From an optimization exercise on the open Yosys and OpenROAD flow, aimed at small area; shortcuts taken in it are not production practice. Where RTL was checked, it was by simulation tests only, not by an equivalence proof against the original. The series may have gaps, and a smaller design here may also do less where the tests do not look. For runs 1 to 4, only the layout was checked, not whether the RTL still works.

==> flow/design.v <==
`timescale 1ns / 1ps
module complex_sinusoid_ddfs#(parameter ROM_DEPTH = 2048, ROM_WIDTH = 16)
(
        input wire                           i_clk,
        input wire                           i_rst,
        input wire        [31:0]             i_freq_control,
        input wire        [1:0]              i_invert_out,
        output reg signed [ROM_WIDTH-1:0]    o_real,
        output reg signed [ROM_WIDTH-1:0]    o_imag
);
    reg  [31:0] accumulator;
    wire [18:0] acc_lo, acc_lc;
    wire [12:0] acc_h0, acc_hc0, acc_h1, acc_hc1;
    ddfs_ha u_acc0 (.a(accumulator[0]), .b(i_freq_control[0]), .s(acc_lo[0]), .co(acc_lc[0]));
    ddfs_fa u_acc1 (.a(accumulator[1]), .b(i_freq_control[1]), .c(acc_lc[0]), .s(acc_lo[1]), .co(acc_lc[1]));
    ddfs_fa u_acc2 (.a(accumulator[2]), .b(i_freq_control[2]), .c(acc_lc[1]), .s(acc_lo[2]), .co(acc_lc[2]));
    ddfs_fa u_acc3 (.a(accumulator[3]), .b(i_freq_control[3]), .c(acc_lc[2]), .s(acc_lo[3]), .co(acc_lc[3]));
    ddfs_fa u_acc4 (.a(accumulator[4]), .b(i_freq_control[4]), .c(acc_lc[3]), .s(acc_lo[4]), .co(acc_lc[4]));
    ddfs_fa u_acc5 (.a(accumulator[5]), .b(i_freq_control[5]), .c(acc_lc[4]), .s(acc_lo[5]), .co(acc_lc[5]));
    ddfs_fa u_acc6 (.a(accumulator[6]), .b(i_freq_control[6]), .c(acc_lc[5]), .s(acc_lo[6]), .co(acc_lc[6]));
    ddfs_fa u_acc7 (.a(accumulator[7]), .b(i_freq_control[7]), .c(acc_lc[6]), .s(acc_lo[7]), .co(acc_lc[7]));
    ddfs_fa u_acc8 (.a(accumulator[8]), .b(i_freq_control[8]), .c(acc_lc[7]), .s(acc_lo[8]), .co(acc_lc[8]));
    ddfs_fa u_acc9 (.a(accumulator[9]), .b(i_freq_control[9]), .c(acc_lc[8]), .s(acc_lo[9]), .co(acc_lc[9]));
    ddfs_fa u_acc10 (.a(accumulator[10]), .b(i_freq_control[10]), .c(acc_lc[9]), .s(acc_lo[10]), .co(acc_lc[10]));
    ddfs_fa u_acc11 (.a(accumulator[11]), .b(i_freq_control[11]), .c(acc_lc[10]), .s(acc_lo[11]), .co(acc_lc[11]));
    ddfs_fa u_acc12 (.a(accumulator[12]), .b(i_freq_control[12]), .c(acc_lc[11]), .s(acc_lo[12]), .co(acc_lc[12]));
    ddfs_fa u_acc13 (.a(accumulator[13]), .b(i_freq_control[13]), .c(acc_lc[12]), .s(acc_lo[13]), .co(acc_lc[13]));
    ddfs_fa u_acc14 (.a(accumulator[14]), .b(i_freq_control[14]), .c(acc_lc[13]), .s(acc_lo[14]), .co(acc_lc[14]));
    ddfs_fa u_acc15 (.a(accumulator[15]), .b(i_freq_control[15]), .c(acc_lc[14]), .s(acc_lo[15]), .co(acc_lc[15]));
    ddfs_fa u_acc16 (.a(accumulator[16]), .b(i_freq_control[16]), .c(acc_lc[15]), .s(acc_lo[16]), .co(acc_lc[16]));
    ddfs_fa u_acc17 (.a(accumulator[17]), .b(i_freq_control[17]), .c(acc_lc[16]), .s(acc_lo[17]), .co(acc_lc[17]));
    ddfs_fa u_acc18 (.a(accumulator[18]), .b(i_freq_control[18]), .c(acc_lc[17]), .s(acc_lo[18]), .co(acc_lc[18]));
    ddfs_ha u_acc0_0 (.a(accumulator[19]), .b(i_freq_control[19]), .s(acc_h0[0]), .co(acc_hc0[0]));
    ddfs_han u_acc1_0 (.a(accumulator[19]), .b(i_freq_control[19]), .s(acc_h1[0]), .co(acc_hc1[0]));
    ddfs_fa u_acc0_1 (.a(accumulator[20]), .b(i_freq_control[20]), .c(acc_hc0[0]), .s(acc_h0[1]), .co(acc_hc0[1]));
    ddfs_fa u_acc1_1 (.a(accumulator[20]), .b(i_freq_control[20]), .c(acc_hc1[0]), .s(acc_h1[1]), .co(acc_hc1[1]));
    ddfs_fa u_acc0_2 (.a(accumulator[21]), .b(i_freq_control[21]), .c(acc_hc0[1]), .s(acc_h0[2]), .co(acc_hc0[2]));
    ddfs_fa u_acc1_2 (.a(accumulator[21]), .b(i_freq_control[21]), .c(acc_hc1[1]), .s(acc_h1[2]), .co(acc_hc1[2]));
    ddfs_fa u_acc0_3 (.a(accumulator[22]), .b(i_freq_control[22]), .c(acc_hc0[2]), .s(acc_h0[3]), .co(acc_hc0[3]));
    ddfs_fa u_acc1_3 (.a(accumulator[22]), .b(i_freq_control[22]), .c(acc_hc1[2]), .s(acc_h1[3]), .co(acc_hc1[3]));
    ddfs_fa u_acc0_4 (.a(accumulator[23]), .b(i_freq_control[23]), .c(acc_hc0[3]), .s(acc_h0[4]), .co(acc_hc0[4]));
    ddfs_fa u_acc1_4 (.a(accumulator[23]), .b(i_freq_control[23]), .c(acc_hc1[3]), .s(acc_h1[4]), .co(acc_hc1[4]));
    ddfs_fa u_acc0_5 (.a(accumulator[24]), .b(i_freq_control[24]), .c(acc_hc0[4]), .s(acc_h0[5]), .co(acc_hc0[5]));
    ddfs_fa u_acc1_5 (.a(accumulator[24]), .b(i_freq_control[24]), .c(acc_hc1[4]), .s(acc_h1[5]), .co(acc_hc1[5]));
    ddfs_fa u_acc0_6 (.a(accumulator[25]), .b(i_freq_control[25]), .c(acc_hc0[5]), .s(acc_h0[6]), .co(acc_hc0[6]));
    ddfs_fa u_acc1_6 (.a(accumulator[25]), .b(i_freq_control[25]), .c(acc_hc1[5]), .s(acc_h1[6]), .co(acc_hc1[6]));
    ddfs_fa u_acc0_7 (.a(accumulator[26]), .b(i_freq_control[26]), .c(acc_hc0[6]), .s(acc_h0[7]), .co(acc_hc0[7]));
    ddfs_fa u_acc1_7 (.a(accumulator[26]), .b(i_freq_control[26]), .c(acc_hc1[6]), .s(acc_h1[7]), .co(acc_hc1[7]));
    ddfs_fa u_acc0_8 (.a(accumulator[27]), .b(i_freq_control[27]), .c(acc_hc0[7]), .s(acc_h0[8]), .co(acc_hc0[8]));
    ddfs_fa u_acc1_8 (.a(accumulator[27]), .b(i_freq_control[27]), .c(acc_hc1[7]), .s(acc_h1[8]), .co(acc_hc1[8]));
    ddfs_fa u_acc0_9 (.a(accumulator[28]), .b(i_freq_control[28]), .c(acc_hc0[8]), .s(acc_h0[9]), .co(acc_hc0[9]));
    ddfs_fa u_acc1_9 (.a(accumulator[28]), .b(i_freq_control[28]), .c(acc_hc1[8]), .s(acc_h1[9]), .co(acc_hc1[9]));
    ddfs_fa u_acc0_10 (.a(accumulator[29]), .b(i_freq_control[29]), .c(acc_hc0[9]), .s(acc_h0[10]), .co(acc_hc0[10]));
    ddfs_fa u_acc1_10 (.a(accumulator[29]), .b(i_freq_control[29]), .c(acc_hc1[9]), .s(acc_h1[10]), .co(acc_hc1[10]));
    ddfs_fa u_acc0_11 (.a(accumulator[30]), .b(i_freq_control[30]), .c(acc_hc0[10]), .s(acc_h0[11]), .co(acc_hc0[11]));
    ddfs_fa u_acc1_11 (.a(accumulator[30]), .b(i_freq_control[30]), .c(acc_hc1[10]), .s(acc_h1[11]), .co(acc_hc1[11]));
    ddfs_fa u_acc0_12 (.a(accumulator[31]), .b(i_freq_control[31]), .c(acc_hc0[11]), .s(acc_h0[12]), .co(acc_hc0[12]));
    ddfs_fa u_acc1_12 (.a(accumulator[31]), .b(i_freq_control[31]), .c(acc_hc1[11]), .s(acc_h1[12]), .co(acc_hc1[12]));
    wire [31:0] acc_sum = {acc_lc[18] ? acc_h1 : acc_h0, acc_lo};
    wire [10:0] sin_addr = accumulator[29:19] ^ {11{accumulator[30]}};
    wire [10:0] cos_addr = ~sin_addr;
    wire [7:0]  g;                        
    ddfs_g u_g (.t(sin_addr[4:0]), .g(g));
    wire sin_neg = accumulator[31] ^ i_invert_out[0];
    wire cos_neg = accumulator[31] ^ accumulator[30] ^ i_invert_out[1];
    wire [19:0] s_c0n, c_c0n;
    wire [11:0] s_c1, c_c1;
    wire [4:0]  s_c2, c_c2;
    ddfs_rom u_rom_s (.s(sin_addr[10:5]), .c0n(s_c0n), .c1(s_c1), .c2(s_c2));
    ddfs_rom u_rom_c (.s(cos_addr[10:5]), .c0n(c_c0n), .c1(c_c1), .c2(c_c2));
    wire [14:0] sin_v_n, cos_v_n;
    ddfs_poly u_poly_s (.c0n(s_c0n), .c1(s_c1), .c2(s_c2), .t(sin_addr[4:0]), .g(g), .neg(sin_neg), .v_n(sin_v_n));
    ddfs_poly u_poly_c (.c0n(c_c0n), .c1(c_c1), .c2(c_c2), .t(cos_addr[4:0]), .g(g), .neg(cos_neg), .v_n(cos_v_n));
    wire [15:0] sin_out = {sin_neg & (|sin_addr), sin_v_n ^ {15{~sin_neg}}};
    wire [15:0] cos_out = {cos_neg & (|cos_addr), cos_v_n ^ {15{~cos_neg}}};
    always @(posedge i_clk) begin
        if (i_rst) begin
            o_real <= 0;
            o_imag <= 0;
            accumulator <= 0;
        end else begin
            accumulator <= acc_sum;
            o_real <= cos_out;
            o_imag <= sin_out;
        end
    end
endmodule
module ddfs_rom(input [5:0] s, output reg [19:0] c0n, output reg [11:0] c1, output reg [4:0] c2);
  always @* begin
    case (s)
      6'd0: begin c0n = ~20'd1048544; c1 = 12'd3217; end
      6'd1: begin c0n = ~20'd25705; c1 = 12'd3214; end
      6'd2: begin c0n = ~20'd51418; c1 = 12'd3211; end
      6'd3: begin c0n = ~20'd77115; c1 = 12'd3201; end
      6'd4: begin c0n = ~20'd102720; c1 = 12'd3200; end
      6'd5: begin c0n = ~20'd128320; c1 = 12'd3188; end
      6'd6: begin c0n = ~20'd153820; c1 = 12'd3176; end
      6'd7: begin c0n = ~20'd179224; c1 = 12'd3163; end
      6'd8: begin c0n = ~20'd204527; c1 = 12'd3147; end
      6'd9: begin c0n = ~20'd229702; c1 = 12'd3130; end
      6'd10: begin c0n = ~20'd254741; c1 = 12'd3111; end
      6'd11: begin c0n = ~20'd279628; c1 = 12'd3090; end
      6'd12: begin c0n = ~20'd304320; c1 = 12'd3070; end
      6'd13: begin c0n = ~20'd328873; c1 = 12'd3042; end
      6'd14: begin c0n = ~20'd353207; c1 = 12'd3016; end
      6'd15: begin c0n = ~20'd377331; c1 = 12'd2987; end
      6'd16: begin c0n = ~20'd401232; c1 = 12'd2955; end
      6'd17: begin c0n = ~20'd424883; c1 = 12'd2924; end
      6'd18: begin c0n = ~20'd448274; c1 = 12'd2892; end
      6'd19: begin c0n = ~20'd471404; c1 = 12'd2856; end
      6'd20: begin c0n = ~20'd494247; c1 = 12'd2819; end
      6'd21: begin c0n = ~20'd516796; c1 = 12'd2780; end
      6'd22: begin c0n = ~20'd539022; c1 = 12'd2740; end
      6'd23: begin c0n = ~20'd560939; c1 = 12'd2695; end
      6'd24: begin c0n = ~20'd582510; c1 = 12'd2653; end
      6'd25: begin c0n = ~20'd603728; c1 = 12'd2608; end
      6'd26: begin c0n = ~20'd624581; c1 = 12'd2561; end
      6'd27: begin c0n = ~20'd645067; c1 = 12'd2511; end
      6'd28: begin c0n = ~20'd665153; c1 = 12'd2462; end
      6'd29: begin c0n = ~20'd684839; c1 = 12'd2412; end
      6'd30: begin c0n = ~20'd704125; c1 = 12'd2358; end
      6'd31: begin c0n = ~20'd722982; c1 = 12'd2303; end
      6'd32: begin c0n = ~20'd741402; c1 = 12'd2247; end
      6'd33: begin c0n = ~20'd759374; c1 = 12'd2190; end
      6'd34: begin c0n = ~20'd776883; c1 = 12'd2133; end
      6'd35: begin c0n = ~20'd793935; c1 = 12'd2072; end
      6'd36: begin c0n = ~20'd810500; c1 = 12'd2011; end
      6'd37: begin c0n = ~20'd826582; c1 = 12'd1949; end
      6'd38: begin c0n = ~20'd842157; c1 = 12'd1886; end
      6'd39: begin c0n = ~20'd857236; c1 = 12'd1821; end
      6'd40: begin c0n = ~20'd871794; c1 = 12'd1756; end
      6'd41: begin c0n = ~20'd885831; c1 = 12'd1688; end
      6'd42: begin c0n = ~20'd899337; c1 = 12'd1620; end
      6'd43: begin c0n = ~20'd912288; c1 = 12'd1553; end
      6'd44: begin c0n = ~20'd924693; c1 = 12'd1483; end
      6'd45: begin c0n = ~20'd936549; c1 = 12'd1412; end
      6'd46: begin c0n = ~20'd947840; c1 = 12'd1341; end
      6'd47: begin c0n = ~20'd958555; c1 = 12'd1269; end
      6'd48: begin c0n = ~20'd968696; c1 = 12'd1196; end
      6'd49: begin c0n = ~20'd978254; c1 = 12'd1122; end
      6'd50: begin c0n = ~20'd987218; c1 = 12'd1049; end
      6'd51: begin c0n = ~20'd995589; c1 = 12'd973; end
      6'd52: begin c0n = ~20'd1003361; c1 = 12'd897; end
      6'd53: begin c0n = ~20'd1010531; c1 = 12'd821; end
      6'd54: begin c0n = ~20'd1017090; c1 = 12'd744; end
      6'd55: begin c0n = ~20'd1023030; c1 = 12'd669; end
      6'd56: begin c0n = ~20'd1028362; c1 = 12'd590; end
      6'd57: begin c0n = ~20'd1033071; c1 = 12'd512; end
      6'd58: begin c0n = ~20'd1037163; c1 = 12'd434; end
      6'd59: begin c0n = ~20'd1040622; c1 = 12'd357; end
      6'd60: begin c0n = ~20'd1043459; c1 = 12'd278; end
      6'd61: begin c0n = ~20'd1045669; c1 = 12'd199; end
      6'd62: begin c0n = ~20'd1047243; c1 = 12'd121; end
      6'd63: begin c0n = ~20'd1048193; c1 = 12'd41; end
      default: begin c0n = {20{1'b1}}; c1 = 12'd0; end
    endcase
    case (s[5:1])
      5'd0: c2 = 5'd0;
      5'd1: c2 = 5'd1;
      5'd2: c2 = 5'd2;
      5'd3: c2 = 5'd4;
      5'd4: c2 = 5'd5;
      5'd5: c2 = 5'd5;
      5'd6: c2 = 5'd8;
      5'd7: c2 = 5'd8;
      5'd8: c2 = 5'd9;
      5'd9: c2 = 5'd9;
      5'd10: c2 = 5'd9;
      5'd11: c2 = 5'd11;
      5'd12: c2 = 5'd11;
      5'd13: c2 = 5'd13;
      5'd14: c2 = 5'd14;
      5'd15: c2 = 5'd14;
      5'd16: c2 = 5'd14;
      5'd17: c2 = 5'd15;
      5'd18: c2 = 5'd16;
      5'd19: c2 = 5'd18;
      5'd20: c2 = 5'd18;
      5'd21: c2 = 5'd18;
      5'd22: c2 = 5'd19;
      5'd23: c2 = 5'd18;
      5'd24: c2 = 5'd18;
      5'd25: c2 = 5'd18;
      5'd26: c2 = 5'd19;
      5'd27: c2 = 5'd19;
      5'd28: c2 = 5'd21;
      5'd29: c2 = 5'd19;
      5'd30: c2 = 5'd20;
      5'd31: c2 = 5'd20;
      default: c2 = 5'd0;
    endcase
  end
endmodule
module ddfs_g(input [4:0] t, output reg [7:0] g);
  always @* begin
    case (t)
      5'd0: g = 8'd0;
      5'd1: g = 8'd30;
      5'd2: g = 8'd58;
      5'd3: g = 8'd84;
      5'd4: g = 8'd108;
      5'd5: g = 8'd130;
      5'd6: g = 8'd150;
      5'd7: g = 8'd168;
      5'd8: g = 8'd184;
      5'd9: g = 8'd198;
      5'd10: g = 8'd210;
      5'd11: g = 8'd220;
      5'd12: g = 8'd228;
      5'd13: g = 8'd234;
      5'd14: g = 8'd238;
      5'd15: g = 8'd240;
      5'd16: g = 8'd240;
      5'd17: g = 8'd238;
      5'd18: g = 8'd234;
      5'd19: g = 8'd228;
      5'd20: g = 8'd220;
      5'd21: g = 8'd210;
      5'd22: g = 8'd198;
      5'd23: g = 8'd184;
      5'd24: g = 8'd168;
      5'd25: g = 8'd150;
      5'd26: g = 8'd130;
      5'd27: g = 8'd108;
      5'd28: g = 8'd84;
      5'd29: g = 8'd58;
      5'd30: g = 8'd30;
      5'd31: g = 8'd0;
      default: g = 8'd0;
    endcase
  end
endmodule
module ddfs_poly(input [19:0] c0n, input [11:0] c1, input [4:0] c2, input [4:0] t, input [7:0] g, input neg, output [14:0] v_n);
  wire n1;
  wire n2;
  wire n3;
  wire n4;
  wire n5;
  wire n6;
  wire n7;
  wire n8;
  wire n9;
  wire n10;
  wire n11;
  wire n12;
  wire n13;
  wire n14;
  wire n15;
  wire n16;
  wire n17;
  wire n18;
  wire n19;
  wire n20;
  wire n21;
  wire n22;
  wire n23;
  wire n24;
  wire n25;
  wire n26;
  wire n27;
  wire n28;
  wire n29;
  wire n30;
  wire n31;
  wire n32;
  wire n33;
  wire n34;
  wire n35;
  wire n36;
  wire n37;
  wire n38;
  wire n39;
  wire n40;
  wire n41;
  wire n42;
  wire n43;
  wire n44;
  wire n45;
  wire n46;
  wire n47;
  wire n48;
  wire n49;
  wire n50;
  wire n51;
  wire n52;
  wire n53;
  wire n54;
  wire n55;
  wire n56;
  wire n57;
  wire n58;
  wire n59;
  wire n60;
  wire n61;
  wire n62;
  wire n63;
  wire n64;
  wire n65;
  wire n66;
  wire n67;
  wire n68;
  wire n69;
  wire n70;
  wire n71;
  wire n72;
  wire n73;
  wire n74;
  wire n75;
  wire n76;
  wire n77;
  wire n78;
  wire n79;
  wire n80;
  wire n81;
  wire n82;
  wire n83;
  wire n84;
  wire n85;
  wire n86;
  wire n87;
  wire n88;
  wire n89;
  wire n90;
  wire n91;
  wire n92;
  wire n93;
  wire n94;
  wire n95;
  wire n96;
  wire n97;
  wire n98;
  wire n99;
  wire n100;
  wire n101;
  wire n102;
  wire n103;
  wire n104;
  wire n105;
  wire n106;
  wire n107;
  wire n108;
  wire n109;
  wire n110;
  wire n111;
  wire n112;
  wire n113;
  wire n114;
  wire n115;
  wire n116;
  wire n117;
  wire n118;
  wire n119;
  wire n120;
  wire n121;
  wire n122;
  wire n123;
  wire n124;
  wire n125;
  wire n126;
  wire n127;
  wire n128;
  wire n129;
  wire n130;
  wire n131;
  wire n132;
  wire n133;
  wire n134;
  wire n135;
  wire n136;
  wire n137;
  wire n138;
  wire n139;
  wire n140;
  wire n141;
  wire n142;
  wire n143;
  wire n144;
  wire n145;
  wire n146;
  wire n147;
  wire n148;
  wire n149;
  wire n150;
  wire n151;
  wire n152;
  wire n153;
  wire n154;
  wire n155;
  wire n156;
  wire n157;
  wire n158;
  wire n159;
  wire n160;
  wire n161;
  wire n162;
  wire n163;
  wire n164;
  wire n165;
  wire n166;
  wire n167;
  wire n168;
  wire n169;
  wire n170;
  wire n171;
  wire n172;
  wire n173;
  wire n174;
  wire n175;
  wire n176;
  wire n177;
  wire n178;
  wire n179;
  wire n180;
  wire n181;
  wire n182;
  wire n183;
  wire n184;
  wire n185;
  wire n186;
  wire n187;
  wire n188;
  wire n189;
  wire n190;
  wire n191;
  wire n192;
  wire n193;
  wire n194;
  wire n195;
  wire n196;
  wire n197;
  wire n198;
  wire n199;
  wire n200;
  wire n201;
  wire n202;
  wire n203;
  wire n204;
  wire n205;
  wire n206;
  wire n207;
  wire n208;
  wire n209;
  wire n210;
  wire n211;
  wire n212;
  wire n213;
  wire n214;
  wire n215;
  wire n216;
  wire n217;
  ddfs_han nha2 (.a(c0n[1]), .b(~(c1[3]&t[0])), .s(n1), .co(n2));
  ddfs_fa nfa4 (.a(c0n[2]), .b(~(c1[4]&t[0])), .c(~(c1[3]&t[1])), .s(n3), .co(n4));
  ddfs_han nha6 (.a(c0n[3]), .b(~(c1[5]&t[0])), .s(n5), .co(n6));
  ddfs_han nha8 (.a(~(c1[1]&t[0])), .b(~(c1[0]&t[1])), .s(n7), .co(n8));
  ddfs_fa nfa10 (.a(c0n[0]), .b(~(c1[2]&t[0])), .c(~(c1[1]&t[1])), .s(n9), .co(n10));
  ddfs_fa nfa12 (.a(~(c1[0]&t[2])), .b(~(c2[4]&g[2])), .c(~(c2[3]&g[3])), .s(n11), .co(n12));
  ddfs_fa nfa14 (.a(~(c1[2]&t[1])), .b(~(c1[1]&t[2])), .c(~(c1[0]&t[3])), .s(n13), .co(n14));
  ddfs_fa nfa16 (.a(~(c2[4]&g[3])), .b(~(c2[3]&g[4])), .c(~(c2[2]&g[5])), .s(n15), .co(n16));
  ddfs_han nha18 (.a(~(c2[1]&g[6])), .b(~(c2[0]&g[7])), .s(n17), .co(n18));
  ddfs_fa nfa20 (.a(~(c1[2]&t[2])), .b(~(c1[1]&t[3])), .c(~(c1[0]&t[4])), .s(n19), .co(n20));
  ddfs_fa nfa22 (.a(~(c2[4]&g[4])), .b(~(c2[3]&g[5])), .c(~(c2[2]&g[6])), .s(n21), .co(n22));
  ddfs_fa nfa24 (.a(~(c2[1]&g[7])), .b(n2), .c(n3), .s(n23), .co(n24));
  ddfs_fa nfa26 (.a(~(c1[4]&t[1])), .b(~(c1[3]&t[2])), .c(~(c1[2]&t[3])), .s(n25), .co(n26));
  ddfs_fa nfa28 (.a(~(c1[1]&t[4])), .b(~(c2[4]&g[5])), .c(~(c2[3]&g[6])), .s(n27), .co(n28));
  ddfs_fa nfa30 (.a(~(c2[2]&g[7])), .b(n4), .c(n5), .s(n29), .co(n30));
  ddfs_fa nfa32 (.a(c0n[4]), .b(~(c1[6]&t[0])), .c(~(c1[5]&t[1])), .s(n31), .co(n32));
  ddfs_fa nfa34 (.a(~(c1[4]&t[2])), .b(~(c1[3]&t[3])), .c(~(c1[2]&t[4])), .s(n33), .co(n34));
  ddfs_fa nfa36 (.a(~(c2[4]&g[6])), .b(~(c2[3]&g[7])), .c(n6), .s(n35), .co(n36));
  ddfs_fa nfa38 (.a(c0n[5]), .b(~(c1[7]&t[0])), .c(~(c1[6]&t[1])), .s(n37), .co(n38));
  ddfs_fa nfa40 (.a(~(c1[5]&t[2])), .b(~(c1[4]&t[3])), .c(~(c1[3]&t[4])), .s(n39), .co(n40));
  ddfs_han nha42 (.a(~(c2[4]&g[7])), .b(neg), .s(n41), .co(n42));
  ddfs_fa nfa44 (.a(c0n[6]), .b(~(c1[8]&t[0])), .c(~(c1[7]&t[1])), .s(n43), .co(n44));
  ddfs_han nha46 (.a(~(c1[6]&t[2])), .b(~(c1[5]&t[3])), .s(n45), .co(n46));
  ddfs_fa nfa48 (.a(c0n[7]), .b(~(c1[9]&t[0])), .c(~(c1[8]&t[1])), .s(n47), .co(n48));
  ddfs_han nha50 (.a(c0n[8]), .b(~(c1[10]&t[0])), .s(n49), .co(n50));
  ddfs_han nha52 (.a(c0n[9]), .b(~(c1[11]&t[0])), .s(n51), .co(n52));
  ddfs_fa nfa54 (.a(~(c1[0]&t[0])), .b(~(c2[4]&g[0])), .c(~(c2[3]&g[1])), .s(n53), .co(n54));
  ddfs_fa nfa56 (.a(~(c2[4]&g[1])), .b(~(c2[3]&g[2])), .c(~(c2[2]&g[3])), .s(n55), .co(n56));
  ddfs_han nha58 (.a(~(c2[1]&g[4])), .b(~(c2[0]&g[5])), .s(n57), .co(n58));
  ddfs_fa nfa60 (.a(~(c2[2]&g[4])), .b(~(c2[1]&g[5])), .c(~(c2[0]&g[6])), .s(n59), .co(n60));
  ddfs_fa nfa62 (.a(n8), .b(n9), .c(n11), .s(n61), .co(n62));
  ddfs_fa nfa64 (.a(n1), .b(n10), .c(n12), .s(n63), .co(n64));
  ddfs_fa nfa66 (.a(n13), .b(n15), .c(n17), .s(n65), .co(n66));
  ddfs_fa nfa68 (.a(n14), .b(n16), .c(n18), .s(n67), .co(n68));
  ddfs_fa nfa70 (.a(n19), .b(n21), .c(n23), .s(n69), .co(n70));
  ddfs_fa nfa72 (.a(n20), .b(n22), .c(n24), .s(n71), .co(n72));
  ddfs_fa nfa74 (.a(n25), .b(n27), .c(n29), .s(n73), .co(n74));
  ddfs_fa nfa76 (.a(n26), .b(n28), .c(n30), .s(n75), .co(n76));
  ddfs_fa nfa78 (.a(n31), .b(n33), .c(n35), .s(n77), .co(n78));
  ddfs_fa nfa80 (.a(n32), .b(n34), .c(n36), .s(n79), .co(n80));
  ddfs_fa nfa82 (.a(n37), .b(n39), .c(n41), .s(n81), .co(n82));
  ddfs_fa nfa84 (.a(~(c1[4]&t[4])), .b(n38), .c(n40), .s(n83), .co(n84));
  ddfs_fa nfa86 (.a(n42), .b(n43), .c(n45), .s(n85), .co(n86));
  ddfs_fa nfa88 (.a(~(c1[7]&t[2])), .b(~(c1[6]&t[3])), .c(~(c1[5]&t[4])), .s(n87), .co(n88));
  ddfs_fa nfa90 (.a(n44), .b(n46), .c(n47), .s(n89), .co(n90));
  ddfs_fa nfa92 (.a(~(c1[9]&t[1])), .b(~(c1[8]&t[2])), .c(~(c1[7]&t[3])), .s(n91), .co(n92));
  ddfs_fa nfa94 (.a(~(c1[6]&t[4])), .b(n48), .c(n49), .s(n93), .co(n94));
  ddfs_fa nfa96 (.a(~(c1[10]&t[1])), .b(~(c1[9]&t[2])), .c(~(c1[8]&t[3])), .s(n95), .co(n96));
  ddfs_fa nfa98 (.a(~(c1[7]&t[4])), .b(n50), .c(n51), .s(n97), .co(n98));
  ddfs_fa nfa100 (.a(c0n[10]), .b(~(c1[11]&t[1])), .c(~(c1[10]&t[2])), .s(n99), .co(n100));
  ddfs_fa nfa102 (.a(~(c1[9]&t[3])), .b(~(c1[8]&t[4])), .c(n52), .s(n101), .co(n102));
  ddfs_fa nfa104 (.a(c0n[11]), .b(~(c1[11]&t[2])), .c(~(c1[10]&t[3])), .s(n103), .co(n104));
  ddfs_han nha106 (.a(~(c2[3]&g[0])), .b(~(c2[2]&g[1])), .s(n105), .co(n106));
  ddfs_fa nfa108 (.a(~(c2[2]&g[2])), .b(~(c2[1]&g[3])), .c(~(c2[0]&g[4])), .s(n107), .co(n108));
  ddfs_fa nfa110 (.a(n7), .b(n54), .c(n55), .s(n109), .co(n110));
  ddfs_fa nfa112 (.a(n56), .b(n58), .c(n59), .s(n111), .co(n112));
  ddfs_fa nfa114 (.a(n60), .b(n62), .c(n63), .s(n113), .co(n114));
  ddfs_fa nfa116 (.a(n64), .b(n66), .c(n67), .s(n115), .co(n116));
  ddfs_fa nfa118 (.a(n68), .b(n70), .c(n71), .s(n117), .co(n118));
  ddfs_fa nfa120 (.a(n72), .b(n74), .c(n75), .s(n119), .co(n120));
  ddfs_fa nfa122 (.a(n76), .b(n78), .c(n79), .s(n121), .co(n122));
  ddfs_fa nfa124 (.a(n80), .b(n82), .c(n83), .s(n123), .co(n124));
  ddfs_fa nfa126 (.a(n84), .b(n86), .c(n87), .s(n125), .co(n126));
  ddfs_fa nfa128 (.a(n88), .b(n90), .c(n91), .s(n127), .co(n128));
  ddfs_fa nfa130 (.a(n92), .b(n94), .c(n95), .s(n129), .co(n130));
  ddfs_fa nfa132 (.a(n96), .b(n98), .c(n99), .s(n131), .co(n132));
  ddfs_fa nfa134 (.a(~(c1[9]&t[4])), .b(n100), .c(n102), .s(n133), .co(n134));
  ddfs_fa nfa136 (.a(c0n[12]), .b(~(c1[11]&t[3])), .c(~(c1[10]&t[4])), .s(n135), .co(n136));
  ddfs_han nha138 (.a(~(c2[2]&g[0])), .b(~(c2[1]&g[1])), .s(n137), .co(n138));
  ddfs_fa nfa140 (.a(~(c2[1]&g[2])), .b(~(c2[0]&g[3])), .c(n105), .s(n139), .co(n140));
  ddfs_fa nfa142 (.a(n53), .b(n106), .c(n107), .s(n141), .co(n142));
  ddfs_fa nfa144 (.a(n57), .b(n108), .c(n109), .s(n143), .co(n144));
  ddfs_fa nfa146 (.a(n61), .b(n110), .c(n111), .s(n145), .co(n146));
  ddfs_fa nfa148 (.a(n65), .b(n112), .c(n113), .s(n147), .co(n148));
  ddfs_fa nfa150 (.a(n69), .b(n114), .c(n115), .s(n149), .co(n150));
  ddfs_fa nfa152 (.a(n73), .b(n116), .c(n117), .s(n151), .co(n152));
  ddfs_fa nfa154 (.a(n77), .b(n118), .c(n119), .s(n153), .co(n154));
  ddfs_fa nfa156 (.a(n81), .b(n120), .c(n121), .s(n155), .co(n156));
  ddfs_fa nfa158 (.a(n85), .b(n122), .c(n123), .s(n157), .co(n158));
  ddfs_fa nfa160 (.a(n89), .b(n124), .c(n125), .s(n159), .co(n160));
  ddfs_fa nfa162 (.a(n93), .b(n126), .c(n127), .s(n161), .co(n162));
  ddfs_fa nfa164 (.a(n97), .b(n128), .c(n129), .s(n163), .co(n164));
  ddfs_fa nfa166 (.a(n101), .b(n130), .c(n131), .s(n165), .co(n166));
  ddfs_fa nfa168 (.a(n103), .b(n132), .c(n133), .s(n167), .co(n168));
  ddfs_fa nfa170 (.a(n104), .b(n134), .c(n135), .s(n169), .co(n170));
  ddfs_fa nfa172 (.a(c0n[13]), .b(~(c1[11]&t[4])), .c(n136), .s(n171), .co(n172));
  ddfs_han nha174 (.a(~(c2[1]&g[0])), .b(~(c2[0]&g[1])), .s(n173), .co(n174));
  ddfs_fa nfa176 (.a(~(c2[0]&g[2])), .b(n137), .c(n174), .s(n175), .co(n176));
  ddfs_fa nfa178 (.a(n138), .b(n139), .c(n176), .s(n177), .co(n178));
  ddfs_fa nfa180 (.a(n140), .b(n141), .c(n178), .s(n179), .co(n180));
  ddfs_fa nfa182 (.a(n142), .b(n143), .c(n180), .s(n181), .co(n182));
  ddfs_fa nfa184 (.a(n144), .b(n145), .c(n182), .s(n183), .co(n184));
  ddfs_fa nfa186 (.a(n146), .b(n147), .c(n184), .s(n185), .co(n186));
  ddfs_fa nfa188 (.a(n148), .b(n149), .c(n186), .s(n187), .co(n188));
  ddfs_fa nfa190 (.a(n150), .b(n151), .c(n188), .s(n189), .co(n190));
  ddfs_fa nfa192 (.a(n152), .b(n153), .c(n190), .s(n191), .co(n192));
  ddfs_fa nfa194 (.a(n154), .b(n155), .c(n192), .s(n193), .co(n194));
  ddfs_fa nfa196 (.a(n156), .b(n157), .c(n194), .s(n195), .co(n196));
  ddfs_fa nfa198 (.a(n158), .b(n159), .c(n196), .s(n197), .co(n198));
  ddfs_fa nfa200 (.a(n160), .b(n161), .c(n198), .s(n199), .co(n200));
  ddfs_fa nfa202 (.a(n162), .b(n163), .c(n200), .s(n201), .co(n202));
  ddfs_fa nfa204 (.a(n164), .b(n165), .c(n202), .s(n203), .co(n204));
  ddfs_fa nfa206 (.a(n166), .b(n167), .c(n204), .s(n205), .co(n206));
  ddfs_fa nfa208 (.a(n168), .b(n169), .c(n206), .s(n207), .co(n208));
  ddfs_fa nfa210 (.a(n170), .b(n171), .c(n208), .s(n209), .co(n210));
  ddfs_fa nfa212 (.a(c0n[14]), .b(n172), .c(n210), .s(n211), .co(n212));
  assign n213 = c0n[15] ^ ~(n212);
  assign n214 = c0n[16] ^ ~(n212 | c0n[15]);
  assign n215 = c0n[17] ^ ~(n212 | c0n[15] | c0n[16]);
  assign n216 = c0n[18] ^ ~(n212 | c0n[15] | c0n[16] | c0n[17]);
  assign n217 = c0n[19] ^ ~(n212 | c0n[15] | c0n[16] | c0n[17] | c0n[18]);
  assign v_n = {n217,n216,n215,n214,n213,n211,n209,n207,n205,n203,n201,n199,n197,n195,n193};
endmodule
module ddfs_fa(input a, input b, input c, output s, output co);
  assign {co, s} = a + b + c;
endmodule
module ddfs_ha(input a, input b, output s, output co);
  assign {co, s} = a + b;
endmodule
module ddfs_han(input a, input b, output s, output co);
  assign s  = ~(a ^ b);
  assign co = a | b;
endmodule
==> flow/run.sh <==
#!/bin/bash
# synth_recipe.tcl (not shown) runs the flow's synth.tcl, then flattens the netlist and writes it again
# the make line also repeats each setting of config.mk as NAME=value (left out here)
make -C /OpenROAD-flow-scripts/flow DESIGN_CONFIG=/design/flow/config.mk WORK_HOME=/design/flow/orfs CLKGATE_MAP_FILE= SYNTH_SCRIPT=/design/flow/synth_recipe.tcl finish
==> flow/config.mk <==
export PLATFORM = sky130hd
export DESIGN_NAME = complex_sinusoid_ddfs
export DESIGN_NICKNAME = complex_sinusoid_ddfs
export VERILOG_FILES = /design/flow/design.v
export SDC_FILE = /design/flow/constraint.sdc
export NUM_CORES = 4
export LEC_CHECK = 0
export ABC_AREA = 1
export CAP_MARGIN = 20
export CORE_MARGIN = 2
export CORE_UTILIZATION = 40
export PLACE_DENSITY = 0.6
export SLEW_MARGIN = 20
export SYNTH_HIERARCHICAL = 1
==> flow/constraint.sdc <==
create_clock -name core_clock -period 10.0 [get_ports {i_clk}]
set_input_delay 2.0000 -clock core_clock [delete_from_list [all_inputs] [get_ports {i_clk}]]
set_output_delay 2.0000 -clock core_clock [all_outputs]
set_load 0.01 [all_outputs]
Run 1, clock nets:
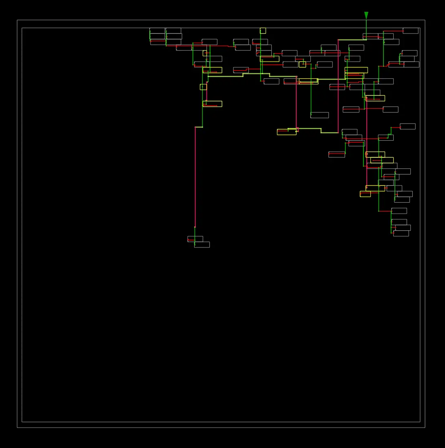
# clk buffers: 10
flip-flop and latch count: 64
worst-case clock skew: 0.01201 ns

Run 1, metal 3:
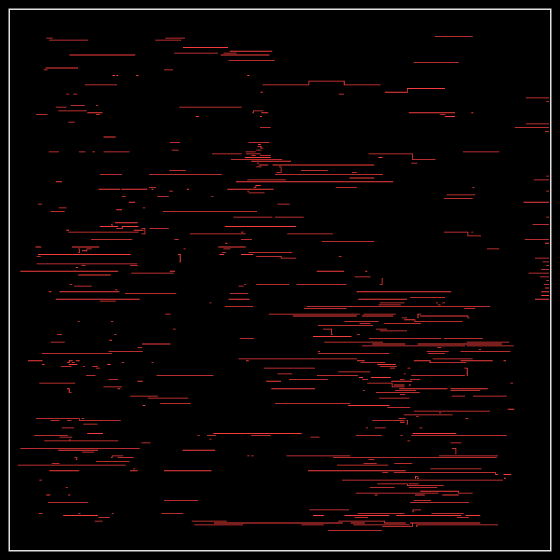
longest straight run: 66.7 um
wire length on this layer: 3960 um
nets with wire on the layer: 284
main direction: horizontal

Run 1, the metal 2 layer:
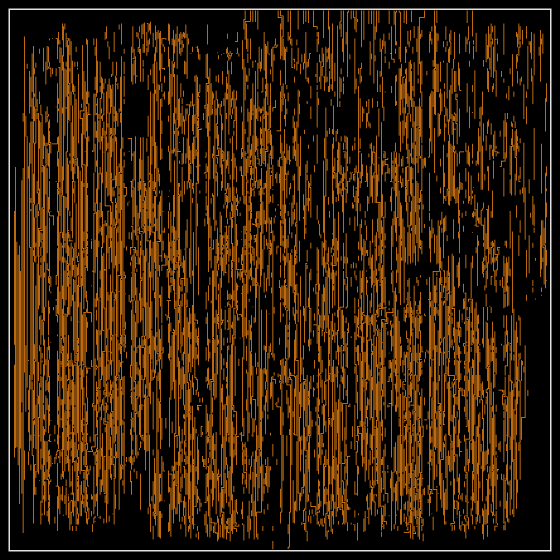
nets with wire on the layer: 2388
wire length on this layer: 32.1 mm
share of all routed wire: 48%
longest straight run: 133 um

Run 1, met4 routing:
Scale bar: 50 um. Cells faint in the background.
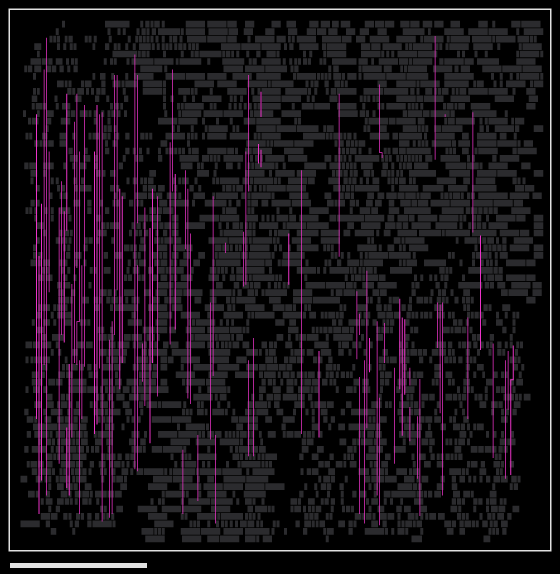
longest straight run: 167 um
share of all routed wire: 7.4%
main direction: vertical
wire length on this layer: 4910 um
nets with wire on the layer: 84

==> summary.txt, run 1 <==
----------------------------------------------------
[Run status]
  Result of the run ... failed layout checks
  Layout Check Failures ... negative setup slack

[Critical path]
  Slowest Stage Delay on Critical Path ... 0.43 ns
  Critical path launch point type ... flip-flop
  Cell with the most instances on the worst path ... fa_2
  Worst setup path endpoint ... o_imag[14]
  Crit path arrival time ... 10.37 ns
  Number of cells on the critical path ... 45
  Type of destination of the critical path ... flip-flop
  Critical path's top delay family ... adder cells
  Critical path type ... flip-flop to flip-flop
  Number of cells on the worst reg-to-reg path ... 45
  Standard cell with the maximum stage delay on the critical path ... fa_1

[CTS]
  CTS tree ... yes
  Clock slew at the register clock pins of the worst setup and hold paths ... 0.06 ns
  Clock H-tree levels ... 3
  Clock Latency Late Sink ... 0.34 ns
  CTS buffer count ... 9
  Number of buffers inserted for hold repair after clock tree synthesis ... 0
  Max Buffers Root-to-Sink ... 2

[GRT]
  Maximum number of pins on one net before global-route repair ... 45
  Most crowded layer after global routing ... met2
  Met1 capacity usage during global routing ... 42.03%
  Global-route congestion overflow total ... 0
  Met2 Use GR ... 58.60%
  Global router's overall resource usage ... 34.51%
  Number of global-route vias before repair ... 16990

[Cells and area]
  Register with the most flip-flops ... accumulator
  Fraction of area in multi-input gates ... 61.14%
  Largest contributor to cell area by class ... multi-input gates
  Count of plain and timing-repair buffers in the layout ... 512
  Cell area after layout ... 0.02011 sq mm
  Fraction of layout cells with a size suffix above 1 ... 25.54%
  Sequential cell area share ... 6.414%
  Storage cell area ... 0.001290 sq mm
  Final non-filler cell total ... 3080
  Proportion of cell area spent on the clock network ... 1.636%
  Multi-input combinational cell area ... 0.01230 sq mm
  Layout inverter count without the clock tree ... 298
  Number of flip-flops in the largest register ... 32
  # fillers ... 3611
  Largest registers in the final layout ... accumulator: 32 flops, o_imag: 16 flops, o_real: 16 flops
  Total Nets Final ... 2952
  Commonest cells after routing, fill and taps aside ... nand2_1, buf_4, inv_1

[Timing]
  Endpoints failing setup ... 4
  Portion of the clock cycle consumed by the worst path in the final layout ... 101.5%
  Number of pins with negative max-slew slack in the final report ... 0
  Fmax achieved ... 0.09848 GHz
  Post-route worst setup slack ... -0.1542 ns
  WHS ... 0.5894 ns
  Sum of negative setup slack ... -0.4409 ns
  Minimum clock period ... 10.15 ns
  RSZ-0062 raised after global routing ... yes
  Tightest slew margin relative to the limit ... 36.60%

[Placement]
  Post-DP Area ... 0.01876 sq mm
  Gpl congestion ... 1.021

[Routing]
  Final wirelength ... 66730 um
  Mean number of vias per cell ... 5.334
  Top sig layer ... met4
  Number of design-rule violations left by the first detailed-router iteration ... 1388
  Number of nets with antenna violations after detailed routing ... 0
  Remaining DRCs ... 0
  Wire length the detailed router placed on met1 ... 25810 um
  TritonRoute pass-1 iters ... 6
  Met2 Routed Length ... 32060 um

[Die]
  Starting density of the core ... 40.67%
  Chip Width ... 196.9 um
  Number of placed I/O pins ... 68
  Standard-cell row count ... 70
  Tap cells ... 468

[Hold path]
  Worst Min Path Start ... accumulator[0]
  Min-delay worst type ... flip-flop to flip-flop
  Depth of the worst hold-timing path ... 3
  Worst-case hold path end point ... accumulator[0]

[Flow run]
  Max-capacitance violation count ... 0

[Synth]
  Cell area after synthesis ... 0.01489 sq mm
  Mean cell area of the mapped netlist ... 6.720 sq um
  Number of warnings issued by yosys ... 9
  Synthesized instance count ... 2216

----------------------------------------------------
Run 1, clock tree branches:
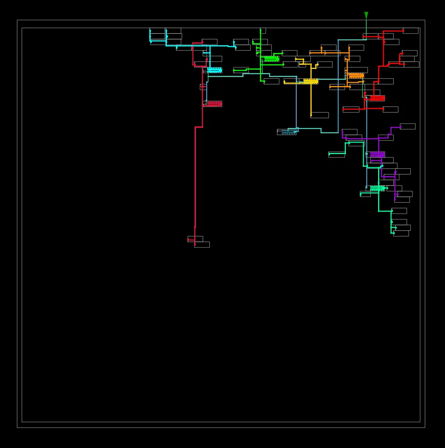

## Run 2: files that changed since run 1, shown whole
==> flow/design.v <==
`timescale 1ns / 1ps
module complex_sinusoid_ddfs#(parameter ROM_DEPTH = 2048, ROM_WIDTH = 16)
(
        input wire                           i_clk,
        input wire                           i_rst,
        input wire        [31:0]             i_freq_control,  
        input wire        [1:0]              i_invert_out,
        output reg signed [ROM_WIDTH-1:0]    o_real,
        output reg signed [ROM_WIDTH-1:0]    o_imag
);
    reg signed [ROM_WIDTH-1:0] rom_memory [ROM_DEPTH-1:0];
    initial begin
        $readmemh("16x2048_sine_lut_quarter.mem", rom_memory);
    end
    reg  [31:0] accumulator;
    wire [10:0] lut_index_sin;
    wire [10:0] lut_index_cos;
    wire [12:0] index;
    wire [ROM_WIDTH-1:0] sin_out;
    wire [ROM_WIDTH-1:0] cos_out;
    wire [1:0] sin_quadrant;
    wire [1:0] cos_quadrant;
    assign sin_quadrant = (i_invert_out[0]) ?  (index[12:11] + 2'd2) : index[12:11];
    assign cos_quadrant = (i_invert_out[1]) ?  (index[12:11] + 2'd3) : (index[12:11] + 1'b1);
    assign index = accumulator[31:19];
    assign lut_index_sin = (sin_quadrant[0]) ? ((ROM_DEPTH-1) - index[10:0]) : index[10:0];
    assign lut_index_cos = (cos_quadrant[0]) ? ((ROM_DEPTH-1) - index[10:0]) : index[10:0];
    assign sin_out  =  (sin_quadrant[1]) ? -rom_memory[lut_index_sin] : rom_memory[lut_index_sin];
    assign cos_out  =  (cos_quadrant[1]) ? -rom_memory[lut_index_cos] : rom_memory[lut_index_cos];
    always@(posedge i_clk) begin
        if(i_rst)begin
            o_real <= 0;
            o_imag <= 0;
            accumulator <= 0;
        end         
        else begin
            accumulator <= accumulator + i_freq_control;
            o_real <= cos_out;
            o_imag <= sin_out;
        end
    end
endmodule
==> flow/16x2048_sine_lut_quarter.mem <==
0
19
32
4B
64
7D
96
AF
C9
E2
FB
114
12D
146
15F
178
192
1AB
1C4
1DD
1F6
20F
228
242
25B
274
28D
2A6
2BF
2D8
2F1
30B
324
33D
356
36F
388
3A1
3BA
3D4
3ED
406
41F
438
451
46A
483
49C
4B6
4CF
4E8
501
51A
533
54C
565
57E
598
5B1
5CA
5E3
5FC
615
62E
647
660
67A
693
6AC
6C5
6DE
6F7
710
729
742
75B
774
78E
7A7
7C0
7D9
7F2
80B
824
83D
856
86F
888
8A1
8BB
8D4
8ED
906
91F
938
951
96A
983
99C
9B5
9CE
9E7
A00
A19
A32
A4C
A65
A7E
A97
AB0
AC9
AE2
AFB
B14
B2D
B46
B5F
B78
B91
BAA
BC3
BDC
BF5
C0E
C27
C40
C59
C72
C8B
CA4
CBD
CD6
CEF
D08
D21
D3A
D53
D6C
D85
D9E
DB7
DD0
DE9
E02
E1B
E34
E4D
E66
E7F
E98
EB1
ECA
EE3
EFC
F15
F2E
F47
F60
F79
F92
FAB
FC3
FDC
FF5
100E
1027
1040
1059
1072
108B
10A4
10BD
10D6
10EF
1107
1120
1139
1152
116B
1184
119D
11B6
11CF
11E8
1200
1219
1232
124B
1264
127D
1296
12AF
12C7
12E0
12F9
1312
132B
1344
135D
1375
138E
13A7
13C0
13D9
13F2
140A
1423
143C
1455
146E
1486
149F
14B8
14D1
14EA
1502
151B
1534
154D
1566
157E
1597
15B0
15C9
15E1
15FA
1613
162C
1644
165D
1676
168F
16A7
16C0
16D9
16F2
170A
1723
173C
1754
176D
1786
179F
17B7
17D0
17E9
1801
181A
1833
184B
1864
187D
1895
18AE
18C7
18DF
18F8
1911
1929
1942
195B
1973
198C
19A4
19BD
19D6
19EE
1A07
1A20
1A38
1A51
1A69
1A82
1A9B
1AB3
1ACC
1AE4
1AFD
1B15
1B2E
1B46
1B5F
1B78
1B90
1BA9
1BC1
1BDA
1BF2
1C0B
1C23
1C3C
1C54
1C6D
1C85
1C9E
1CB6
1CCF
1CE7
1D00
1D18
1D31
1D49
1D62
1D7A
1D93
1DAB
1DC3
1DDC
1DF4
1E0D
1E25
1E3E
1E56
1E6E
1E87
1E9F
1EB8
1ED0
1EE8
1F01
1F19
1F32
1F4A
1F62
1F7B
1F93
1FAB
1FC4
1FDC
1FF4
200D
2025
203D
2056
206E
2086
209F
20B7
20CF
20E8
2100
2118
2130
2149
2161
2179
2191
21AA
21C2
21DA
21F2
220B
2223
223B
2253
226C
2284
229C
22B4
22CC
22E4
22FD
2315
232D
2345
235D
2375
238E
23A6
23BE
23D6
23EE
2406
241E
2436
244F
2467
247F
2497
24AF
24C7
24DF
24F7
250F
2527
253F
2557
256F
2587
259F
25B7
25CF
25E7
25FF
2617
262F
2647
265F
2677
268F
26A7
26BF
26D7
26EF
2707
271F
2737
274F
2767
277F
2797
27AF
27C6
27DE
27F6
280E
2826
283E
2856
286D
2885
289D
28B5
28CD
28E5
28FC
2914
292C
2944
295C
2973
298B
29A3
29BB
29D2
29EA
2A02
2A1A
2A31
2A49
2A61
2A79
2A90
2AA8
2AC0
2AD7
2AEF
2B07
2B1E
2B36
2B4E
2B65
2B7D
2B95
2BAC
2BC4
2BDB
2BF3
2C0B
2C22
2C3A
2C51
2C69
2C81
2C98
2CB0
2CC7
2CDF
2CF6
2D0E
2D25
2D3D
2D54
2D6C
2D83
2D9B
2DB2
2DCA
2DE1
2DF9
2E10
2E28
2E3F
2E56
2E6E
2E85
2E9D
2EB4
2ECC
2EE3
2EFA
2F12
2F29
2F40
2F58
2F6F
2F86
2F9E
2FB5
2FCC
2FE4
2FFB
3012
302A
3041
3058
306F
3087
309E
30B5
30CC
30E4
30FB
3112
3129
3141
3158
316F
3186
319D
31B4
31CC
31E3
31FA
3211
3228
323F
3256
326D
3285
329C
32B3
32CA
32E1
32F8
330F
3326
333D
3354
336B
3382
3399
33B0
33C7
33DE
33F5
340C
3423
343A
3451
3468
347F
3496
34AD
34C3
34DA
34F1
3508
351F
3536
354D
3563
357A
3591
35A8
35BF
35D6
35EC
3603
361A
3631
3647
365E
3675
368C
36A2
36B9
36D0
36E7
36FD
3714
372B
3741
3758
376F
3785
379C
37B3
37C9
37E0
37F6
380D
3824
383A
3851
3867
387E
3894
38AB
38C2
38D8
38EF
3905
391C
3932
3949
395F
3975
398C
39A2
39B9
39CF
39E6
39FC
3A12
3A29
3A3F
3A56
3A6C
3A82
3A99
3AAF
3AC5
3ADC
3AF2
3B08
3B1F
3B35
3B4B
3B61
3B78
3B8E
3BA4
3BBA
3BD1
3BE7
3BFD
3C13
3C29
3C40
3C56
3C6C
3C82
3C98
3CAE
3CC4
3CDB
3CF1
3D07
3D1D
3D33
3D49
3D5F
3D75
3D8B
3DA1
3DB7
3DCD
3DE3
3DF9
3E0F
3E25
3E3B
3E51
3E67
3E7D
3E93
3EA9
3EBF
3ED5
3EEB
3F00
3F16
3F2C
3F42
3F58
3F6E
3F84
3F99
3FAF
3FC5
3FDB
3FF0
4006
401C
4032
4047
405D
4073
4089
409E
40B4
40CA
40DF
40F5
410B
4120
4136
414C
4161
4177
418C
41A2
41B8
41CD
41E3
41F8
420E
4223
4239
424E
4264
4279
428F
42A4
42BA
42CF
42E4
42FA
430F
4325
433A
4350
4365
437A
4390
43A5
43BA
43D0
43E5
43FA
440F
4425
443A
444F
4465
447A
448F
44A4
44B9
44CF
44E4
44F9
450E
4523
4538
454E
4563
4578
458D
45A2
45B7
45CC
45E1
45F6
460B
4620
4635
464A
465F
4674
4689
469E
46B3
46C8
46DD
46F2
4707
471C
4731
4746
475B
476F
4784
4799
47AE
47C3
47D8
47EC
4801
4816
482B
483F
4854
4869
487E
4892
48A7
48BC
48D0
48E5
48FA
490E
4923
4938
494C
4961
4975
498A
499E
49B3
49C8
49DC
49F1
4A05
4A1A
4A2E
4A43
4A57
4A6B
4A80
4A94
4AA9
4ABD
4AD2
4AE6
4AFA
4B0F
4B23
4B37
4B4C
4B60
4B74
4B89
4B9D
4BB1
4BC5
4BDA
4BEE
4C02
4C16
4C2B
4C3F
4C53
4C67
4C7B
4C8F
4CA4
4CB8
4CCC
4CE0
4CF4
4D08
4D1C
4D30
4D44
4D58
4D6C
4D80
4D94
4DA8
4DBC
4DD0
4DE4
4DF8
4E0C
4E20
4E34
4E48
4E5C
4E6F
4E83
4E97
4EAB
4EBF
4ED3
4EE6
4EFA
4F0E
4F22
4F35
4F49
4F5D
4F71
4F84
4F98
4FAC
4FBF
4FD3
4FE7
4FFA
500E
5021
5035
5049
505C
5070
5083
5097
50AA
50BE
50D1
50E5
50F8
510C
511F
5133
5146
5159
516D
5180
5194
51A7
51BA
51CE
51E1
51F4
5208
521B
522E
5241
5255
5268
527B
528E
52A2
52B5
52C8
52DB
52EE
5301
5314
5328
533B
534E
5361
5374
5387
539A
53AD
53C0
53D3
53E6
53F9
540C
541F
5432
5445
5458
546B
547D
5490
54A3
54B6
54C9
54DC
54EF
5501
5514
5527
553A
554C
555F
5572
5585
5597
55AA
55BD
55CF
55E2
55F4
5607
561A
562C
563F
5651
5664
5677
5689
569C
56AE
56C1
56D3
56E5
56F8
570A
571D
572F
5742
5754
5766
5779
578B
579D
57B0
57C2
57D4
57E7
57F9
580B
581D
582F
5842
5854
5866
5878
588A
589D
58AF
58C1
58D3
58E5
58F7
5909
591B
592D
593F
5951
5963
5975
5987
5999
59AB
59BD
59CF
59E1
59F3
5A05
5A16
5A28
5A3A
5A4C
5A5E
5A6F
5A81
5A93
5AA5
5AB7
5AC8
5ADA
5AEC
5AFD
5B0F
5B21
5B32
5B44
5B56
5B67
5B79
5B8A
5B9C
5BAD
5BBF
5BD0
5BE2
5BF3
5C05
5C16
5C28
5C39
5C4B
5C5C
5C6D
5C7F
5C90
5CA2
5CB3
5CC4
5CD6
5CE7
5CF8
5D09
5D1B
5D2C
5D3D
5D4E
5D5F
5D71
5D82
5D93
5DA4
5DB5
5DC6
5DD7
5DE9
5DFA
5E0B
5E1C
5E2D
5E3E
5E4F
5E60
5E71
5E82
5E93
5EA4
5EB4
5EC5
5ED6
5EE7
5EF8
5F09
5F1A
5F2A
5F3B
5F4C
5F5D
5F6E
5F7E
5F8F
5FA0
5FB0
5FC1
5FD2
5FE2
5FF3
6004
6014
6025
6036
6046
6057
6067
6078
6088
6099
60A9
60BA
60CA
60DB
60EB
60FB
610C
611C
612D
613D
614D
615E
616E
617E
618E
619F
61AF
61BF
61CF
61E0
61F0
6200
6210
6220
6230
6240
6251
6261
6271
6281
6291
62A1
62B1
62C1
62D1
62E1
62F1
6301
6311
6320
6330
6340
6350
6360
6370
6380
638F
639F
63AF
63BF
63CE
63DE
63EE
63FE
640D
641D
642D
643C
644C
645B
646B
647B
648A
649A
64A9
64B9
64C8
64D8
64E7
64F7
6506
6516
6525
6534
6544
6553
6562
6572
6581
6590
65A0
65AF
65BE
65CD
65DD
65EC
65FB
660A
6619
6629
6638
6647
6656
6665
6674
6683
6692
66A1
66B0
66BF
66CE
66DD
66EC
66FB
670A
6719
6728
6737
6745
6754
6763
6772
6781
6790
679E
67AD
67BC
67CA
67D9
67E8
67F7
6805
6814
6822
6831
6840
684E
685D
686B
687A
6888
6897
68A5
68B4
68C2
68D1
68DF
68ED
68FC
690A
6919
6927
6935
6944
6952
6960
696E
697D
698B
6999
69A7
69B5
69C4
69D2
69E0
69EE
69FC
6A0A
6A18
6A26
6A34
6A42
6A50
6A5E
6A6C
6A7A
6A88
6A96
6AA4
6AB2
6AC0
6ACE
6ADB
6AE9
6AF7
6B05
6B13
6B20
6B2E
6B3C
6B4A
6B57
6B65
6B73
6B80
6B8E
6B9C
6BA9
6BB7
6BC4
6BD2
6BDF
6BED
6BFA
6C08
6C15
6C23
6C30
6C3E
6C4B
6C58
6C66
6C73
6C81
6C8E
6C9B
6CA8
6CB6
6CC3
6CD0
6CDD
6CEB
6CF8
6D05
6D12
6D1F
6D2C
6D3A
6D47
6D54
6D61
6D6E
6D7B
6D88
6D95
6DA2
6DAF
6DBC
6DC9
6DD6
6DE3
6DEF
6DFC
6E09
6E16
6E23
6E30
6E3C
6E49
6E56
6E63
6E6F
6E7C
6E89
6E95
6EA2
6EAF
6EBB
6EC8
6ED4
6EE1
6EED
6EFA
6F07
6F13
6F1F
6F2C
6F38
6F45
6F51
6F5E
6F6A
6F76
6F83
6F8F
6F9B
6FA8
6FB4
6FC0
6FCC
6FD9
6FE5
6FF1
6FFD
7009
7016
7022
702E
703A
7046
7052
705E
706A
7076
7082
708E
709A
70A6
70B2
70BE
70CA
70D6
70E1
70ED
70F9
7105
7111
711C
7128
7134
7140
714B
7157
7163
716E
717A
7186
7191
719D
71A8
71B4
71BF
71CB
71D6
71E2
71ED
71F9
7204
7210
721B
7226
7232
723D
7248
7254
725F
726A
7276
7281
728C
7297
72A2
72AE
72B9
72C4
72CF
72DA
72E5
72F0
72FB
7306
7311
731C
7327
7332
733D
7348
7353
735E
7369
7374
737F
7389
7394
739F
73AA
73B5
73BF
73CA
73D5
73DF
73EA
73F5
73FF
740A
7415
741F
742A
7434
743F
7449
7454
745E
7469
7473
747E
7488
7492
749D
74A7
74B1
74BC
74C6
74D0
74DB
74E5
74EF
74F9
7503
750E
7518
7522
752C
7536
7540
754A
7554
755E
7568
7572
757C
7586
7590
759A
75A4
75AE
75B8
75C2
75CC
75D5
75DF
75E9
75F3
75FD
7606
7610
761A
7623
762D
7637
7640
764A
7653
765D
7667
7670
767A
7683
768D
7696
76A0
76A9
76B2
76BC
76C5
76CF
76D8
76E1
76EA
76F4
76FD
7706
7710
7719
7722
772B
7734
773D
7747
7750
7759
7762
776B
7774
777D
7786
778F
7798
77A1
77AA
77B3
77BC
77C4
77CD
77D6
77DF
77E8
77F1
77F9
7802
780B
7813
781C
7825
782E
7836
783F
7847
7850
7859
7861
786A
7872
787B
7883
788C
7894
789C
78A5
78AD
78B6
78BE
78C6
78CF
78D7
78DF
78E7
78F0
78F8
7900
7908
7910
7919
7921
7929
7931
7939
7941
7949
7951
7959
7961
7969
7971
7979
7981
7989
7991
7998
79A0
79A8
79B0
79B8
79BF
79C7
79CF
79D7
79DE
79E6
79EE
79F5
79FD
7A04
7A0C
7A14
7A1B
7A23
7A2A
7A32
7A39
7A41
7A48
7A4F
7A57
7A5E
7A66
7A6D
7A74
7A7C
7A83
7A8A
7A91
7A99
7AA0
7AA7
7AAE
7AB5
7ABC
7AC4
7ACB
7AD2
7AD9
7AE0
7AE7
7AEE
7AF5
7AFC
7B03
7B0A
7B11
7B18
7B1E
7B25
7B2C
7B33
7B3A
7B41
7B47
7B4E
7B55
7B5C
7B62
7B69
7B70
7B76
7B7D
7B83
7B8A
7B91
7B97
7B9E
7BA4
7BAB
7BB1
7BB8
7BBE
7BC4
7BCB
7BD1
7BD8
7BDE
7BE4
7BEB
7BF1
7BF7
7BFD
7C04
7C0A
7C10
7C16
7C1C
7C22
7C29
7C2F
7C35
7C3B
7C41
7C47
7C4D
7C53
7C59
7C5F
7C65
7C6B
7C70
7C76
7C7C
7C82
7C88
7C8E
7C93
7C99
7C9F
7CA5
7CAA
7CB0
7CB6
7CBB
7CC1
7CC7
7CCC
7CD2
7CD7
7CDD
7CE2
7CE8
7CED
7CF3
7CF8
7CFE
7D03
7D08
7D0E
7D13
7D18
7D1E
7D23
7D28
7D2E
7D33
7D38
7D3D
7D42
7D48
7D4D
7D52
7D57
7D5C
7D61
7D66
7D6B
7D70
7D75
7D7A
7D7F
7D84
7D89
7D8E
7D93
7D98
7D9C
7DA1
7DA6
7DAB
7DB0
7DB4
7DB9
7DBE
7DC2
7DC7
7DCC
7DD0
7DD5
7DDA
7DDE
7DE3
7DE7
7DEC
7DF0
7DF5
7DF9
7DFE
7E02
7E06
7E0B
7E0F
7E13
7E18
7E1C
7E20
7E25
7E29
7E2D
7E31
7E36
7E3A
7E3E
7E42
7E46
7E4A
7E4E
7E52
7E56
7E5A
7E5E
7E62
7E66
7E6A
7E6E
7E72
7E76
7E7A
7E7E
7E82
7E85
7E89
7E8D
7E91
7E94
7E98
7E9C
7EA0
7EA3
7EA7
7EAA
7EAE
7EB2
7EB5
7EB9
7EBC
7EC0
7EC3
7EC7
7ECA
7ECE
7ED1
7ED4
7ED8
7EDB
7EDE
7EE2
7EE5
7EE8
7EEC
7EEF
7EF2
7EF5
7EF8
7EFC
7EFF
7F02
7F05
7F08
7F0B
7F0E
7F11
7F14
7F17
7F1A
7F1D
7F20
7F23
7F26
7F29
7F2C
7F2E
7F31
7F34
7F37
7F3A
7F3C
7F3F
7F42
7F44
7F47
7F4A
7F4C
7F4F
7F52
7F54
7F57
7F59
7F5C
7F5E
7F61
7F63
7F66
7F68
7F6A
7F6D
7F6F
7F71
7F74
7F76
7F78
7F7B
7F7D
7F7F
7F81
7F84
7F86
7F88
7F8A
7F8C
7F8E
7F90
7F92
7F94
7F96
7F98
7F9A
7F9C
7F9E
7FA0
7FA2
7FA4
7FA6
7FA8
7FA9
7FAB
7FAD
7FAF
7FB0
7FB2
7FB4
7FB6
7FB7
7FB9
7FBB
7FBC
7FBE
7FBF
7FC1
7FC2
7FC4
7FC5
7FC7
7FC8
7FCA
7FCB
7FCD
7FCE
7FCF
7FD1
7FD2
7FD3
7FD5
7FD6
7FD7
7FD8
7FD9
7FDB
7FDC
7FDD
7FDE
7FDF
7FE0
7FE1
7FE2
7FE3
7FE4
7FE5
7FE6
7FE7
7FE8
7FE9
7FEA
7FEB
7FEC
7FED
7FEE
7FEE
7FEF
7FF0
7FF1
7FF1
7FF2
7FF3
7FF3
7FF4
7FF5
7FF5
7FF6
7FF6
7FF7
7FF7
7FF8
7FF8
7FF9
7FF9
7FFA
7FFA
7FFB
7FFB
7FFB
7FFC
7FFC
7FFC
7FFD
7FFD
7FFD
7FFD
7FFE
7FFE
7FFE
7FFE
7FFE
7FFE
7FFE
7FFE
7FFE
7FFE
==> flow/config.mk <==
export PLATFORM = sky130hd
export DESIGN_NAME = complex_sinusoid_ddfs
export DESIGN_NICKNAME = complex_sinusoid_ddfs
export VERILOG_FILES = /design/flow/design.v
export SDC_FILE = /design/flow/constraint.sdc
export NUM_CORES = 4
export LEC_CHECK = 0
export ABC_AREA = 1
export CAP_MARGIN = 20
export CELL_PAD_IN_SITES_DETAIL_PLACEMENT = 2
export CELL_PAD_IN_SITES_GLOBAL_PLACEMENT = 4
export CORE_MARGIN = 2
export CORE_UTILIZATION = 20
export PLACE_DENSITY = 0.25
export SLEW_MARGIN = 20
export SYNTH_MEMORY_MAX_BITS = 1048576
Run 2, clock tree branches:
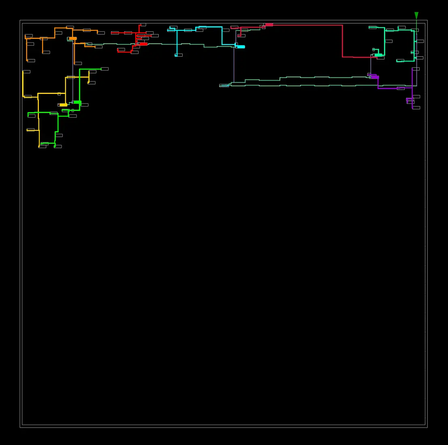
root cell of the clock tree: clkbuf_16
total clock sinks: 64
CTS buffer count: 9
Clock H-tree levels: 3

==> summary.txt, run 2 <==
----------------------------------------------------
[Critical path]
  Critical path type ... flip-flop to flip-flop
  Number of cells on the worst reg-to-reg path ... 25 (-44%)
  Worst setup path endpoint ... o_real[10]
  Cell with the most instances on the worst path ... nand2_1
  Number of cells on the critical path ... 25 (-44%)
  Crit path arrival time ... 7.17 ns (-3.20 ns)
  Standard cell with the maximum stage delay on the critical path ... nand2_1
  Critical path launch point type ... flip-flop
  Type of destination of the critical path ... flip-flop

[Timing]
  Worst-case clock skew ... 0.01283 ns (+0.0008235 ns)
  Portion of the clock cycle consumed by the worst path in the final layout ... 68.43% (-33 points)
  Endpoints failing setup ... 0 (-4)
  Number of pins with negative max-slew slack in the final report ... 0 (unchanged)
  WHS ... 0.5541 ns (-0.03534 ns)
  Post-route worst setup slack ... 3.157 ns (+3.311 ns)
  Fmax achieved ... 0.1461 GHz (+48%)
  RSZ-0062 raised after global routing ... no
  Minimum clock period ... 6.843 ns (-3.311 ns)

[Run status]
  Result of the run ... no timing/DRC/antenna violations

[Cells and area]
  Storage cell area ... 0.001282 sq mm (-0.58%)
  Flip-flop and latch count ... 64 (unchanged)
  Layout inverter count without the clock tree ... 350 (+17%)
  Total Nets Final ... 6595 (+120%)
  Count of plain and timing-repair buffers in the layout ... 208 (-59%)
  Commonest cells after routing, fill and taps aside ... nand2_1, nand3_1, nor2_1
  Fraction of layout cells with a size suffix above 1 ... 5.054% (-20 points)
  Largest contributor to cell area by class ... multi-input gates
  # fillers ... 20320 (+460%)
  Multi-input combinational cell area ... 0.02665 sq mm (+120%)
  Sequential cell area share ... 3.774% (-2.6 points)
  Fraction of area in multi-input gates ... 78.44% (+17 points)
  Register with the most flip-flops ... accumulator
  Final non-filler cell total ... 8559 (+180%)
  Proportion of cell area spent on the clock network ... 0.8285% (-0.81 points)
  # clk buffers ... 10 (unchanged)
  Largest registers in the final layout ... accumulator: 32 flops, o_imag: 16 flops, o_real: 16 flops

[Routing]
  Top sig layer ... met5
  Wire length the detailed router placed on met1 ... 151300 um (+490%)
  Number of nets with antenna violations after detailed routing ... 0 (unchanged)
  Remaining DRCs ... 0 (unchanged)
  Met2 Routed Length ... 149800 um (+370%)
  TritonRoute pass-1 iters ... 6 (unchanged)

[GRT]
  Most crowded layer after global routing ... met2
  Met1 capacity usage during global routing ... 57.30% (+15 points)
  Global router's overall resource usage ... 43.61% (+9.1 points)
  Global-route congestion overflow total ... 0 (unchanged)
  Number of global-route vias before repair ... 52590 (+210%)

[Synth]
  Synthesized instance count ... 6691 (+200%)
  Number of warnings issued by yosys ... 1 (-8)
  Cell area after synthesis ... 0.03139 sq mm (+110%)
  Mean cell area of the mapped netlist ... 4.691 sq um (-30%)

[CTS]
  Clock Latency Late Sink ... 0.40 ns (+0.06 ns)
  Max Buffers Root-to-Sink ... 2 (unchanged)
  Number of buffers inserted for hold repair after clock tree synthesis ... 0 (unchanged)
  CTS tree ... yes

[Flow run]
  Max-capacitance violation count ... 0 (unchanged)

[Die]
  Tap cells ... 2058 (+340%)
  Number of placed I/O pins ... 68 (unchanged)
  Chip Width ... 400.2 um (+100%)
  Starting density of the core ... 20.12% (-21 points)

[Hold path]
  Worst Min Path Start ... accumulator[0]
  Min-delay worst type ... flip-flop to flip-flop
  Worst-case hold path end point ... accumulator[0]

[Placement]
  Gpl congestion ... 1.006 (-1.4%)
  Post-DP Area ... 0.03367 sq mm (+79%)

----------------------------------------------------
Run 2, met4 routing:
Scale bar: 100 um. Cells faint in the background.
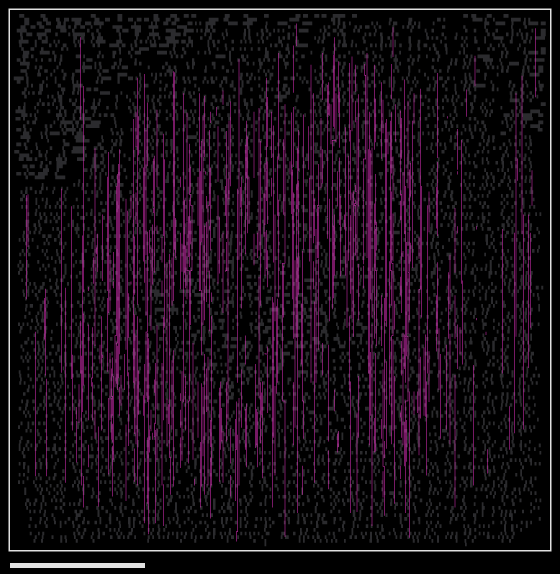
vias: 52210
final wirelength: 359900 um

Run 2, metal 3:
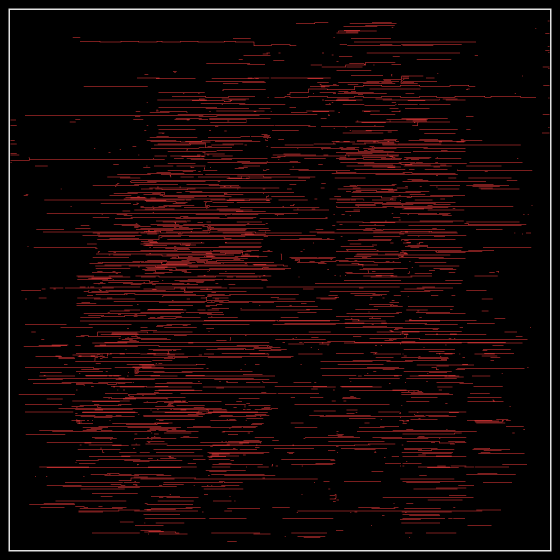

==> run 3: a larger rewrite; changed files in full <==
removed: flow/16x2048_sine_lut_quarter.mem
==> flow/design.v <==
`timescale 1ns / 1ps
module complex_sinusoid_ddfs#(parameter ROM_DEPTH = 2048, ROM_WIDTH = 16)
(
        input wire                           i_clk,
        input wire                           i_rst,
        input wire        [31:0]             i_freq_control,
        input wire        [1:0]              i_invert_out,
        output reg signed [ROM_WIDTH-1:0]    o_real,
        output reg signed [ROM_WIDTH-1:0]    o_imag
);
    reg  [31:0] accumulator;
    wire [31:0] acc_sum;
    wire [31:0] acc_c;
    ddfs_fa u_acc0 (.a(accumulator[0]), .b(i_freq_control[0]), .c(1'b0), .s(acc_sum[0]), .co(acc_c[0]));
    ddfs_fa u_acc1 (.a(accumulator[1]), .b(i_freq_control[1]), .c(acc_c[0]), .s(acc_sum[1]), .co(acc_c[1]));
    ddfs_fa u_acc2 (.a(accumulator[2]), .b(i_freq_control[2]), .c(acc_c[1]), .s(acc_sum[2]), .co(acc_c[2]));
    ddfs_fa u_acc3 (.a(accumulator[3]), .b(i_freq_control[3]), .c(acc_c[2]), .s(acc_sum[3]), .co(acc_c[3]));
    ddfs_fa u_acc4 (.a(accumulator[4]), .b(i_freq_control[4]), .c(acc_c[3]), .s(acc_sum[4]), .co(acc_c[4]));
    ddfs_fa u_acc5 (.a(accumulator[5]), .b(i_freq_control[5]), .c(acc_c[4]), .s(acc_sum[5]), .co(acc_c[5]));
    ddfs_fa u_acc6 (.a(accumulator[6]), .b(i_freq_control[6]), .c(acc_c[5]), .s(acc_sum[6]), .co(acc_c[6]));
    ddfs_fa u_acc7 (.a(accumulator[7]), .b(i_freq_control[7]), .c(acc_c[6]), .s(acc_sum[7]), .co(acc_c[7]));
    ddfs_fa u_acc8 (.a(accumulator[8]), .b(i_freq_control[8]), .c(acc_c[7]), .s(acc_sum[8]), .co(acc_c[8]));
    ddfs_fa u_acc9 (.a(accumulator[9]), .b(i_freq_control[9]), .c(acc_c[8]), .s(acc_sum[9]), .co(acc_c[9]));
    ddfs_fa u_acc10 (.a(accumulator[10]), .b(i_freq_control[10]), .c(acc_c[9]), .s(acc_sum[10]), .co(acc_c[10]));
    ddfs_fa u_acc11 (.a(accumulator[11]), .b(i_freq_control[11]), .c(acc_c[10]), .s(acc_sum[11]), .co(acc_c[11]));
    ddfs_fa u_acc12 (.a(accumulator[12]), .b(i_freq_control[12]), .c(acc_c[11]), .s(acc_sum[12]), .co(acc_c[12]));
    ddfs_fa u_acc13 (.a(accumulator[13]), .b(i_freq_control[13]), .c(acc_c[12]), .s(acc_sum[13]), .co(acc_c[13]));
    ddfs_fa u_acc14 (.a(accumulator[14]), .b(i_freq_control[14]), .c(acc_c[13]), .s(acc_sum[14]), .co(acc_c[14]));
    ddfs_fa u_acc15 (.a(accumulator[15]), .b(i_freq_control[15]), .c(acc_c[14]), .s(acc_sum[15]), .co(acc_c[15]));
    ddfs_fa u_acc16 (.a(accumulator[16]), .b(i_freq_control[16]), .c(acc_c[15]), .s(acc_sum[16]), .co(acc_c[16]));
    ddfs_fa u_acc17 (.a(accumulator[17]), .b(i_freq_control[17]), .c(acc_c[16]), .s(acc_sum[17]), .co(acc_c[17]));
    ddfs_fa u_acc18 (.a(accumulator[18]), .b(i_freq_control[18]), .c(acc_c[17]), .s(acc_sum[18]), .co(acc_c[18]));
    ddfs_fa u_acc19 (.a(accumulator[19]), .b(i_freq_control[19]), .c(acc_c[18]), .s(acc_sum[19]), .co(acc_c[19]));
    ddfs_fa u_acc20 (.a(accumulator[20]), .b(i_freq_control[20]), .c(acc_c[19]), .s(acc_sum[20]), .co(acc_c[20]));
    ddfs_fa u_acc21 (.a(accumulator[21]), .b(i_freq_control[21]), .c(acc_c[20]), .s(acc_sum[21]), .co(acc_c[21]));
    ddfs_fa u_acc22 (.a(accumulator[22]), .b(i_freq_control[22]), .c(acc_c[21]), .s(acc_sum[22]), .co(acc_c[22]));
    ddfs_fa u_acc23 (.a(accumulator[23]), .b(i_freq_control[23]), .c(acc_c[22]), .s(acc_sum[23]), .co(acc_c[23]));
    ddfs_fa u_acc24 (.a(accumulator[24]), .b(i_freq_control[24]), .c(acc_c[23]), .s(acc_sum[24]), .co(acc_c[24]));
    ddfs_fa u_acc25 (.a(accumulator[25]), .b(i_freq_control[25]), .c(acc_c[24]), .s(acc_sum[25]), .co(acc_c[25]));
    ddfs_fa u_acc26 (.a(accumulator[26]), .b(i_freq_control[26]), .c(acc_c[25]), .s(acc_sum[26]), .co(acc_c[26]));
    ddfs_fa u_acc27 (.a(accumulator[27]), .b(i_freq_control[27]), .c(acc_c[26]), .s(acc_sum[27]), .co(acc_c[27]));
    ddfs_fa u_acc28 (.a(accumulator[28]), .b(i_freq_control[28]), .c(acc_c[27]), .s(acc_sum[28]), .co(acc_c[28]));
    ddfs_fa u_acc29 (.a(accumulator[29]), .b(i_freq_control[29]), .c(acc_c[28]), .s(acc_sum[29]), .co(acc_c[29]));
    ddfs_fa u_acc30 (.a(accumulator[30]), .b(i_freq_control[30]), .c(acc_c[29]), .s(acc_sum[30]), .co(acc_c[30]));
    ddfs_fa u_acc31 (.a(accumulator[31]), .b(i_freq_control[31]), .c(acc_c[30]), .s(acc_sum[31]), .co(acc_c[31]));
    wire [10:0] sin_addr = accumulator[29:19] ^ {11{accumulator[30]}};
    wire [10:0] cos_addr = ~sin_addr;
    wire [7:0]  g;                        
    ddfs_g u_g (.t(sin_addr[4:0]), .g(g));
    wire [19:0] s_c0n, c_c0n;
    wire [11:0] s_c1, c_c1;
    wire [4:0]  s_c2, c_c2;
    ddfs_rom u_rom_s (.s(sin_addr[10:5]), .c0n(s_c0n), .c1(s_c1), .c2(s_c2));
    ddfs_rom u_rom_c (.s(cos_addr[10:5]), .c0n(c_c0n), .c1(c_c1), .c2(c_c2));
    wire [14:0] sin_mag_n, cos_mag_n;    
    ddfs_poly u_poly_s (.c0n(s_c0n), .c1(s_c1), .c2(s_c2), .t(sin_addr[4:0]), .g(g), .v_n(sin_mag_n));
    ddfs_poly u_poly_c (.c0n(c_c0n), .c1(c_c1), .c2(c_c2), .t(cos_addr[4:0]), .g(g), .v_n(cos_mag_n));
    wire sin_neg = accumulator[31] ^ i_invert_out[0];
    wire cos_neg = accumulator[31] ^ accumulator[30] ^ i_invert_out[1];
    wire [15:0] sin_out = {sin_neg, sin_mag_n ^ {15{~sin_neg}}} + {15'd0, sin_neg};
    wire [15:0] cos_out = {cos_neg, cos_mag_n ^ {15{~cos_neg}}} + {15'd0, cos_neg};
    always @(posedge i_clk) begin
        if (i_rst) begin
            o_real <= 0;
            o_imag <= 0;
            accumulator <= 0;
        end else begin
            accumulator <= acc_sum;
            o_real <= cos_out;
            o_imag <= sin_out;
        end
    end
endmodule
module ddfs_rom(input [5:0] s, output reg [19:0] c0n, output reg [11:0] c1, output reg [4:0] c2);
  always @* begin
    case (s)
      6'd0: begin c0n = ~20'd0; c1 = 12'd3217; c2 = 5'd0; end
      6'd1: begin c0n = ~20'd25737; c1 = 12'd3214; c2 = 5'd0; end
      6'd2: begin c0n = ~20'd51453; c1 = 12'd3211; c2 = 5'd0; end
      6'd3: begin c0n = ~20'd77141; c1 = 12'd3205; c2 = 5'd0; end
      6'd4: begin c0n = ~20'd102752; c1 = 12'd3200; c2 = 5'd0; end
      6'd5: begin c0n = ~20'd128352; c1 = 12'd3188; c2 = 5'd2; end
      6'd6: begin c0n = ~20'd153854; c1 = 12'd3177; c2 = 5'd2; end
      6'd7: begin c0n = ~20'd179262; c1 = 12'd3163; c2 = 5'd3; end
      6'd8: begin c0n = ~20'd204559; c1 = 12'd3147; c2 = 5'd5; end
      6'd9: begin c0n = ~20'd229737; c1 = 12'd3130; c2 = 5'd4; end
      6'd10: begin c0n = ~20'd254777; c1 = 12'd3111; c2 = 5'd4; end
      6'd11: begin c0n = ~20'd279667; c1 = 12'd3090; c2 = 5'd3; end
      6'd12: begin c0n = ~20'd304379; c1 = 12'd3068; c2 = 5'd0; end
      6'd13: begin c0n = ~20'd328909; c1 = 12'd3043; c2 = 5'd5; end
      6'd14: begin c0n = ~20'd353241; c1 = 12'd3017; c2 = 5'd6; end
      6'd15: begin c0n = ~20'd377366; c1 = 12'd2987; c2 = 5'd7; end
      6'd16: begin c0n = ~20'd401267; c1 = 12'd2958; c2 = 5'd5; end
      6'd17: begin c0n = ~20'd424922; c1 = 12'd2924; c2 = 5'd7; end
      6'd18: begin c0n = ~20'd448314; c1 = 12'd2891; c2 = 5'd8; end
      6'd19: begin c0n = ~20'd471440; c1 = 12'd2856; c2 = 5'd8; end
      6'd20: begin c0n = ~20'd494296; c1 = 12'd2817; c2 = 5'd3; end
      6'd21: begin c0n = ~20'd516829; c1 = 12'd2780; c2 = 5'd8; end
      6'd22: begin c0n = ~20'd539054; c1 = 12'd2740; c2 = 5'd11; end
      6'd23: begin c0n = ~20'd560973; c1 = 12'd2698; c2 = 5'd8; end
      6'd24: begin c0n = ~20'd582543; c1 = 12'd2653; c2 = 5'd11; end
      6'd25: begin c0n = ~20'd603767; c1 = 12'd2607; c2 = 5'd10; end
      6'd26: begin c0n = ~20'd624621; c1 = 12'd2561; c2 = 5'd9; end
      6'd27: begin c0n = ~20'd645099; c1 = 12'd2513; c2 = 5'd10; end
      6'd28: begin c0n = ~20'd665186; c1 = 12'd2463; c2 = 5'd12; end
      6'd29: begin c0n = ~20'd684887; c1 = 12'd2411; c2 = 5'd11; end
      6'd30: begin c0n = ~20'd704157; c1 = 12'd2358; c2 = 5'd14; end
      6'd31: begin c0n = ~20'd723015; c1 = 12'd2303; c2 = 5'd14; end
      6'd32: begin c0n = ~20'd741437; c1 = 12'd2247; c2 = 5'd13; end
      6'd33: begin c0n = ~20'd759407; c1 = 12'd2190; c2 = 5'd14; end
      6'd34: begin c0n = ~20'd776924; c1 = 12'd2133; c2 = 5'd12; end
      6'd35: begin c0n = ~20'd793970; c1 = 12'd2072; c2 = 5'd14; end
      6'd36: begin c0n = ~20'd810534; c1 = 12'd2012; c2 = 5'd14; end
      6'd37: begin c0n = ~20'd826623; c1 = 12'd1949; c2 = 5'd13; end
      6'd38: begin c0n = ~20'd842196; c1 = 12'd1886; c2 = 5'd16; end
      6'd39: begin c0n = ~20'd857277; c1 = 12'd1821; c2 = 5'd15; end
      6'd40: begin c0n = ~20'd871838; c1 = 12'd1755; c2 = 5'd15; end
      6'd41: begin c0n = ~20'd885869; c1 = 12'd1689; c2 = 5'd15; end
      6'd42: begin c0n = ~20'd899369; c1 = 12'd1620; c2 = 5'd18; end
      6'd43: begin c0n = ~20'd912328; c1 = 12'd1555; c2 = 5'd13; end
      6'd44: begin c0n = ~20'd924735; c1 = 12'd1482; c2 = 5'd17; end
      6'd45: begin c0n = ~20'd936593; c1 = 12'd1412; c2 = 5'd14; end
      6'd46: begin c0n = ~20'd947879; c1 = 12'd1341; c2 = 5'd16; end
      6'd47: begin c0n = ~20'd958591; c1 = 12'd1269; c2 = 5'd17; end
      6'd48: begin c0n = ~20'd968728; c1 = 12'd1196; c2 = 5'd18; end
      6'd49: begin c0n = ~20'd978293; c1 = 12'd1122; c2 = 5'd16; end
      6'd50: begin c0n = ~20'd987256; c1 = 12'd1049; c2 = 5'd16; end
      6'd51: begin c0n = ~20'd995624; c1 = 12'd973; c2 = 5'd17; end
      6'd52: begin c0n = ~20'd1003402; c1 = 12'd897; c2 = 5'd16; end
      6'd53: begin c0n = ~20'd1010565; c1 = 12'd821; c2 = 5'd18; end
      6'd54: begin c0n = ~20'd1017148; c1 = 12'd742; c2 = 5'd14; end
      6'd55: begin c0n = ~20'd1023070; c1 = 12'd669; c2 = 5'd17; end
      6'd56: begin c0n = ~20'd1028398; c1 = 12'd590; c2 = 5'd19; end
      6'd57: begin c0n = ~20'd1033111; c1 = 12'd512; c2 = 5'd18; end
      6'd58: begin c0n = ~20'd1037199; c1 = 12'd434; c2 = 5'd18; end
      6'd59: begin c0n = ~20'd1040671; c1 = 12'd355; c2 = 5'd17; end
      6'd60: begin c0n = ~20'd1043498; c1 = 12'd278; c2 = 5'd18; end
      6'd61: begin c0n = ~20'd1045707; c1 = 12'd199; c2 = 5'd18; end
      6'd62: begin c0n = ~20'd1047282; c1 = 12'd120; c2 = 5'd19; end
      6'd63: begin c0n = ~20'd1048226; c1 = 12'd41; c2 = 5'd20; end
      default: begin c0n = {20{1'b1}}; c1 = 12'd0; c2 = 5'd0; end
    endcase
  end
endmodule
module ddfs_g(input [4:0] t, output reg [7:0] g);
  always @* begin
    case (t)
      5'd0: g = 8'd0;
      5'd1: g = 8'd30;
      5'd2: g = 8'd58;
      5'd3: g = 8'd84;
      5'd4: g = 8'd108;
      5'd5: g = 8'd130;
      5'd6: g = 8'd150;
      5'd7: g = 8'd168;
      5'd8: g = 8'd184;
      5'd9: g = 8'd198;
      5'd10: g = 8'd210;
      5'd11: g = 8'd220;
      5'd12: g = 8'd228;
      5'd13: g = 8'd234;
      5'd14: g = 8'd238;
      5'd15: g = 8'd240;
      5'd16: g = 8'd240;
      5'd17: g = 8'd238;
      5'd18: g = 8'd234;
      5'd19: g = 8'd228;
      5'd20: g = 8'd220;
      5'd21: g = 8'd210;
      5'd22: g = 8'd198;
      5'd23: g = 8'd184;
      5'd24: g = 8'd168;
      5'd25: g = 8'd150;
      5'd26: g = 8'd130;
      5'd27: g = 8'd108;
      5'd28: g = 8'd84;
      5'd29: g = 8'd58;
      5'd30: g = 8'd30;
      5'd31: g = 8'd0;
      default: g = 8'd0;
    endcase
  end
endmodule
module ddfs_poly(input [19:0] c0n, input [11:0] c1, input [4:0] c2, input [4:0] t, input [7:0] g, output [14:0] v_n);
  wire n1;
  wire n2;
  wire n3;
  wire n4;
  wire n5;
  wire n6;
  wire n7;
  wire n8;
  wire n9;
  wire n10;
  wire n11;
  wire n12;
  wire n13;
  wire n14;
  wire n15;
  wire n16;
  wire n17;
  wire n18;
  wire n19;
  wire n20;
  wire n21;
  wire n22;
  wire n23;
  wire n24;
  wire n25;
  wire n26;
  wire n27;
  wire n28;
  wire n29;
  wire n30;
  wire n31;
  wire n32;
  wire n33;
  wire n34;
  wire n35;
  wire n36;
  wire n37;
  wire n38;
  wire n39;
  wire n40;
  wire n41;
  wire n42;
  wire n43;
  wire n44;
  wire n45;
  wire n46;
  wire n47;
  wire n48;
  wire n49;
  wire n50;
  wire n51;
  wire n52;
  wire n53;
  wire n54;
  wire n55;
  wire n56;
  wire n57;
  wire n58;
  wire n59;
  wire n60;
  wire n61;
  wire n62;
  wire n63;
  wire n64;
  wire n65;
  wire n66;
  wire n67;
  wire n68;
  wire n69;
  wire n70;
  wire n71;
  wire n72;
  wire n73;
  wire n74;
  wire n75;
  wire n76;
  wire n77;
  wire n78;
  wire n79;
  wire n80;
  wire n81;
  wire n82;
  wire n83;
  wire n84;
  wire n85;
  wire n86;
  wire n87;
  wire n88;
  wire n89;
  wire n90;
  wire n91;
  wire n92;
  wire n93;
  wire n94;
  wire n95;
  wire n96;
  wire n97;
  wire n98;
  wire n99;
  wire n100;
  wire n101;
  wire n102;
  wire n103;
  wire n104;
  wire n105;
  wire n106;
  wire n107;
  wire n108;
  wire n109;
  wire n110;
  wire n111;
  wire n112;
  wire n113;
  wire n114;
  wire n115;
  wire n116;
  wire n117;
  wire n118;
  wire n119;
  wire n120;
  wire n121;
  wire n122;
  wire n123;
  wire n124;
  wire n125;
  wire n126;
  wire n127;
  wire n128;
  wire n129;
  wire n130;
  wire n131;
  wire n132;
  wire n133;
  wire n134;
  wire n135;
  wire n136;
  wire n137;
  wire n138;
  wire n139;
  wire n140;
  wire n141;
  wire n142;
  wire n143;
  wire n144;
  wire n145;
  wire n146;
  wire n147;
  wire n148;
  wire n149;
  wire n150;
  wire n151;
  wire n152;
  wire n153;
  wire n154;
  wire n155;
  wire n156;
  wire n157;
  wire n158;
  wire n159;
  wire n160;
  wire n161;
  wire n162;
  wire n163;
  wire n164;
  wire n165;
  wire n166;
  wire n167;
  wire n168;
  wire n169;
  wire n170;
  wire n171;
  wire n172;
  wire n173;
  wire n174;
  wire n175;
  wire n176;
  wire n177;
  wire n178;
  wire n179;
  wire n180;
  wire n181;
  wire n182;
  wire n183;
  wire n184;
  wire n185;
  wire n186;
  wire n187;
  wire n188;
  wire n189;
  wire n190;
  wire n191;
  wire n192;
  wire n193;
  wire n194;
  wire n195;
  wire n196;
  wire n197;
  wire n198;
  wire n199;
  wire n200;
  wire n201;
  wire n202;
  wire n203;
  wire n204;
  wire n205;
  wire n206;
  wire n207;
  wire n208;
  wire n209;
  wire n210;
  wire n211;
  wire n212;
  wire n213;
  wire n214;
  wire n215;
  wire n216;
  wire n217;
  wire n218;
  ddfs_han nha2 (.a(c0n[1]), .b(~(c1[3]&t[0])), .s(n1), .co(n2));
  ddfs_fa nfa4 (.a(c0n[2]), .b(~(c1[4]&t[0])), .c(~(c1[3]&t[1])), .s(n3), .co(n4));
  ddfs_han nha6 (.a(c0n[3]), .b(~(c1[5]&t[0])), .s(n5), .co(n6));
  ddfs_han nha8 (.a(~(c1[1]&t[0])), .b(~(c1[0]&t[1])), .s(n7), .co(n8));
  ddfs_fa nfa10 (.a(c0n[0]), .b(~(c1[2]&t[0])), .c(~(c1[1]&t[1])), .s(n9), .co(n10));
  ddfs_fa nfa12 (.a(~(c1[0]&t[2])), .b(~(c2[4]&g[2])), .c(~(c2[3]&g[3])), .s(n11), .co(n12));
  ddfs_fa nfa14 (.a(~(c1[2]&t[1])), .b(~(c1[1]&t[2])), .c(~(c1[0]&t[3])), .s(n13), .co(n14));
  ddfs_fa nfa16 (.a(~(c2[4]&g[3])), .b(~(c2[3]&g[4])), .c(~(c2[2]&g[5])), .s(n15), .co(n16));
  ddfs_han nha18 (.a(~(c2[1]&g[6])), .b(~(c2[0]&g[7])), .s(n17), .co(n18));
  ddfs_fa nfa20 (.a(~(c1[2]&t[2])), .b(~(c1[1]&t[3])), .c(~(c1[0]&t[4])), .s(n19), .co(n20));
  ddfs_fa nfa22 (.a(~(c2[4]&g[4])), .b(~(c2[3]&g[5])), .c(~(c2[2]&g[6])), .s(n21), .co(n22));
  ddfs_fa nfa24 (.a(~(c2[1]&g[7])), .b(n2), .c(n3), .s(n23), .co(n24));
  ddfs_fa nfa26 (.a(~(c1[4]&t[1])), .b(~(c1[3]&t[2])), .c(~(c1[2]&t[3])), .s(n25), .co(n26));
  ddfs_fa nfa28 (.a(~(c1[1]&t[4])), .b(~(c2[4]&g[5])), .c(~(c2[3]&g[6])), .s(n27), .co(n28));
  ddfs_fa nfa30 (.a(~(c2[2]&g[7])), .b(n4), .c(n5), .s(n29), .co(n30));
  ddfs_fa nfa32 (.a(c0n[4]), .b(~(c1[6]&t[0])), .c(~(c1[5]&t[1])), .s(n31), .co(n32));
  ddfs_fa nfa34 (.a(~(c1[4]&t[2])), .b(~(c1[3]&t[3])), .c(~(c1[2]&t[4])), .s(n33), .co(n34));
  ddfs_fa nfa36 (.a(~(c2[4]&g[6])), .b(~(c2[3]&g[7])), .c(n6), .s(n35), .co(n36));
  ddfs_fa nfa38 (.a(c0n[5]), .b(~(c1[7]&t[0])), .c(~(c1[6]&t[1])), .s(n37), .co(n38));
  ddfs_fa nfa40 (.a(~(c1[5]&t[2])), .b(~(c1[4]&t[3])), .c(~(c1[3]&t[4])), .s(n39), .co(n40));
  ddfs_fa nfa42 (.a(c0n[6]), .b(~(c1[8]&t[0])), .c(~(c1[7]&t[1])), .s(n41), .co(n42));
  ddfs_han nha44 (.a(c0n[7]), .b(~(c1[9]&t[0])), .s(n43), .co(n44));
  ddfs_han nha46 (.a(c0n[8]), .b(~(c1[10]&t[0])), .s(n45), .co(n46));
  ddfs_han nha48 (.a(c0n[9]), .b(~(c1[11]&t[0])), .s(n47), .co(n48));
  ddfs_fa nfa50 (.a(~(c1[0]&t[0])), .b(~(c2[4]&g[0])), .c(~(c2[3]&g[1])), .s(n49), .co(n50));
  ddfs_fa nfa52 (.a(~(c2[4]&g[1])), .b(~(c2[3]&g[2])), .c(~(c2[2]&g[3])), .s(n51), .co(n52));
  ddfs_han nha54 (.a(~(c2[1]&g[4])), .b(~(c2[0]&g[5])), .s(n53), .co(n54));
  ddfs_fa nfa56 (.a(~(c2[2]&g[4])), .b(~(c2[1]&g[5])), .c(~(c2[0]&g[6])), .s(n55), .co(n56));
  ddfs_fa nfa58 (.a(n8), .b(n9), .c(n11), .s(n57), .co(n58));
  ddfs_fa nfa60 (.a(n1), .b(n10), .c(n12), .s(n59), .co(n60));
  ddfs_fa nfa62 (.a(n13), .b(n15), .c(n17), .s(n61), .co(n62));
  ddfs_fa nfa64 (.a(n14), .b(n16), .c(n18), .s(n63), .co(n64));
  ddfs_fa nfa66 (.a(n19), .b(n21), .c(n23), .s(n65), .co(n66));
  ddfs_fa nfa68 (.a(n20), .b(n22), .c(n24), .s(n67), .co(n68));
  ddfs_fa nfa70 (.a(n25), .b(n27), .c(n29), .s(n69), .co(n70));
  ddfs_fa nfa72 (.a(n26), .b(n28), .c(n30), .s(n71), .co(n72));
  ddfs_fa nfa74 (.a(n31), .b(n33), .c(n35), .s(n73), .co(n74));
  ddfs_fa nfa76 (.a(~(c2[4]&g[7])), .b(n32), .c(n34), .s(n75), .co(n76));
  ddfs_fa nfa78 (.a(n36), .b(n37), .c(n39), .s(n77), .co(n78));
  ddfs_fa nfa80 (.a(~(c1[6]&t[2])), .b(~(c1[5]&t[3])), .c(~(c1[4]&t[4])), .s(n79), .co(n80));
  ddfs_fa nfa82 (.a(n38), .b(n40), .c(n41), .s(n81), .co(n82));
  ddfs_fa nfa84 (.a(~(c1[8]&t[1])), .b(~(c1[7]&t[2])), .c(~(c1[6]&t[3])), .s(n83), .co(n84));
  ddfs_fa nfa86 (.a(~(c1[5]&t[4])), .b(n42), .c(n43), .s(n85), .co(n86));
  ddfs_fa nfa88 (.a(~(c1[9]&t[1])), .b(~(c1[8]&t[2])), .c(~(c1[7]&t[3])), .s(n87), .co(n88));
  ddfs_fa nfa90 (.a(~(c1[6]&t[4])), .b(n44), .c(n45), .s(n89), .co(n90));
  ddfs_fa nfa92 (.a(~(c1[10]&t[1])), .b(~(c1[9]&t[2])), .c(~(c1[8]&t[3])), .s(n91), .co(n92));
  ddfs_fa nfa94 (.a(~(c1[7]&t[4])), .b(n46), .c(n47), .s(n93), .co(n94));
  ddfs_fa nfa96 (.a(c0n[10]), .b(~(c1[11]&t[1])), .c(~(c1[10]&t[2])), .s(n95), .co(n96));
  ddfs_fa nfa98 (.a(~(c1[9]&t[3])), .b(~(c1[8]&t[4])), .c(n48), .s(n97), .co(n98));
  ddfs_fa nfa100 (.a(c0n[11]), .b(~(c1[11]&t[2])), .c(~(c1[10]&t[3])), .s(n99), .co(n100));
  ddfs_han nha102 (.a(~(c2[3]&g[0])), .b(~(c2[2]&g[1])), .s(n101), .co(n102));
  ddfs_fa nfa104 (.a(~(c2[2]&g[2])), .b(~(c2[1]&g[3])), .c(~(c2[0]&g[4])), .s(n103), .co(n104));
  ddfs_fa nfa106 (.a(n7), .b(n50), .c(n51), .s(n105), .co(n106));
  ddfs_fa nfa108 (.a(n52), .b(n54), .c(n55), .s(n107), .co(n108));
  ddfs_fa nfa110 (.a(n56), .b(n58), .c(n59), .s(n109), .co(n110));
  ddfs_fa nfa112 (.a(n60), .b(n62), .c(n63), .s(n111), .co(n112));
  ddfs_fa nfa114 (.a(n64), .b(n66), .c(n67), .s(n113), .co(n114));
  ddfs_fa nfa116 (.a(n68), .b(n70), .c(n71), .s(n115), .co(n116));
  ddfs_fa nfa118 (.a(n72), .b(n74), .c(n75), .s(n117), .co(n118));
  ddfs_fa nfa120 (.a(n76), .b(n78), .c(n79), .s(n119), .co(n120));
  ddfs_fa nfa122 (.a(n80), .b(n82), .c(n83), .s(n121), .co(n122));
  ddfs_fa nfa124 (.a(n84), .b(n86), .c(n87), .s(n123), .co(n124));
  ddfs_fa nfa126 (.a(n88), .b(n90), .c(n91), .s(n125), .co(n126));
  ddfs_fa nfa128 (.a(n92), .b(n94), .c(n95), .s(n127), .co(n128));
  ddfs_fa nfa130 (.a(~(c1[9]&t[4])), .b(n96), .c(n98), .s(n129), .co(n130));
  ddfs_fa nfa132 (.a(c0n[12]), .b(~(c1[11]&t[3])), .c(~(c1[10]&t[4])), .s(n131), .co(n132));
  ddfs_han nha134 (.a(~(c2[2]&g[0])), .b(~(c2[1]&g[1])), .s(n133), .co(n134));
  ddfs_fa nfa136 (.a(~(c2[1]&g[2])), .b(~(c2[0]&g[3])), .c(n101), .s(n135), .co(n136));
  ddfs_fa nfa138 (.a(n49), .b(n102), .c(n103), .s(n137), .co(n138));
  ddfs_fa nfa140 (.a(n53), .b(n104), .c(n105), .s(n139), .co(n140));
  ddfs_fa nfa142 (.a(n57), .b(n106), .c(n107), .s(n141), .co(n142));
  ddfs_fa nfa144 (.a(n61), .b(n108), .c(n109), .s(n143), .co(n144));
  ddfs_fa nfa146 (.a(n65), .b(n110), .c(n111), .s(n145), .co(n146));
  ddfs_fa nfa148 (.a(n69), .b(n112), .c(n113), .s(n147), .co(n148));
  ddfs_fa nfa150 (.a(n73), .b(n114), .c(n115), .s(n149), .co(n150));
  ddfs_fa nfa152 (.a(n77), .b(n116), .c(n117), .s(n151), .co(n152));
  ddfs_fa nfa154 (.a(n81), .b(n118), .c(n119), .s(n153), .co(n154));
  ddfs_fa nfa156 (.a(n85), .b(n120), .c(n121), .s(n155), .co(n156));
  ddfs_fa nfa158 (.a(n89), .b(n122), .c(n123), .s(n157), .co(n158));
  ddfs_fa nfa160 (.a(n93), .b(n124), .c(n125), .s(n159), .co(n160));
  ddfs_fa nfa162 (.a(n97), .b(n126), .c(n127), .s(n161), .co(n162));
  ddfs_fa nfa164 (.a(n99), .b(n128), .c(n129), .s(n163), .co(n164));
  ddfs_fa nfa166 (.a(n100), .b(n130), .c(n131), .s(n165), .co(n166));
  ddfs_fa nfa168 (.a(c0n[13]), .b(~(c1[11]&t[4])), .c(n132), .s(n167), .co(n168));
  ddfs_han nha170 (.a(~(c2[1]&g[0])), .b(~(c2[0]&g[1])), .s(n169), .co(n170));
  ddfs_fa nfa172 (.a(~(c2[0]&g[2])), .b(n133), .c(n170), .s(n171), .co(n172));
  ddfs_fa nfa174 (.a(n134), .b(n135), .c(n172), .s(n173), .co(n174));
  ddfs_fa nfa176 (.a(n136), .b(n137), .c(n174), .s(n175), .co(n176));
  ddfs_fa nfa178 (.a(n138), .b(n139), .c(n176), .s(n177), .co(n178));
  ddfs_fa nfa180 (.a(n140), .b(n141), .c(n178), .s(n179), .co(n180));
  ddfs_fa nfa182 (.a(n142), .b(n143), .c(n180), .s(n181), .co(n182));
  ddfs_fa nfa184 (.a(n144), .b(n145), .c(n182), .s(n183), .co(n184));
  ddfs_fa nfa186 (.a(n146), .b(n147), .c(n184), .s(n185), .co(n186));
  ddfs_fa nfa188 (.a(n148), .b(n149), .c(n186), .s(n187), .co(n188));
  ddfs_fa nfa190 (.a(n150), .b(n151), .c(n188), .s(n189), .co(n190));
  ddfs_fa nfa192 (.a(n152), .b(n153), .c(n190), .s(n191), .co(n192));
  ddfs_fa nfa194 (.a(n154), .b(n155), .c(n192), .s(n193), .co(n194));
  ddfs_fa nfa196 (.a(n156), .b(n157), .c(n194), .s(n195), .co(n196));
  ddfs_fa nfa198 (.a(n158), .b(n159), .c(n196), .s(n197), .co(n198));
  ddfs_fa nfa200 (.a(n160), .b(n161), .c(n198), .s(n199), .co(n200));
  ddfs_fa nfa202 (.a(n162), .b(n163), .c(n200), .s(n201), .co(n202));
  ddfs_fa nfa204 (.a(n164), .b(n165), .c(n202), .s(n203), .co(n204));
  ddfs_fa nfa206 (.a(n166), .b(n167), .c(n204), .s(n205), .co(n206));
  ddfs_fa nfa208 (.a(c0n[14]), .b(n168), .c(n206), .s(n207), .co(n208));
  ddfs_han nha210 (.a(c0n[15]), .b(n208), .s(n209), .co(n210));
  ddfs_han nha212 (.a(c0n[16]), .b(n210), .s(n211), .co(n212));
  ddfs_han nha214 (.a(c0n[17]), .b(n212), .s(n213), .co(n214));
  ddfs_han nha216 (.a(c0n[18]), .b(n214), .s(n215), .co(n216));
  ddfs_han nha218 (.a(c0n[19]), .b(n216), .s(n217), .co(n218));
  assign v_n = {n217,n215,n213,n211,n209,n207,n205,n203,n201,n199,n197,n195,n193,n191,n189};
endmodule
module ddfs_fa(input a, input b, input c, output s, output co);
  assign {co, s} = a + b + c;
endmodule
module ddfs_ha(input a, input b, output s, output co);
  assign {co, s} = a + b;
endmodule
module ddfs_han(input a, input b, output s, output co);
  assign s  = ~(a ^ b);
  assign co = a | b;
endmodule
==> flow/config.mk <==
export PLATFORM = sky130hd
export DESIGN_NAME = complex_sinusoid_ddfs
export DESIGN_NICKNAME = complex_sinusoid_ddfs
export VERILOG_FILES = /design/flow/design.v
export SDC_FILE = /design/flow/constraint.sdc
export NUM_CORES = 4
export LEC_CHECK = 0
export ABC_AREA = 1
export CAP_MARGIN = 20
export CELL_PAD_IN_SITES_DETAIL_PLACEMENT = 2
export CELL_PAD_IN_SITES_GLOBAL_PLACEMENT = 4
export CORE_MARGIN = 2
export CORE_UTILIZATION = 20
export PLACE_DENSITY = 0.25
export SLEW_MARGIN = 20
export SYNTH_HIERARCHICAL = 1
export SYNTH_MEMORY_MAX_BITS = 1048576
Run 3, metal 3:
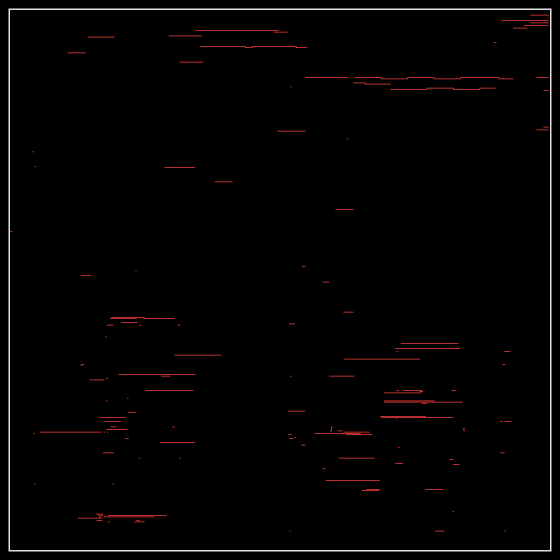
main direction: horizontal
wire length on this layer: 1300 um
share of all routed wire: 1.5%
longest straight run: 43.2 um
nets with wire on the layer: 86

==> summary.txt, run 3 <==
----------------------------------------------------
[Run status]
  Result of the run ... failed layout checks
  Layout Check Failures ... negative setup slack

[CTS]
  Total clock sinks ... 64 (unchanged)
  Number of buffers inserted for hold repair after clock tree synthesis ... 0 (unchanged)
  CTS buffer count ... 9 (unchanged)
  Clock H-tree levels ... 3 (unchanged)
  Max Buffers Root-to-Sink ... 2 (unchanged)
  Root cell of the clock tree ... clkbuf_16
  Clock Latency Late Sink ... 0.34 ns (-0.06 ns)

[Critical path]
  Standard cell with the maximum stage delay on the critical path ... fa_1
  Worst setup path endpoint ... accumulator[31]
  Critical R2R Capture ... accumulator[31]
  Number of cells on the worst reg-to-reg path ... 34 (+36%)
  Cell with the most instances on the worst path ... fa_2
  Type of destination of the critical path ... flip-flop
  Crit path arrival time ... 13.63 ns (+6.46 ns)
  Critical path type ... input pin to flip-flop
  Number of cells on the critical path ... 35 (+40%)
  Critical path launch point type ... input pin

[Routing]
  Top sig layer ... met4
  Remaining DRCs ... 0 (unchanged)
  Wire length the detailed router placed on met1 ... 38770 um (-74%)
  Met2 Routed Length ... 46780 um (-69%)
  TritonRoute pass-1 iters ... 5 (-1)
  Number of nets with antenna violations after detailed routing ... 0 (unchanged)
  Final wirelength ... 88640 um (-75%)
  Drt wl/cell ... 22.53 um
  Vias ... 17670 (-66%)

[Hold path]
  Worst-case hold path end point ... accumulator[5]
  Min-delay worst type ... flip-flop to flip-flop
  Worst Min Path Start ... accumulator[5]

[Cells and area]
  Proportion of cell area spent on the clock network ... 1.374% (+0.55 points)
  Final non-filler cell total ... 3934 (-54%)
  # clk buffers ... 10 (unchanged)
  # fillers ... 9038 (-56%)
  Register with the most flip-flops ... accumulator
  Sequential cell area share ... 5.516% (+1.7 points)
  Storage cell area ... 0.001286 sq mm (+0.29%)
  Largest contributor to cell area by class ... multi-input gates
  Flip-flop and latch count ... 64 (unchanged)
  Layout inverter count without the clock tree ... 308 (-12%)
  Fraction of layout cells with a size suffix above 1 ... 34.76% (+30 points)
  Commonest cells after routing, fill and taps aside ... nand2_1, buf_4, nand3_1
  Multi-input combinational cell area ... 0.01357 sq mm (-49%)
  Count of plain and timing-repair buffers in the layout ... 661 (+220%)
  Total Nets Final ... 3228 (-51%)
  Fraction of area in multi-input gates ... 58.20% (-20 points)
  Largest registers in the final layout ... accumulator: 32 flops, o_imag: 16 flops, o_real: 16 flops

[GRT]
  Met1 capacity usage during global routing ... 28.21% (-29 points)
  Number of global-route vias before repair ... 20300 (-61%)
  Most crowded layer after global routing ... met2
  Global-route congestion overflow total ... 0 (unchanged)
  Global-route wire length before repair ... 132700 um
  Global router's overall resource usage ... 22.63% (-21 points)

[Flow run]
  Max-capacitance violation count ... 0 (unchanged)

[Timing]
  Post-route worst setup slack ... -3.347 ns (-6.504 ns)
  Number of pins with negative max-slew slack in the final report ... 0 (unchanged)
  Worst-case clock skew ... 0.005781 ns (-0.007051 ns)
  Portion of the clock cycle consumed by the worst path in the final layout ... 133.5% (+65 points)
  Endpoints failing setup ... 24 (+24)
  Minimum clock period ... 13.35 ns (+6.504 ns)
  Fmax achieved ... 0.07492 GHz (-49%)
  Tightest slew margin relative to the limit ... 30.63%
  WHS ... 0.6754 ns (+0.1214 ns)
  RSZ-0062 raised after global routing ... yes

[Synth]
  Synthesized instance count ... 2358 (-65%)
  Mean cell area of the mapped netlist ... 6.546 sq um (+40%)
  Cell area after synthesis ... 0.01543 sq mm (-51%)
  Number of warnings issued by yosys ... 9 (+8)

[Placement]
  Placement-stage worst setup slack ... -4.069 ns
  Gpl congestion ... 0.8985 (-11%)
  Post-DP Area ... 0.02138 sq mm (-36%)
  Placed wire-length estimate ... 76210 um

[Die]
  Die area ... 0.07941 sq mm
  Tap cells ... 1030 (-50%)
  Starting density of the core ... 20.26% (+0.14 points)
  Number of placed I/O pins ... 68 (unchanged)
  Chip Width ... 281.8 um (-30%)

----------------------------------------------------
Run 3, signal wires on met1:
Cells faint in the background.
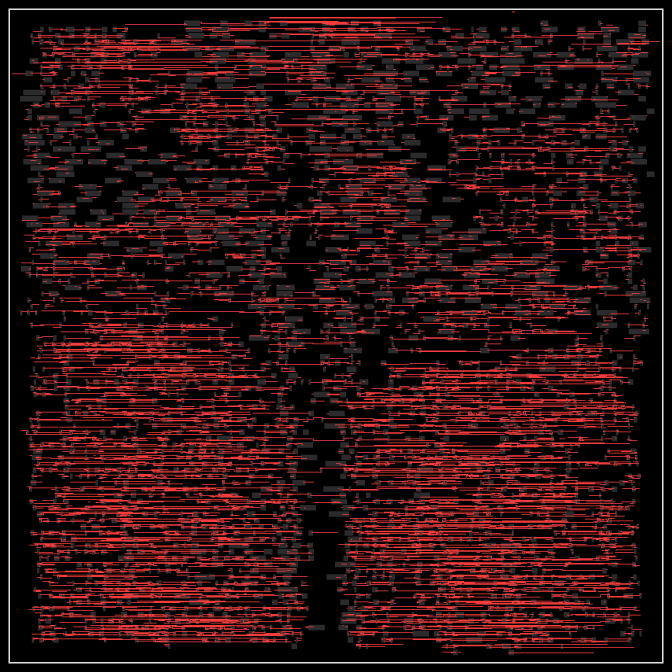
longest straight run: 107 um
nets with wire on the layer: 3007

Run 3, clock nets:
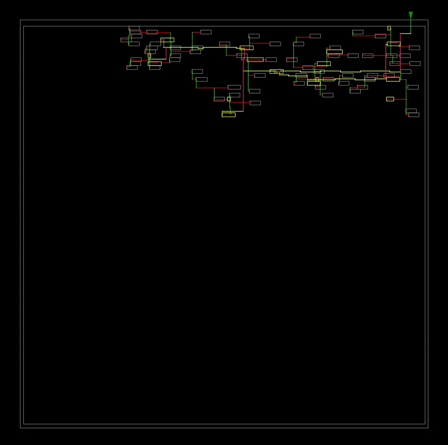

==> run 4, diff against run 3 <==
==> flow/config.mk (replaced) <==
export PLATFORM = sky130hd
export DESIGN_NAME = complex_sinusoid_ddfs
export DESIGN_NICKNAME = complex_sinusoid_ddfs
export VERILOG_FILES = /design/flow/design.v
export SDC_FILE = /design/flow/constraint.sdc
export NUM_CORES = 4
export LEC_CHECK = 0
export ABC_AREA = 1
export CAP_MARGIN = 20
export CORE_MARGIN = 2
export CORE_UTILIZATION = 40
export PLACE_DENSITY = 0.6
export SLEW_MARGIN = 20
export SYNTH_HIERARCHICAL = 1
Run 4, clock nets:
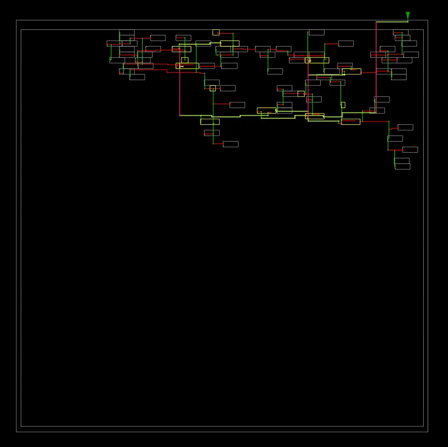
# clk buffers: 9
Clock Latency Late Sink: 0.34 ns
worst-case clock skew: 0.009787 ns

Run 4, met4 routing:
Scale bar: 50 um. Cells faint in the background.
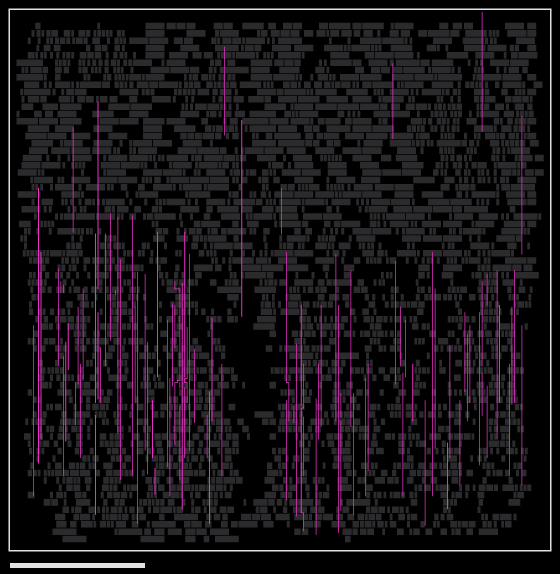
share of all routed wire: 6.2%
longest straight run: 102 um

==> summary.txt, run 4 <==
----------------------------------------------------
[Timing]
  Endpoints failing setup ... 23 (-4.2%)
  Number of pins with negative max-slew slack in the final report ... 0 (unchanged)
  Tightest slew margin relative to the limit ... 36.27% (+5.6 points)
  WHS ... 0.6799 ns (+0.004434 ns)
  Portion of the clock cycle consumed by the worst path in the final layout ... 132.3% (-1.2 points)
  Post-route worst setup slack ... -3.232 ns (+0.1153 ns)
  Fmax achieved ... 0.07557 GHz (+0.87%)
  RSZ-0062 raised after global routing ... yes

[Placement]
  Placed wire-length estimate ... 55120 um (-28%)
  Placement-stage worst setup slack ... -3.961 ns (+0.1073 ns)
  Post-DP Area ... 0.02012 sq mm (-5.9%)
  Gpl congestion ... 1.032 (+15%)

[Critical path]
  Cell with the most instances on the worst path ... fa_2
  Type of destination of the critical path ... flip-flop
  Critical path launch point type ... input pin
  Worst setup path endpoint ... accumulator[31]
  Number of cells on the critical path ... 35 (unchanged)
  Number of cells on the worst reg-to-reg path ... 34 (unchanged)
  Crit path arrival time ... 13.44 ns (-0.19 ns)
  Standard cell with the maximum stage delay on the critical path ... fa_1

[Routing]
  Drt wl/cell ... 19.83 um (-12%)
  Number of nets with antenna violations after detailed routing ... 0 (unchanged)
  Final wirelength ... 66030 um (-26%)
  Top sig layer ... met4
  Met2 Routed Length ... 31710 um (-32%)
  Vias ... 17370 (-1.7%)

[Run status]
  Layout Check Failures ... negative setup slack
  Result of the run ... failed layout checks

[CTS]
  Root cell of the clock tree ... clkbuf_16
  Number of buffers inserted for hold repair after clock tree synthesis ... 0 (unchanged)
  CTS buffer count ... 9 (unchanged)
  Total clock sinks ... 64 (unchanged)
  Clock H-tree levels ... 3 (unchanged)

[Synth]
  Synthesized instance count ... 2358 (unchanged)
  Number of warnings issued by yosys ... 9 (unchanged)

[GRT]
  Global-route wire length before repair ... 102600 um (-23%)
  Global router's overall resource usage ... 33.08% (+10 points)
  Met1 capacity usage during global routing ... 41.25% (+13 points)
  Global-route congestion overflow total ... 0 (unchanged)

[Cells and area]
  Largest registers in the final layout ... accumulator: 32 flops, o_imag: 16 flops, o_real: 16 flops
  Commonest cells after routing, fill and taps aside ... nand2_1, buf_4, inv_1, nand3_1, nor2_1
  Final non-filler cell total ... 3330 (-15%)
  Sequential cell area share ... 6.021% (+0.51 points)
  # fillers ... 3785 (-58%)
  Multi-input combinational cell area ... 0.01318 sq mm (-2.9%)
  Largest contributor to cell area by class ... multi-input gates
  Flip-flop and latch count ... 64 (unchanged)
  Proportion of cell area spent on the clock network ... 1.283% (-0.091 points)
  Fraction of layout cells with a size suffix above 1 ... 29.55% (-5.2 points)
  Storage cell area ... 0.001286 sq mm (unchanged)
  Count of plain and timing-repair buffers in the layout ... 577 (-13%)
  Fraction of area in multi-input gates ... 61.69% (+3.5 points)

[Flow run]
  Max-capacitance violation count ... 0 (unchanged)

[Die]
  Tap cells ... 511 (-50%)
  Number of placed I/O pins ... 68 (unchanged)

[Hold path]
  Worst-case hold path end point ... accumulator[6]
  Worst Min Path Start ... accumulator[6]
  Min-delay worst type ... flip-flop to flip-flop

----------------------------------------------------
Run 4, the metal 2 layer:
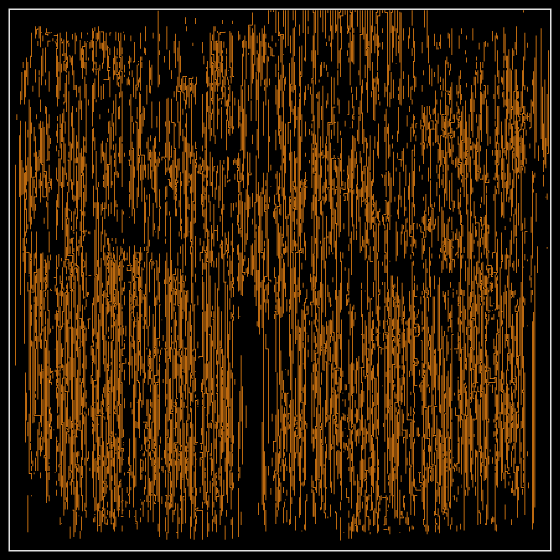

==> run 5: too many edits to list; what changed since run 4 <==
flow/design.v: 523 -> 1187 lines; modules unchanged: 4
  complex_sinusoid_ddfs: edited, 72 -> 85 lines
  ddfs_rom: edited, 71 -> 636 lines
  ddfs_poly: edited, 330 -> 416 lines
==> flow/flow/run.sh (new file) <==
#!/bin/bash
# Layout flow: the standard flow (standard.sh, the ORFS make targets up to
# finish) with these changes:
#  - synthesis runs flow/synth.tcl, which sources synth_recipe.tcl unchanged but
#    has ABC map with flow/abc.script (area-oriented);
#  - the port buffers are sky130_fd_sc_hd__buf_1 cells;
#  - clock tree synthesis uses clkbuf_8 buffers and no dummy loads.
# make's full output goes to flow_make.log here; ORFS keeps each step's log
# under orfs/logs.
set -euo pipefail
export FLOW_SYNTH_TCL=$PWD/synth_recipe.tcl
export CUSTOM_ABC_SCRIPT=$PWD/flow/abc.script
bash standard.sh "SYNTH_SCRIPT=$PWD/flow/synth.tcl" \
  "BUFFER_PORTS_ARGS=-buffer_cell sky130_fd_sc_hd__buf_1" \
  "CTS_ARGS=-sink_clustering_enable -repair_clock_nets -buf_list sky130_fd_sc_hd__clkbuf_8 -dont_use_dummy_load" \
  finish > flow_make.log 2>&1
==> flow/flow/abc.script (new file) <==
strash
ifraig
dc2
dch -f
map -a
==> flow/flow/synth.tcl (new file) <==
# The standard flow's own synthesis script (synth_recipe.tcl, sourced unchanged), except
# that ABC maps every module with flow/abc.script (area-oriented) instead of
# ORFS's abc_area.script.
proc abc {args} {
  set i [lsearch -exact $args -script]
  lset args [expr { $i + 1 }] $::env(CUSTOM_ABC_SCRIPT)
  yosys abc {*}$args
}
source $::env(FLOW_SYNTH_TCL)
==> flow/standard.sh (new file) <==
#!/bin/bash
# synth_recipe.tcl (not shown) runs the flow's synth.tcl, then flattens the netlist and writes it again
# the make line also repeats each setting of config.mk as NAME=value (left out here)
make -C /OpenROAD-flow-scripts/flow DESIGN_CONFIG=/design/flow/config.mk WORK_HOME=/design/flow/orfs CLKGATE_MAP_FILE= SYNTH_SCRIPT=/design/flow/synth_recipe.tcl "${@:-finish}"
--- a/flow/config.mk
+++ b/flow/config.mk
@@ -10,4 +10,6 @@
 export CORE_MARGIN = 2
 export CORE_UTILIZATION = 40
+export CTS_BUF_LIST = sky130_fd_sc_hd__clkbuf_8
+export GPL_TIMING_DRIVEN = 0
 export PLACE_DENSITY = 0.6
 export SLEW_MARGIN = 20
removed: flow/run.sh
Run 5, the metal 2 layer:
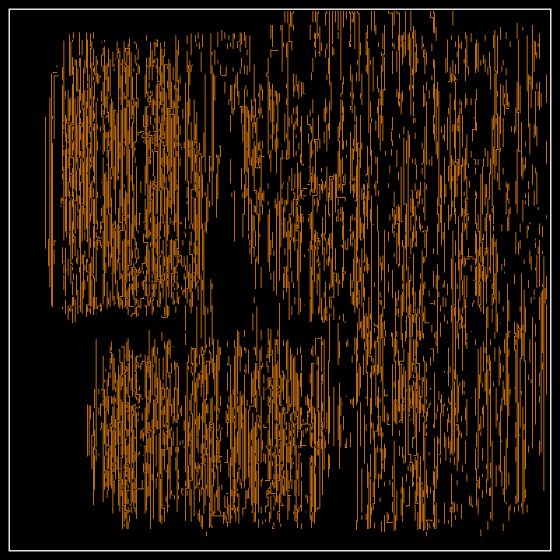
wire length on this layer: 20.2 mm
longest straight run: 76.8 um
main direction: vertical

==> summary.txt, run 5 <==
----------------------------------------------------
[Run status]
  Result of the run ... no timing/DRC/antenna violations

[Die]
  Tap cells ... 390 (-24%)
  Die area ... 0.03151 sq mm
  Standard-cell row count ... 63
  Chip Width ... 177.5 um
  Core footprint ... 0.02964 sq mm
  Number of placed I/O pins ... 68 (unchanged)
  Starting density of the core ... 40.64%

[CTS]
  Root cell of the clock tree ... clkbuf_8
  Clock H-tree levels ... 3 (unchanged)
  CTS buffer count ... 9 (unchanged)
  Count of instances resized after the clock tree is built ... 6
  Clock Latency Late Sink ... 0.35 ns (about the same)
  Number of buffers inserted for hold repair after clock tree synthesis ... 0 (unchanged)
  Total clock sinks ... 64 (unchanged)

[Timing]
  Worst-case clock skew ... 0.03988 ns (+0.03009 ns)
  Fmax achieved ... 0.1032 GHz (+37%)
  WHS ... 0.6044 ns (-0.07545 ns)
  Portion of the clock cycle consumed by the worst path in the final layout ... 96.89% (-35 points)
  RSZ-0062 raised after global routing ... no
  Endpoints failing setup ... 0 (-100%)
  Tightest slew margin relative to the limit ... 25.98% (-10 points)
  Sum of negative setup slack ... 0 ns
  Number of pins with negative max-slew slack in the final report ... 0 (unchanged)
  Slew of the pin with the lowest slew margin ... 1.099 ns
  Post-route worst setup slack ... 0.3108 ns (+3.543 ns)

[GRT]
  Global-route congestion overflow total ... 0 (unchanged)
  Global-route wire length before repair ... 71090 um (-31%)
  Global router's overall resource usage ... 29.64% (-3.4 points)
  Number of global-route vias before repair ... 12250
  Met1 capacity usage during global routing ... 40.50% (-0.75 points)
  Met2 Use GR ... 46.03%

[Critical path]
  Standard cell with the maximum stage delay on the critical path ... a21oi_1
  Critical path launch point type ... flip-flop
  Slowest Stage Delay on Critical Path ... 0.61 ns
  R2R Setup Slk ... 0.31 ns
  Critical path's top delay family ... adder cells
  Type of destination of the critical path ... flip-flop
  Number of cells on the critical path ... 26 (-26%)
  Crit path arrival time ... 9.89 ns (-3.55 ns)
  Crit-path max FO ... 19
  Worst setup path endpoint ... o_real[7]
  Number of cells on the worst reg-to-reg path ... 26 (-24%)
  Cell with the most instances on the worst path ... fa_1
  Reg-to-reg startpoint ... accumulator[28]

[Cells and area]
  Sequential cell area share ... 9.843% (+3.8 points)
  Commonest cells after routing, fill and taps aside ... nand2_1, fa_1, nor2_1
  Final non-filler cell total ... 2033 (-39%)
  Leading cell type in the layout, fill and taps excluded ... nand2_1
  Non-clock buffer share ... 4.374%
  # fillers ... 3099 (-18%)
  Largest contributor to cell area by class ... multi-input gates
  # clk buffers ... 9 (unchanged)
  Fraction of area in multi-input gates ... 76.46% (+15 points)
  Layout inverter count without the clock tree ... 155
  Count of plain and timing-repair buffers in the layout ... 106 (-82%)
  Cell area after layout ... 0.01313 sq mm
  Storage cell area ... 0.001292 sq mm (+0.49%)
  Multi-input combinational cell area ... 0.01004 sq mm (-24%)
  Proportion of cell area spent on the clock network ... 0.9433% (-0.34 points)
  Largest registers in the final layout ... accumulator: 32 flops, o_imag: 16 flops, o_real: 16 flops
  Fraction of layout cells with a size suffix above 1 ... 5.542% (-24 points)
  Util after Layout ... 44.31%
  Flip-flop and latch count ... 64 (unchanged)

[Synth]
  Adder-Cell Fraction of Synth Area ... 39.52%
  Number of warnings issued by yosys ... 8 (-1)
  Commonest register cell after synthesis ... dfxtp_1
  Parity-gate share of the synthesized area counting xor and xnor cells ... 2.472%
  Count of flip-flops with a built-in enable after synthesis ... 0
  Mean cell area of the mapped netlist ... 7.745 sq um
  Leading cell type by number of instances after synthesis ... nand2_1
  Portion of the post-synthesis area used by sequential elements ... 10.64%
  Dominant cell type by area after synthesis ... fa_1
  Synthesized instance count ... 1555 (-34%)
  Simple-gate portion of the synthesized area ... 19.37%
  Synthesis-stage register bit count ... 64
  Leading post-synthesis cells by cell area ... fa_1, dfxtp_1, nand2_1

[Hold path]
  Min-delay worst type ... flip-flop to flip-flop
  Worst-case hold path end point ... accumulator[0]
  Worst Min Path Start ... accumulator[0]

[Routing]
  Met2 Routed Length ... 20180 um (-36%)
  Top sig layer ... met4
  Mean number of vias per cell ... 5.989
  Number of nets with antenna violations after detailed routing ... 0 (unchanged)
  Detailed-routed wire length on met3 ... 4794 um
  Drt wl/cell ... 22.59 um (+14%)

[Placement]
  Placement-stage worst setup slack ... -0.7273 ns (+3.234 ns)
  Gpl congestion ... 0.9890 (-4.2%)
  Post-DP Area ... 0.01288 sq mm (-36%)
  Placed wire-length estimate ... 35580 um (-35%)
  Number of placed cells counting well taps ... 2019
  Port buffer count ... 67

[Flow run]
  Max-capacitance violation count ... 0 (unchanged)

----------------------------------------------------
Run 5, met4 routing:
Scale bar: 50 um. Cells faint in the background.
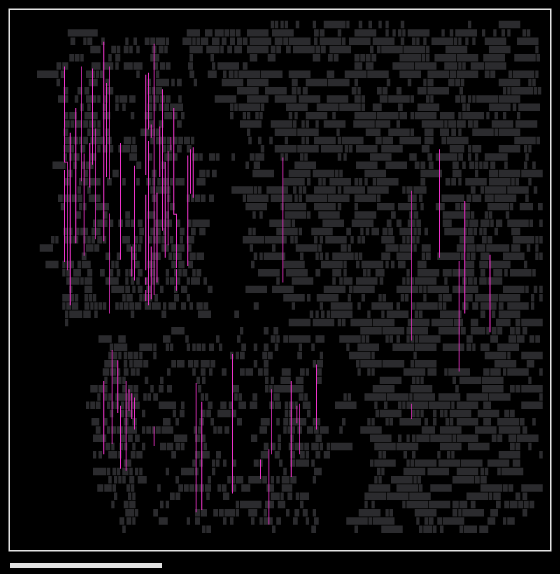
vias: 12180
final wirelength: 45930 um

re-timing with driven ports:
No port has a modelled driver above. Below, the same layouts with a new extraction and two added sets of constraints.
Step 1 sets driving cells, clkbuf_16 on the clock port and buf_2 on the other inputs (assumed; they add their load-dependent delay and slew).
Step 2 adds t to the input delays and takes it off the output delays; t is the mean of the earliest and latest rising clock arrival at the registers after step 1. Input paths then give back, and output paths get back, about the clock's delay inside the block.
Three values: no drivers, after step 1, after step 2; two values: the first two.
| run | t (ns) | slack for setup (ns) | worst register clock-pin slew, ns |
|---|---|---|---|
| run 1 | 0.374 | -0.154 / -0.154 / -0.154 | 0.06 / 0.06 |
| run 2 | 0.461 | 3.157 / 3.157 / 3.157 | 0.07 / 0.07 |
| run 3 | 0.385 | -3.347 / -3.339 / -3.724 | 0.06 / 0.06 |
| run 4 | 0.377 | -3.232 / -3.221 / -3.598 | 0.06 / 0.06 |
| run 5 | 0.365 | 0.311 / 0.311 / 0.311 | 0.09 / 0.09 |
For run 3, which loses most, drivers alone change the setup slack by +0.008 ns; drivers and shift together by -0.377 ns.
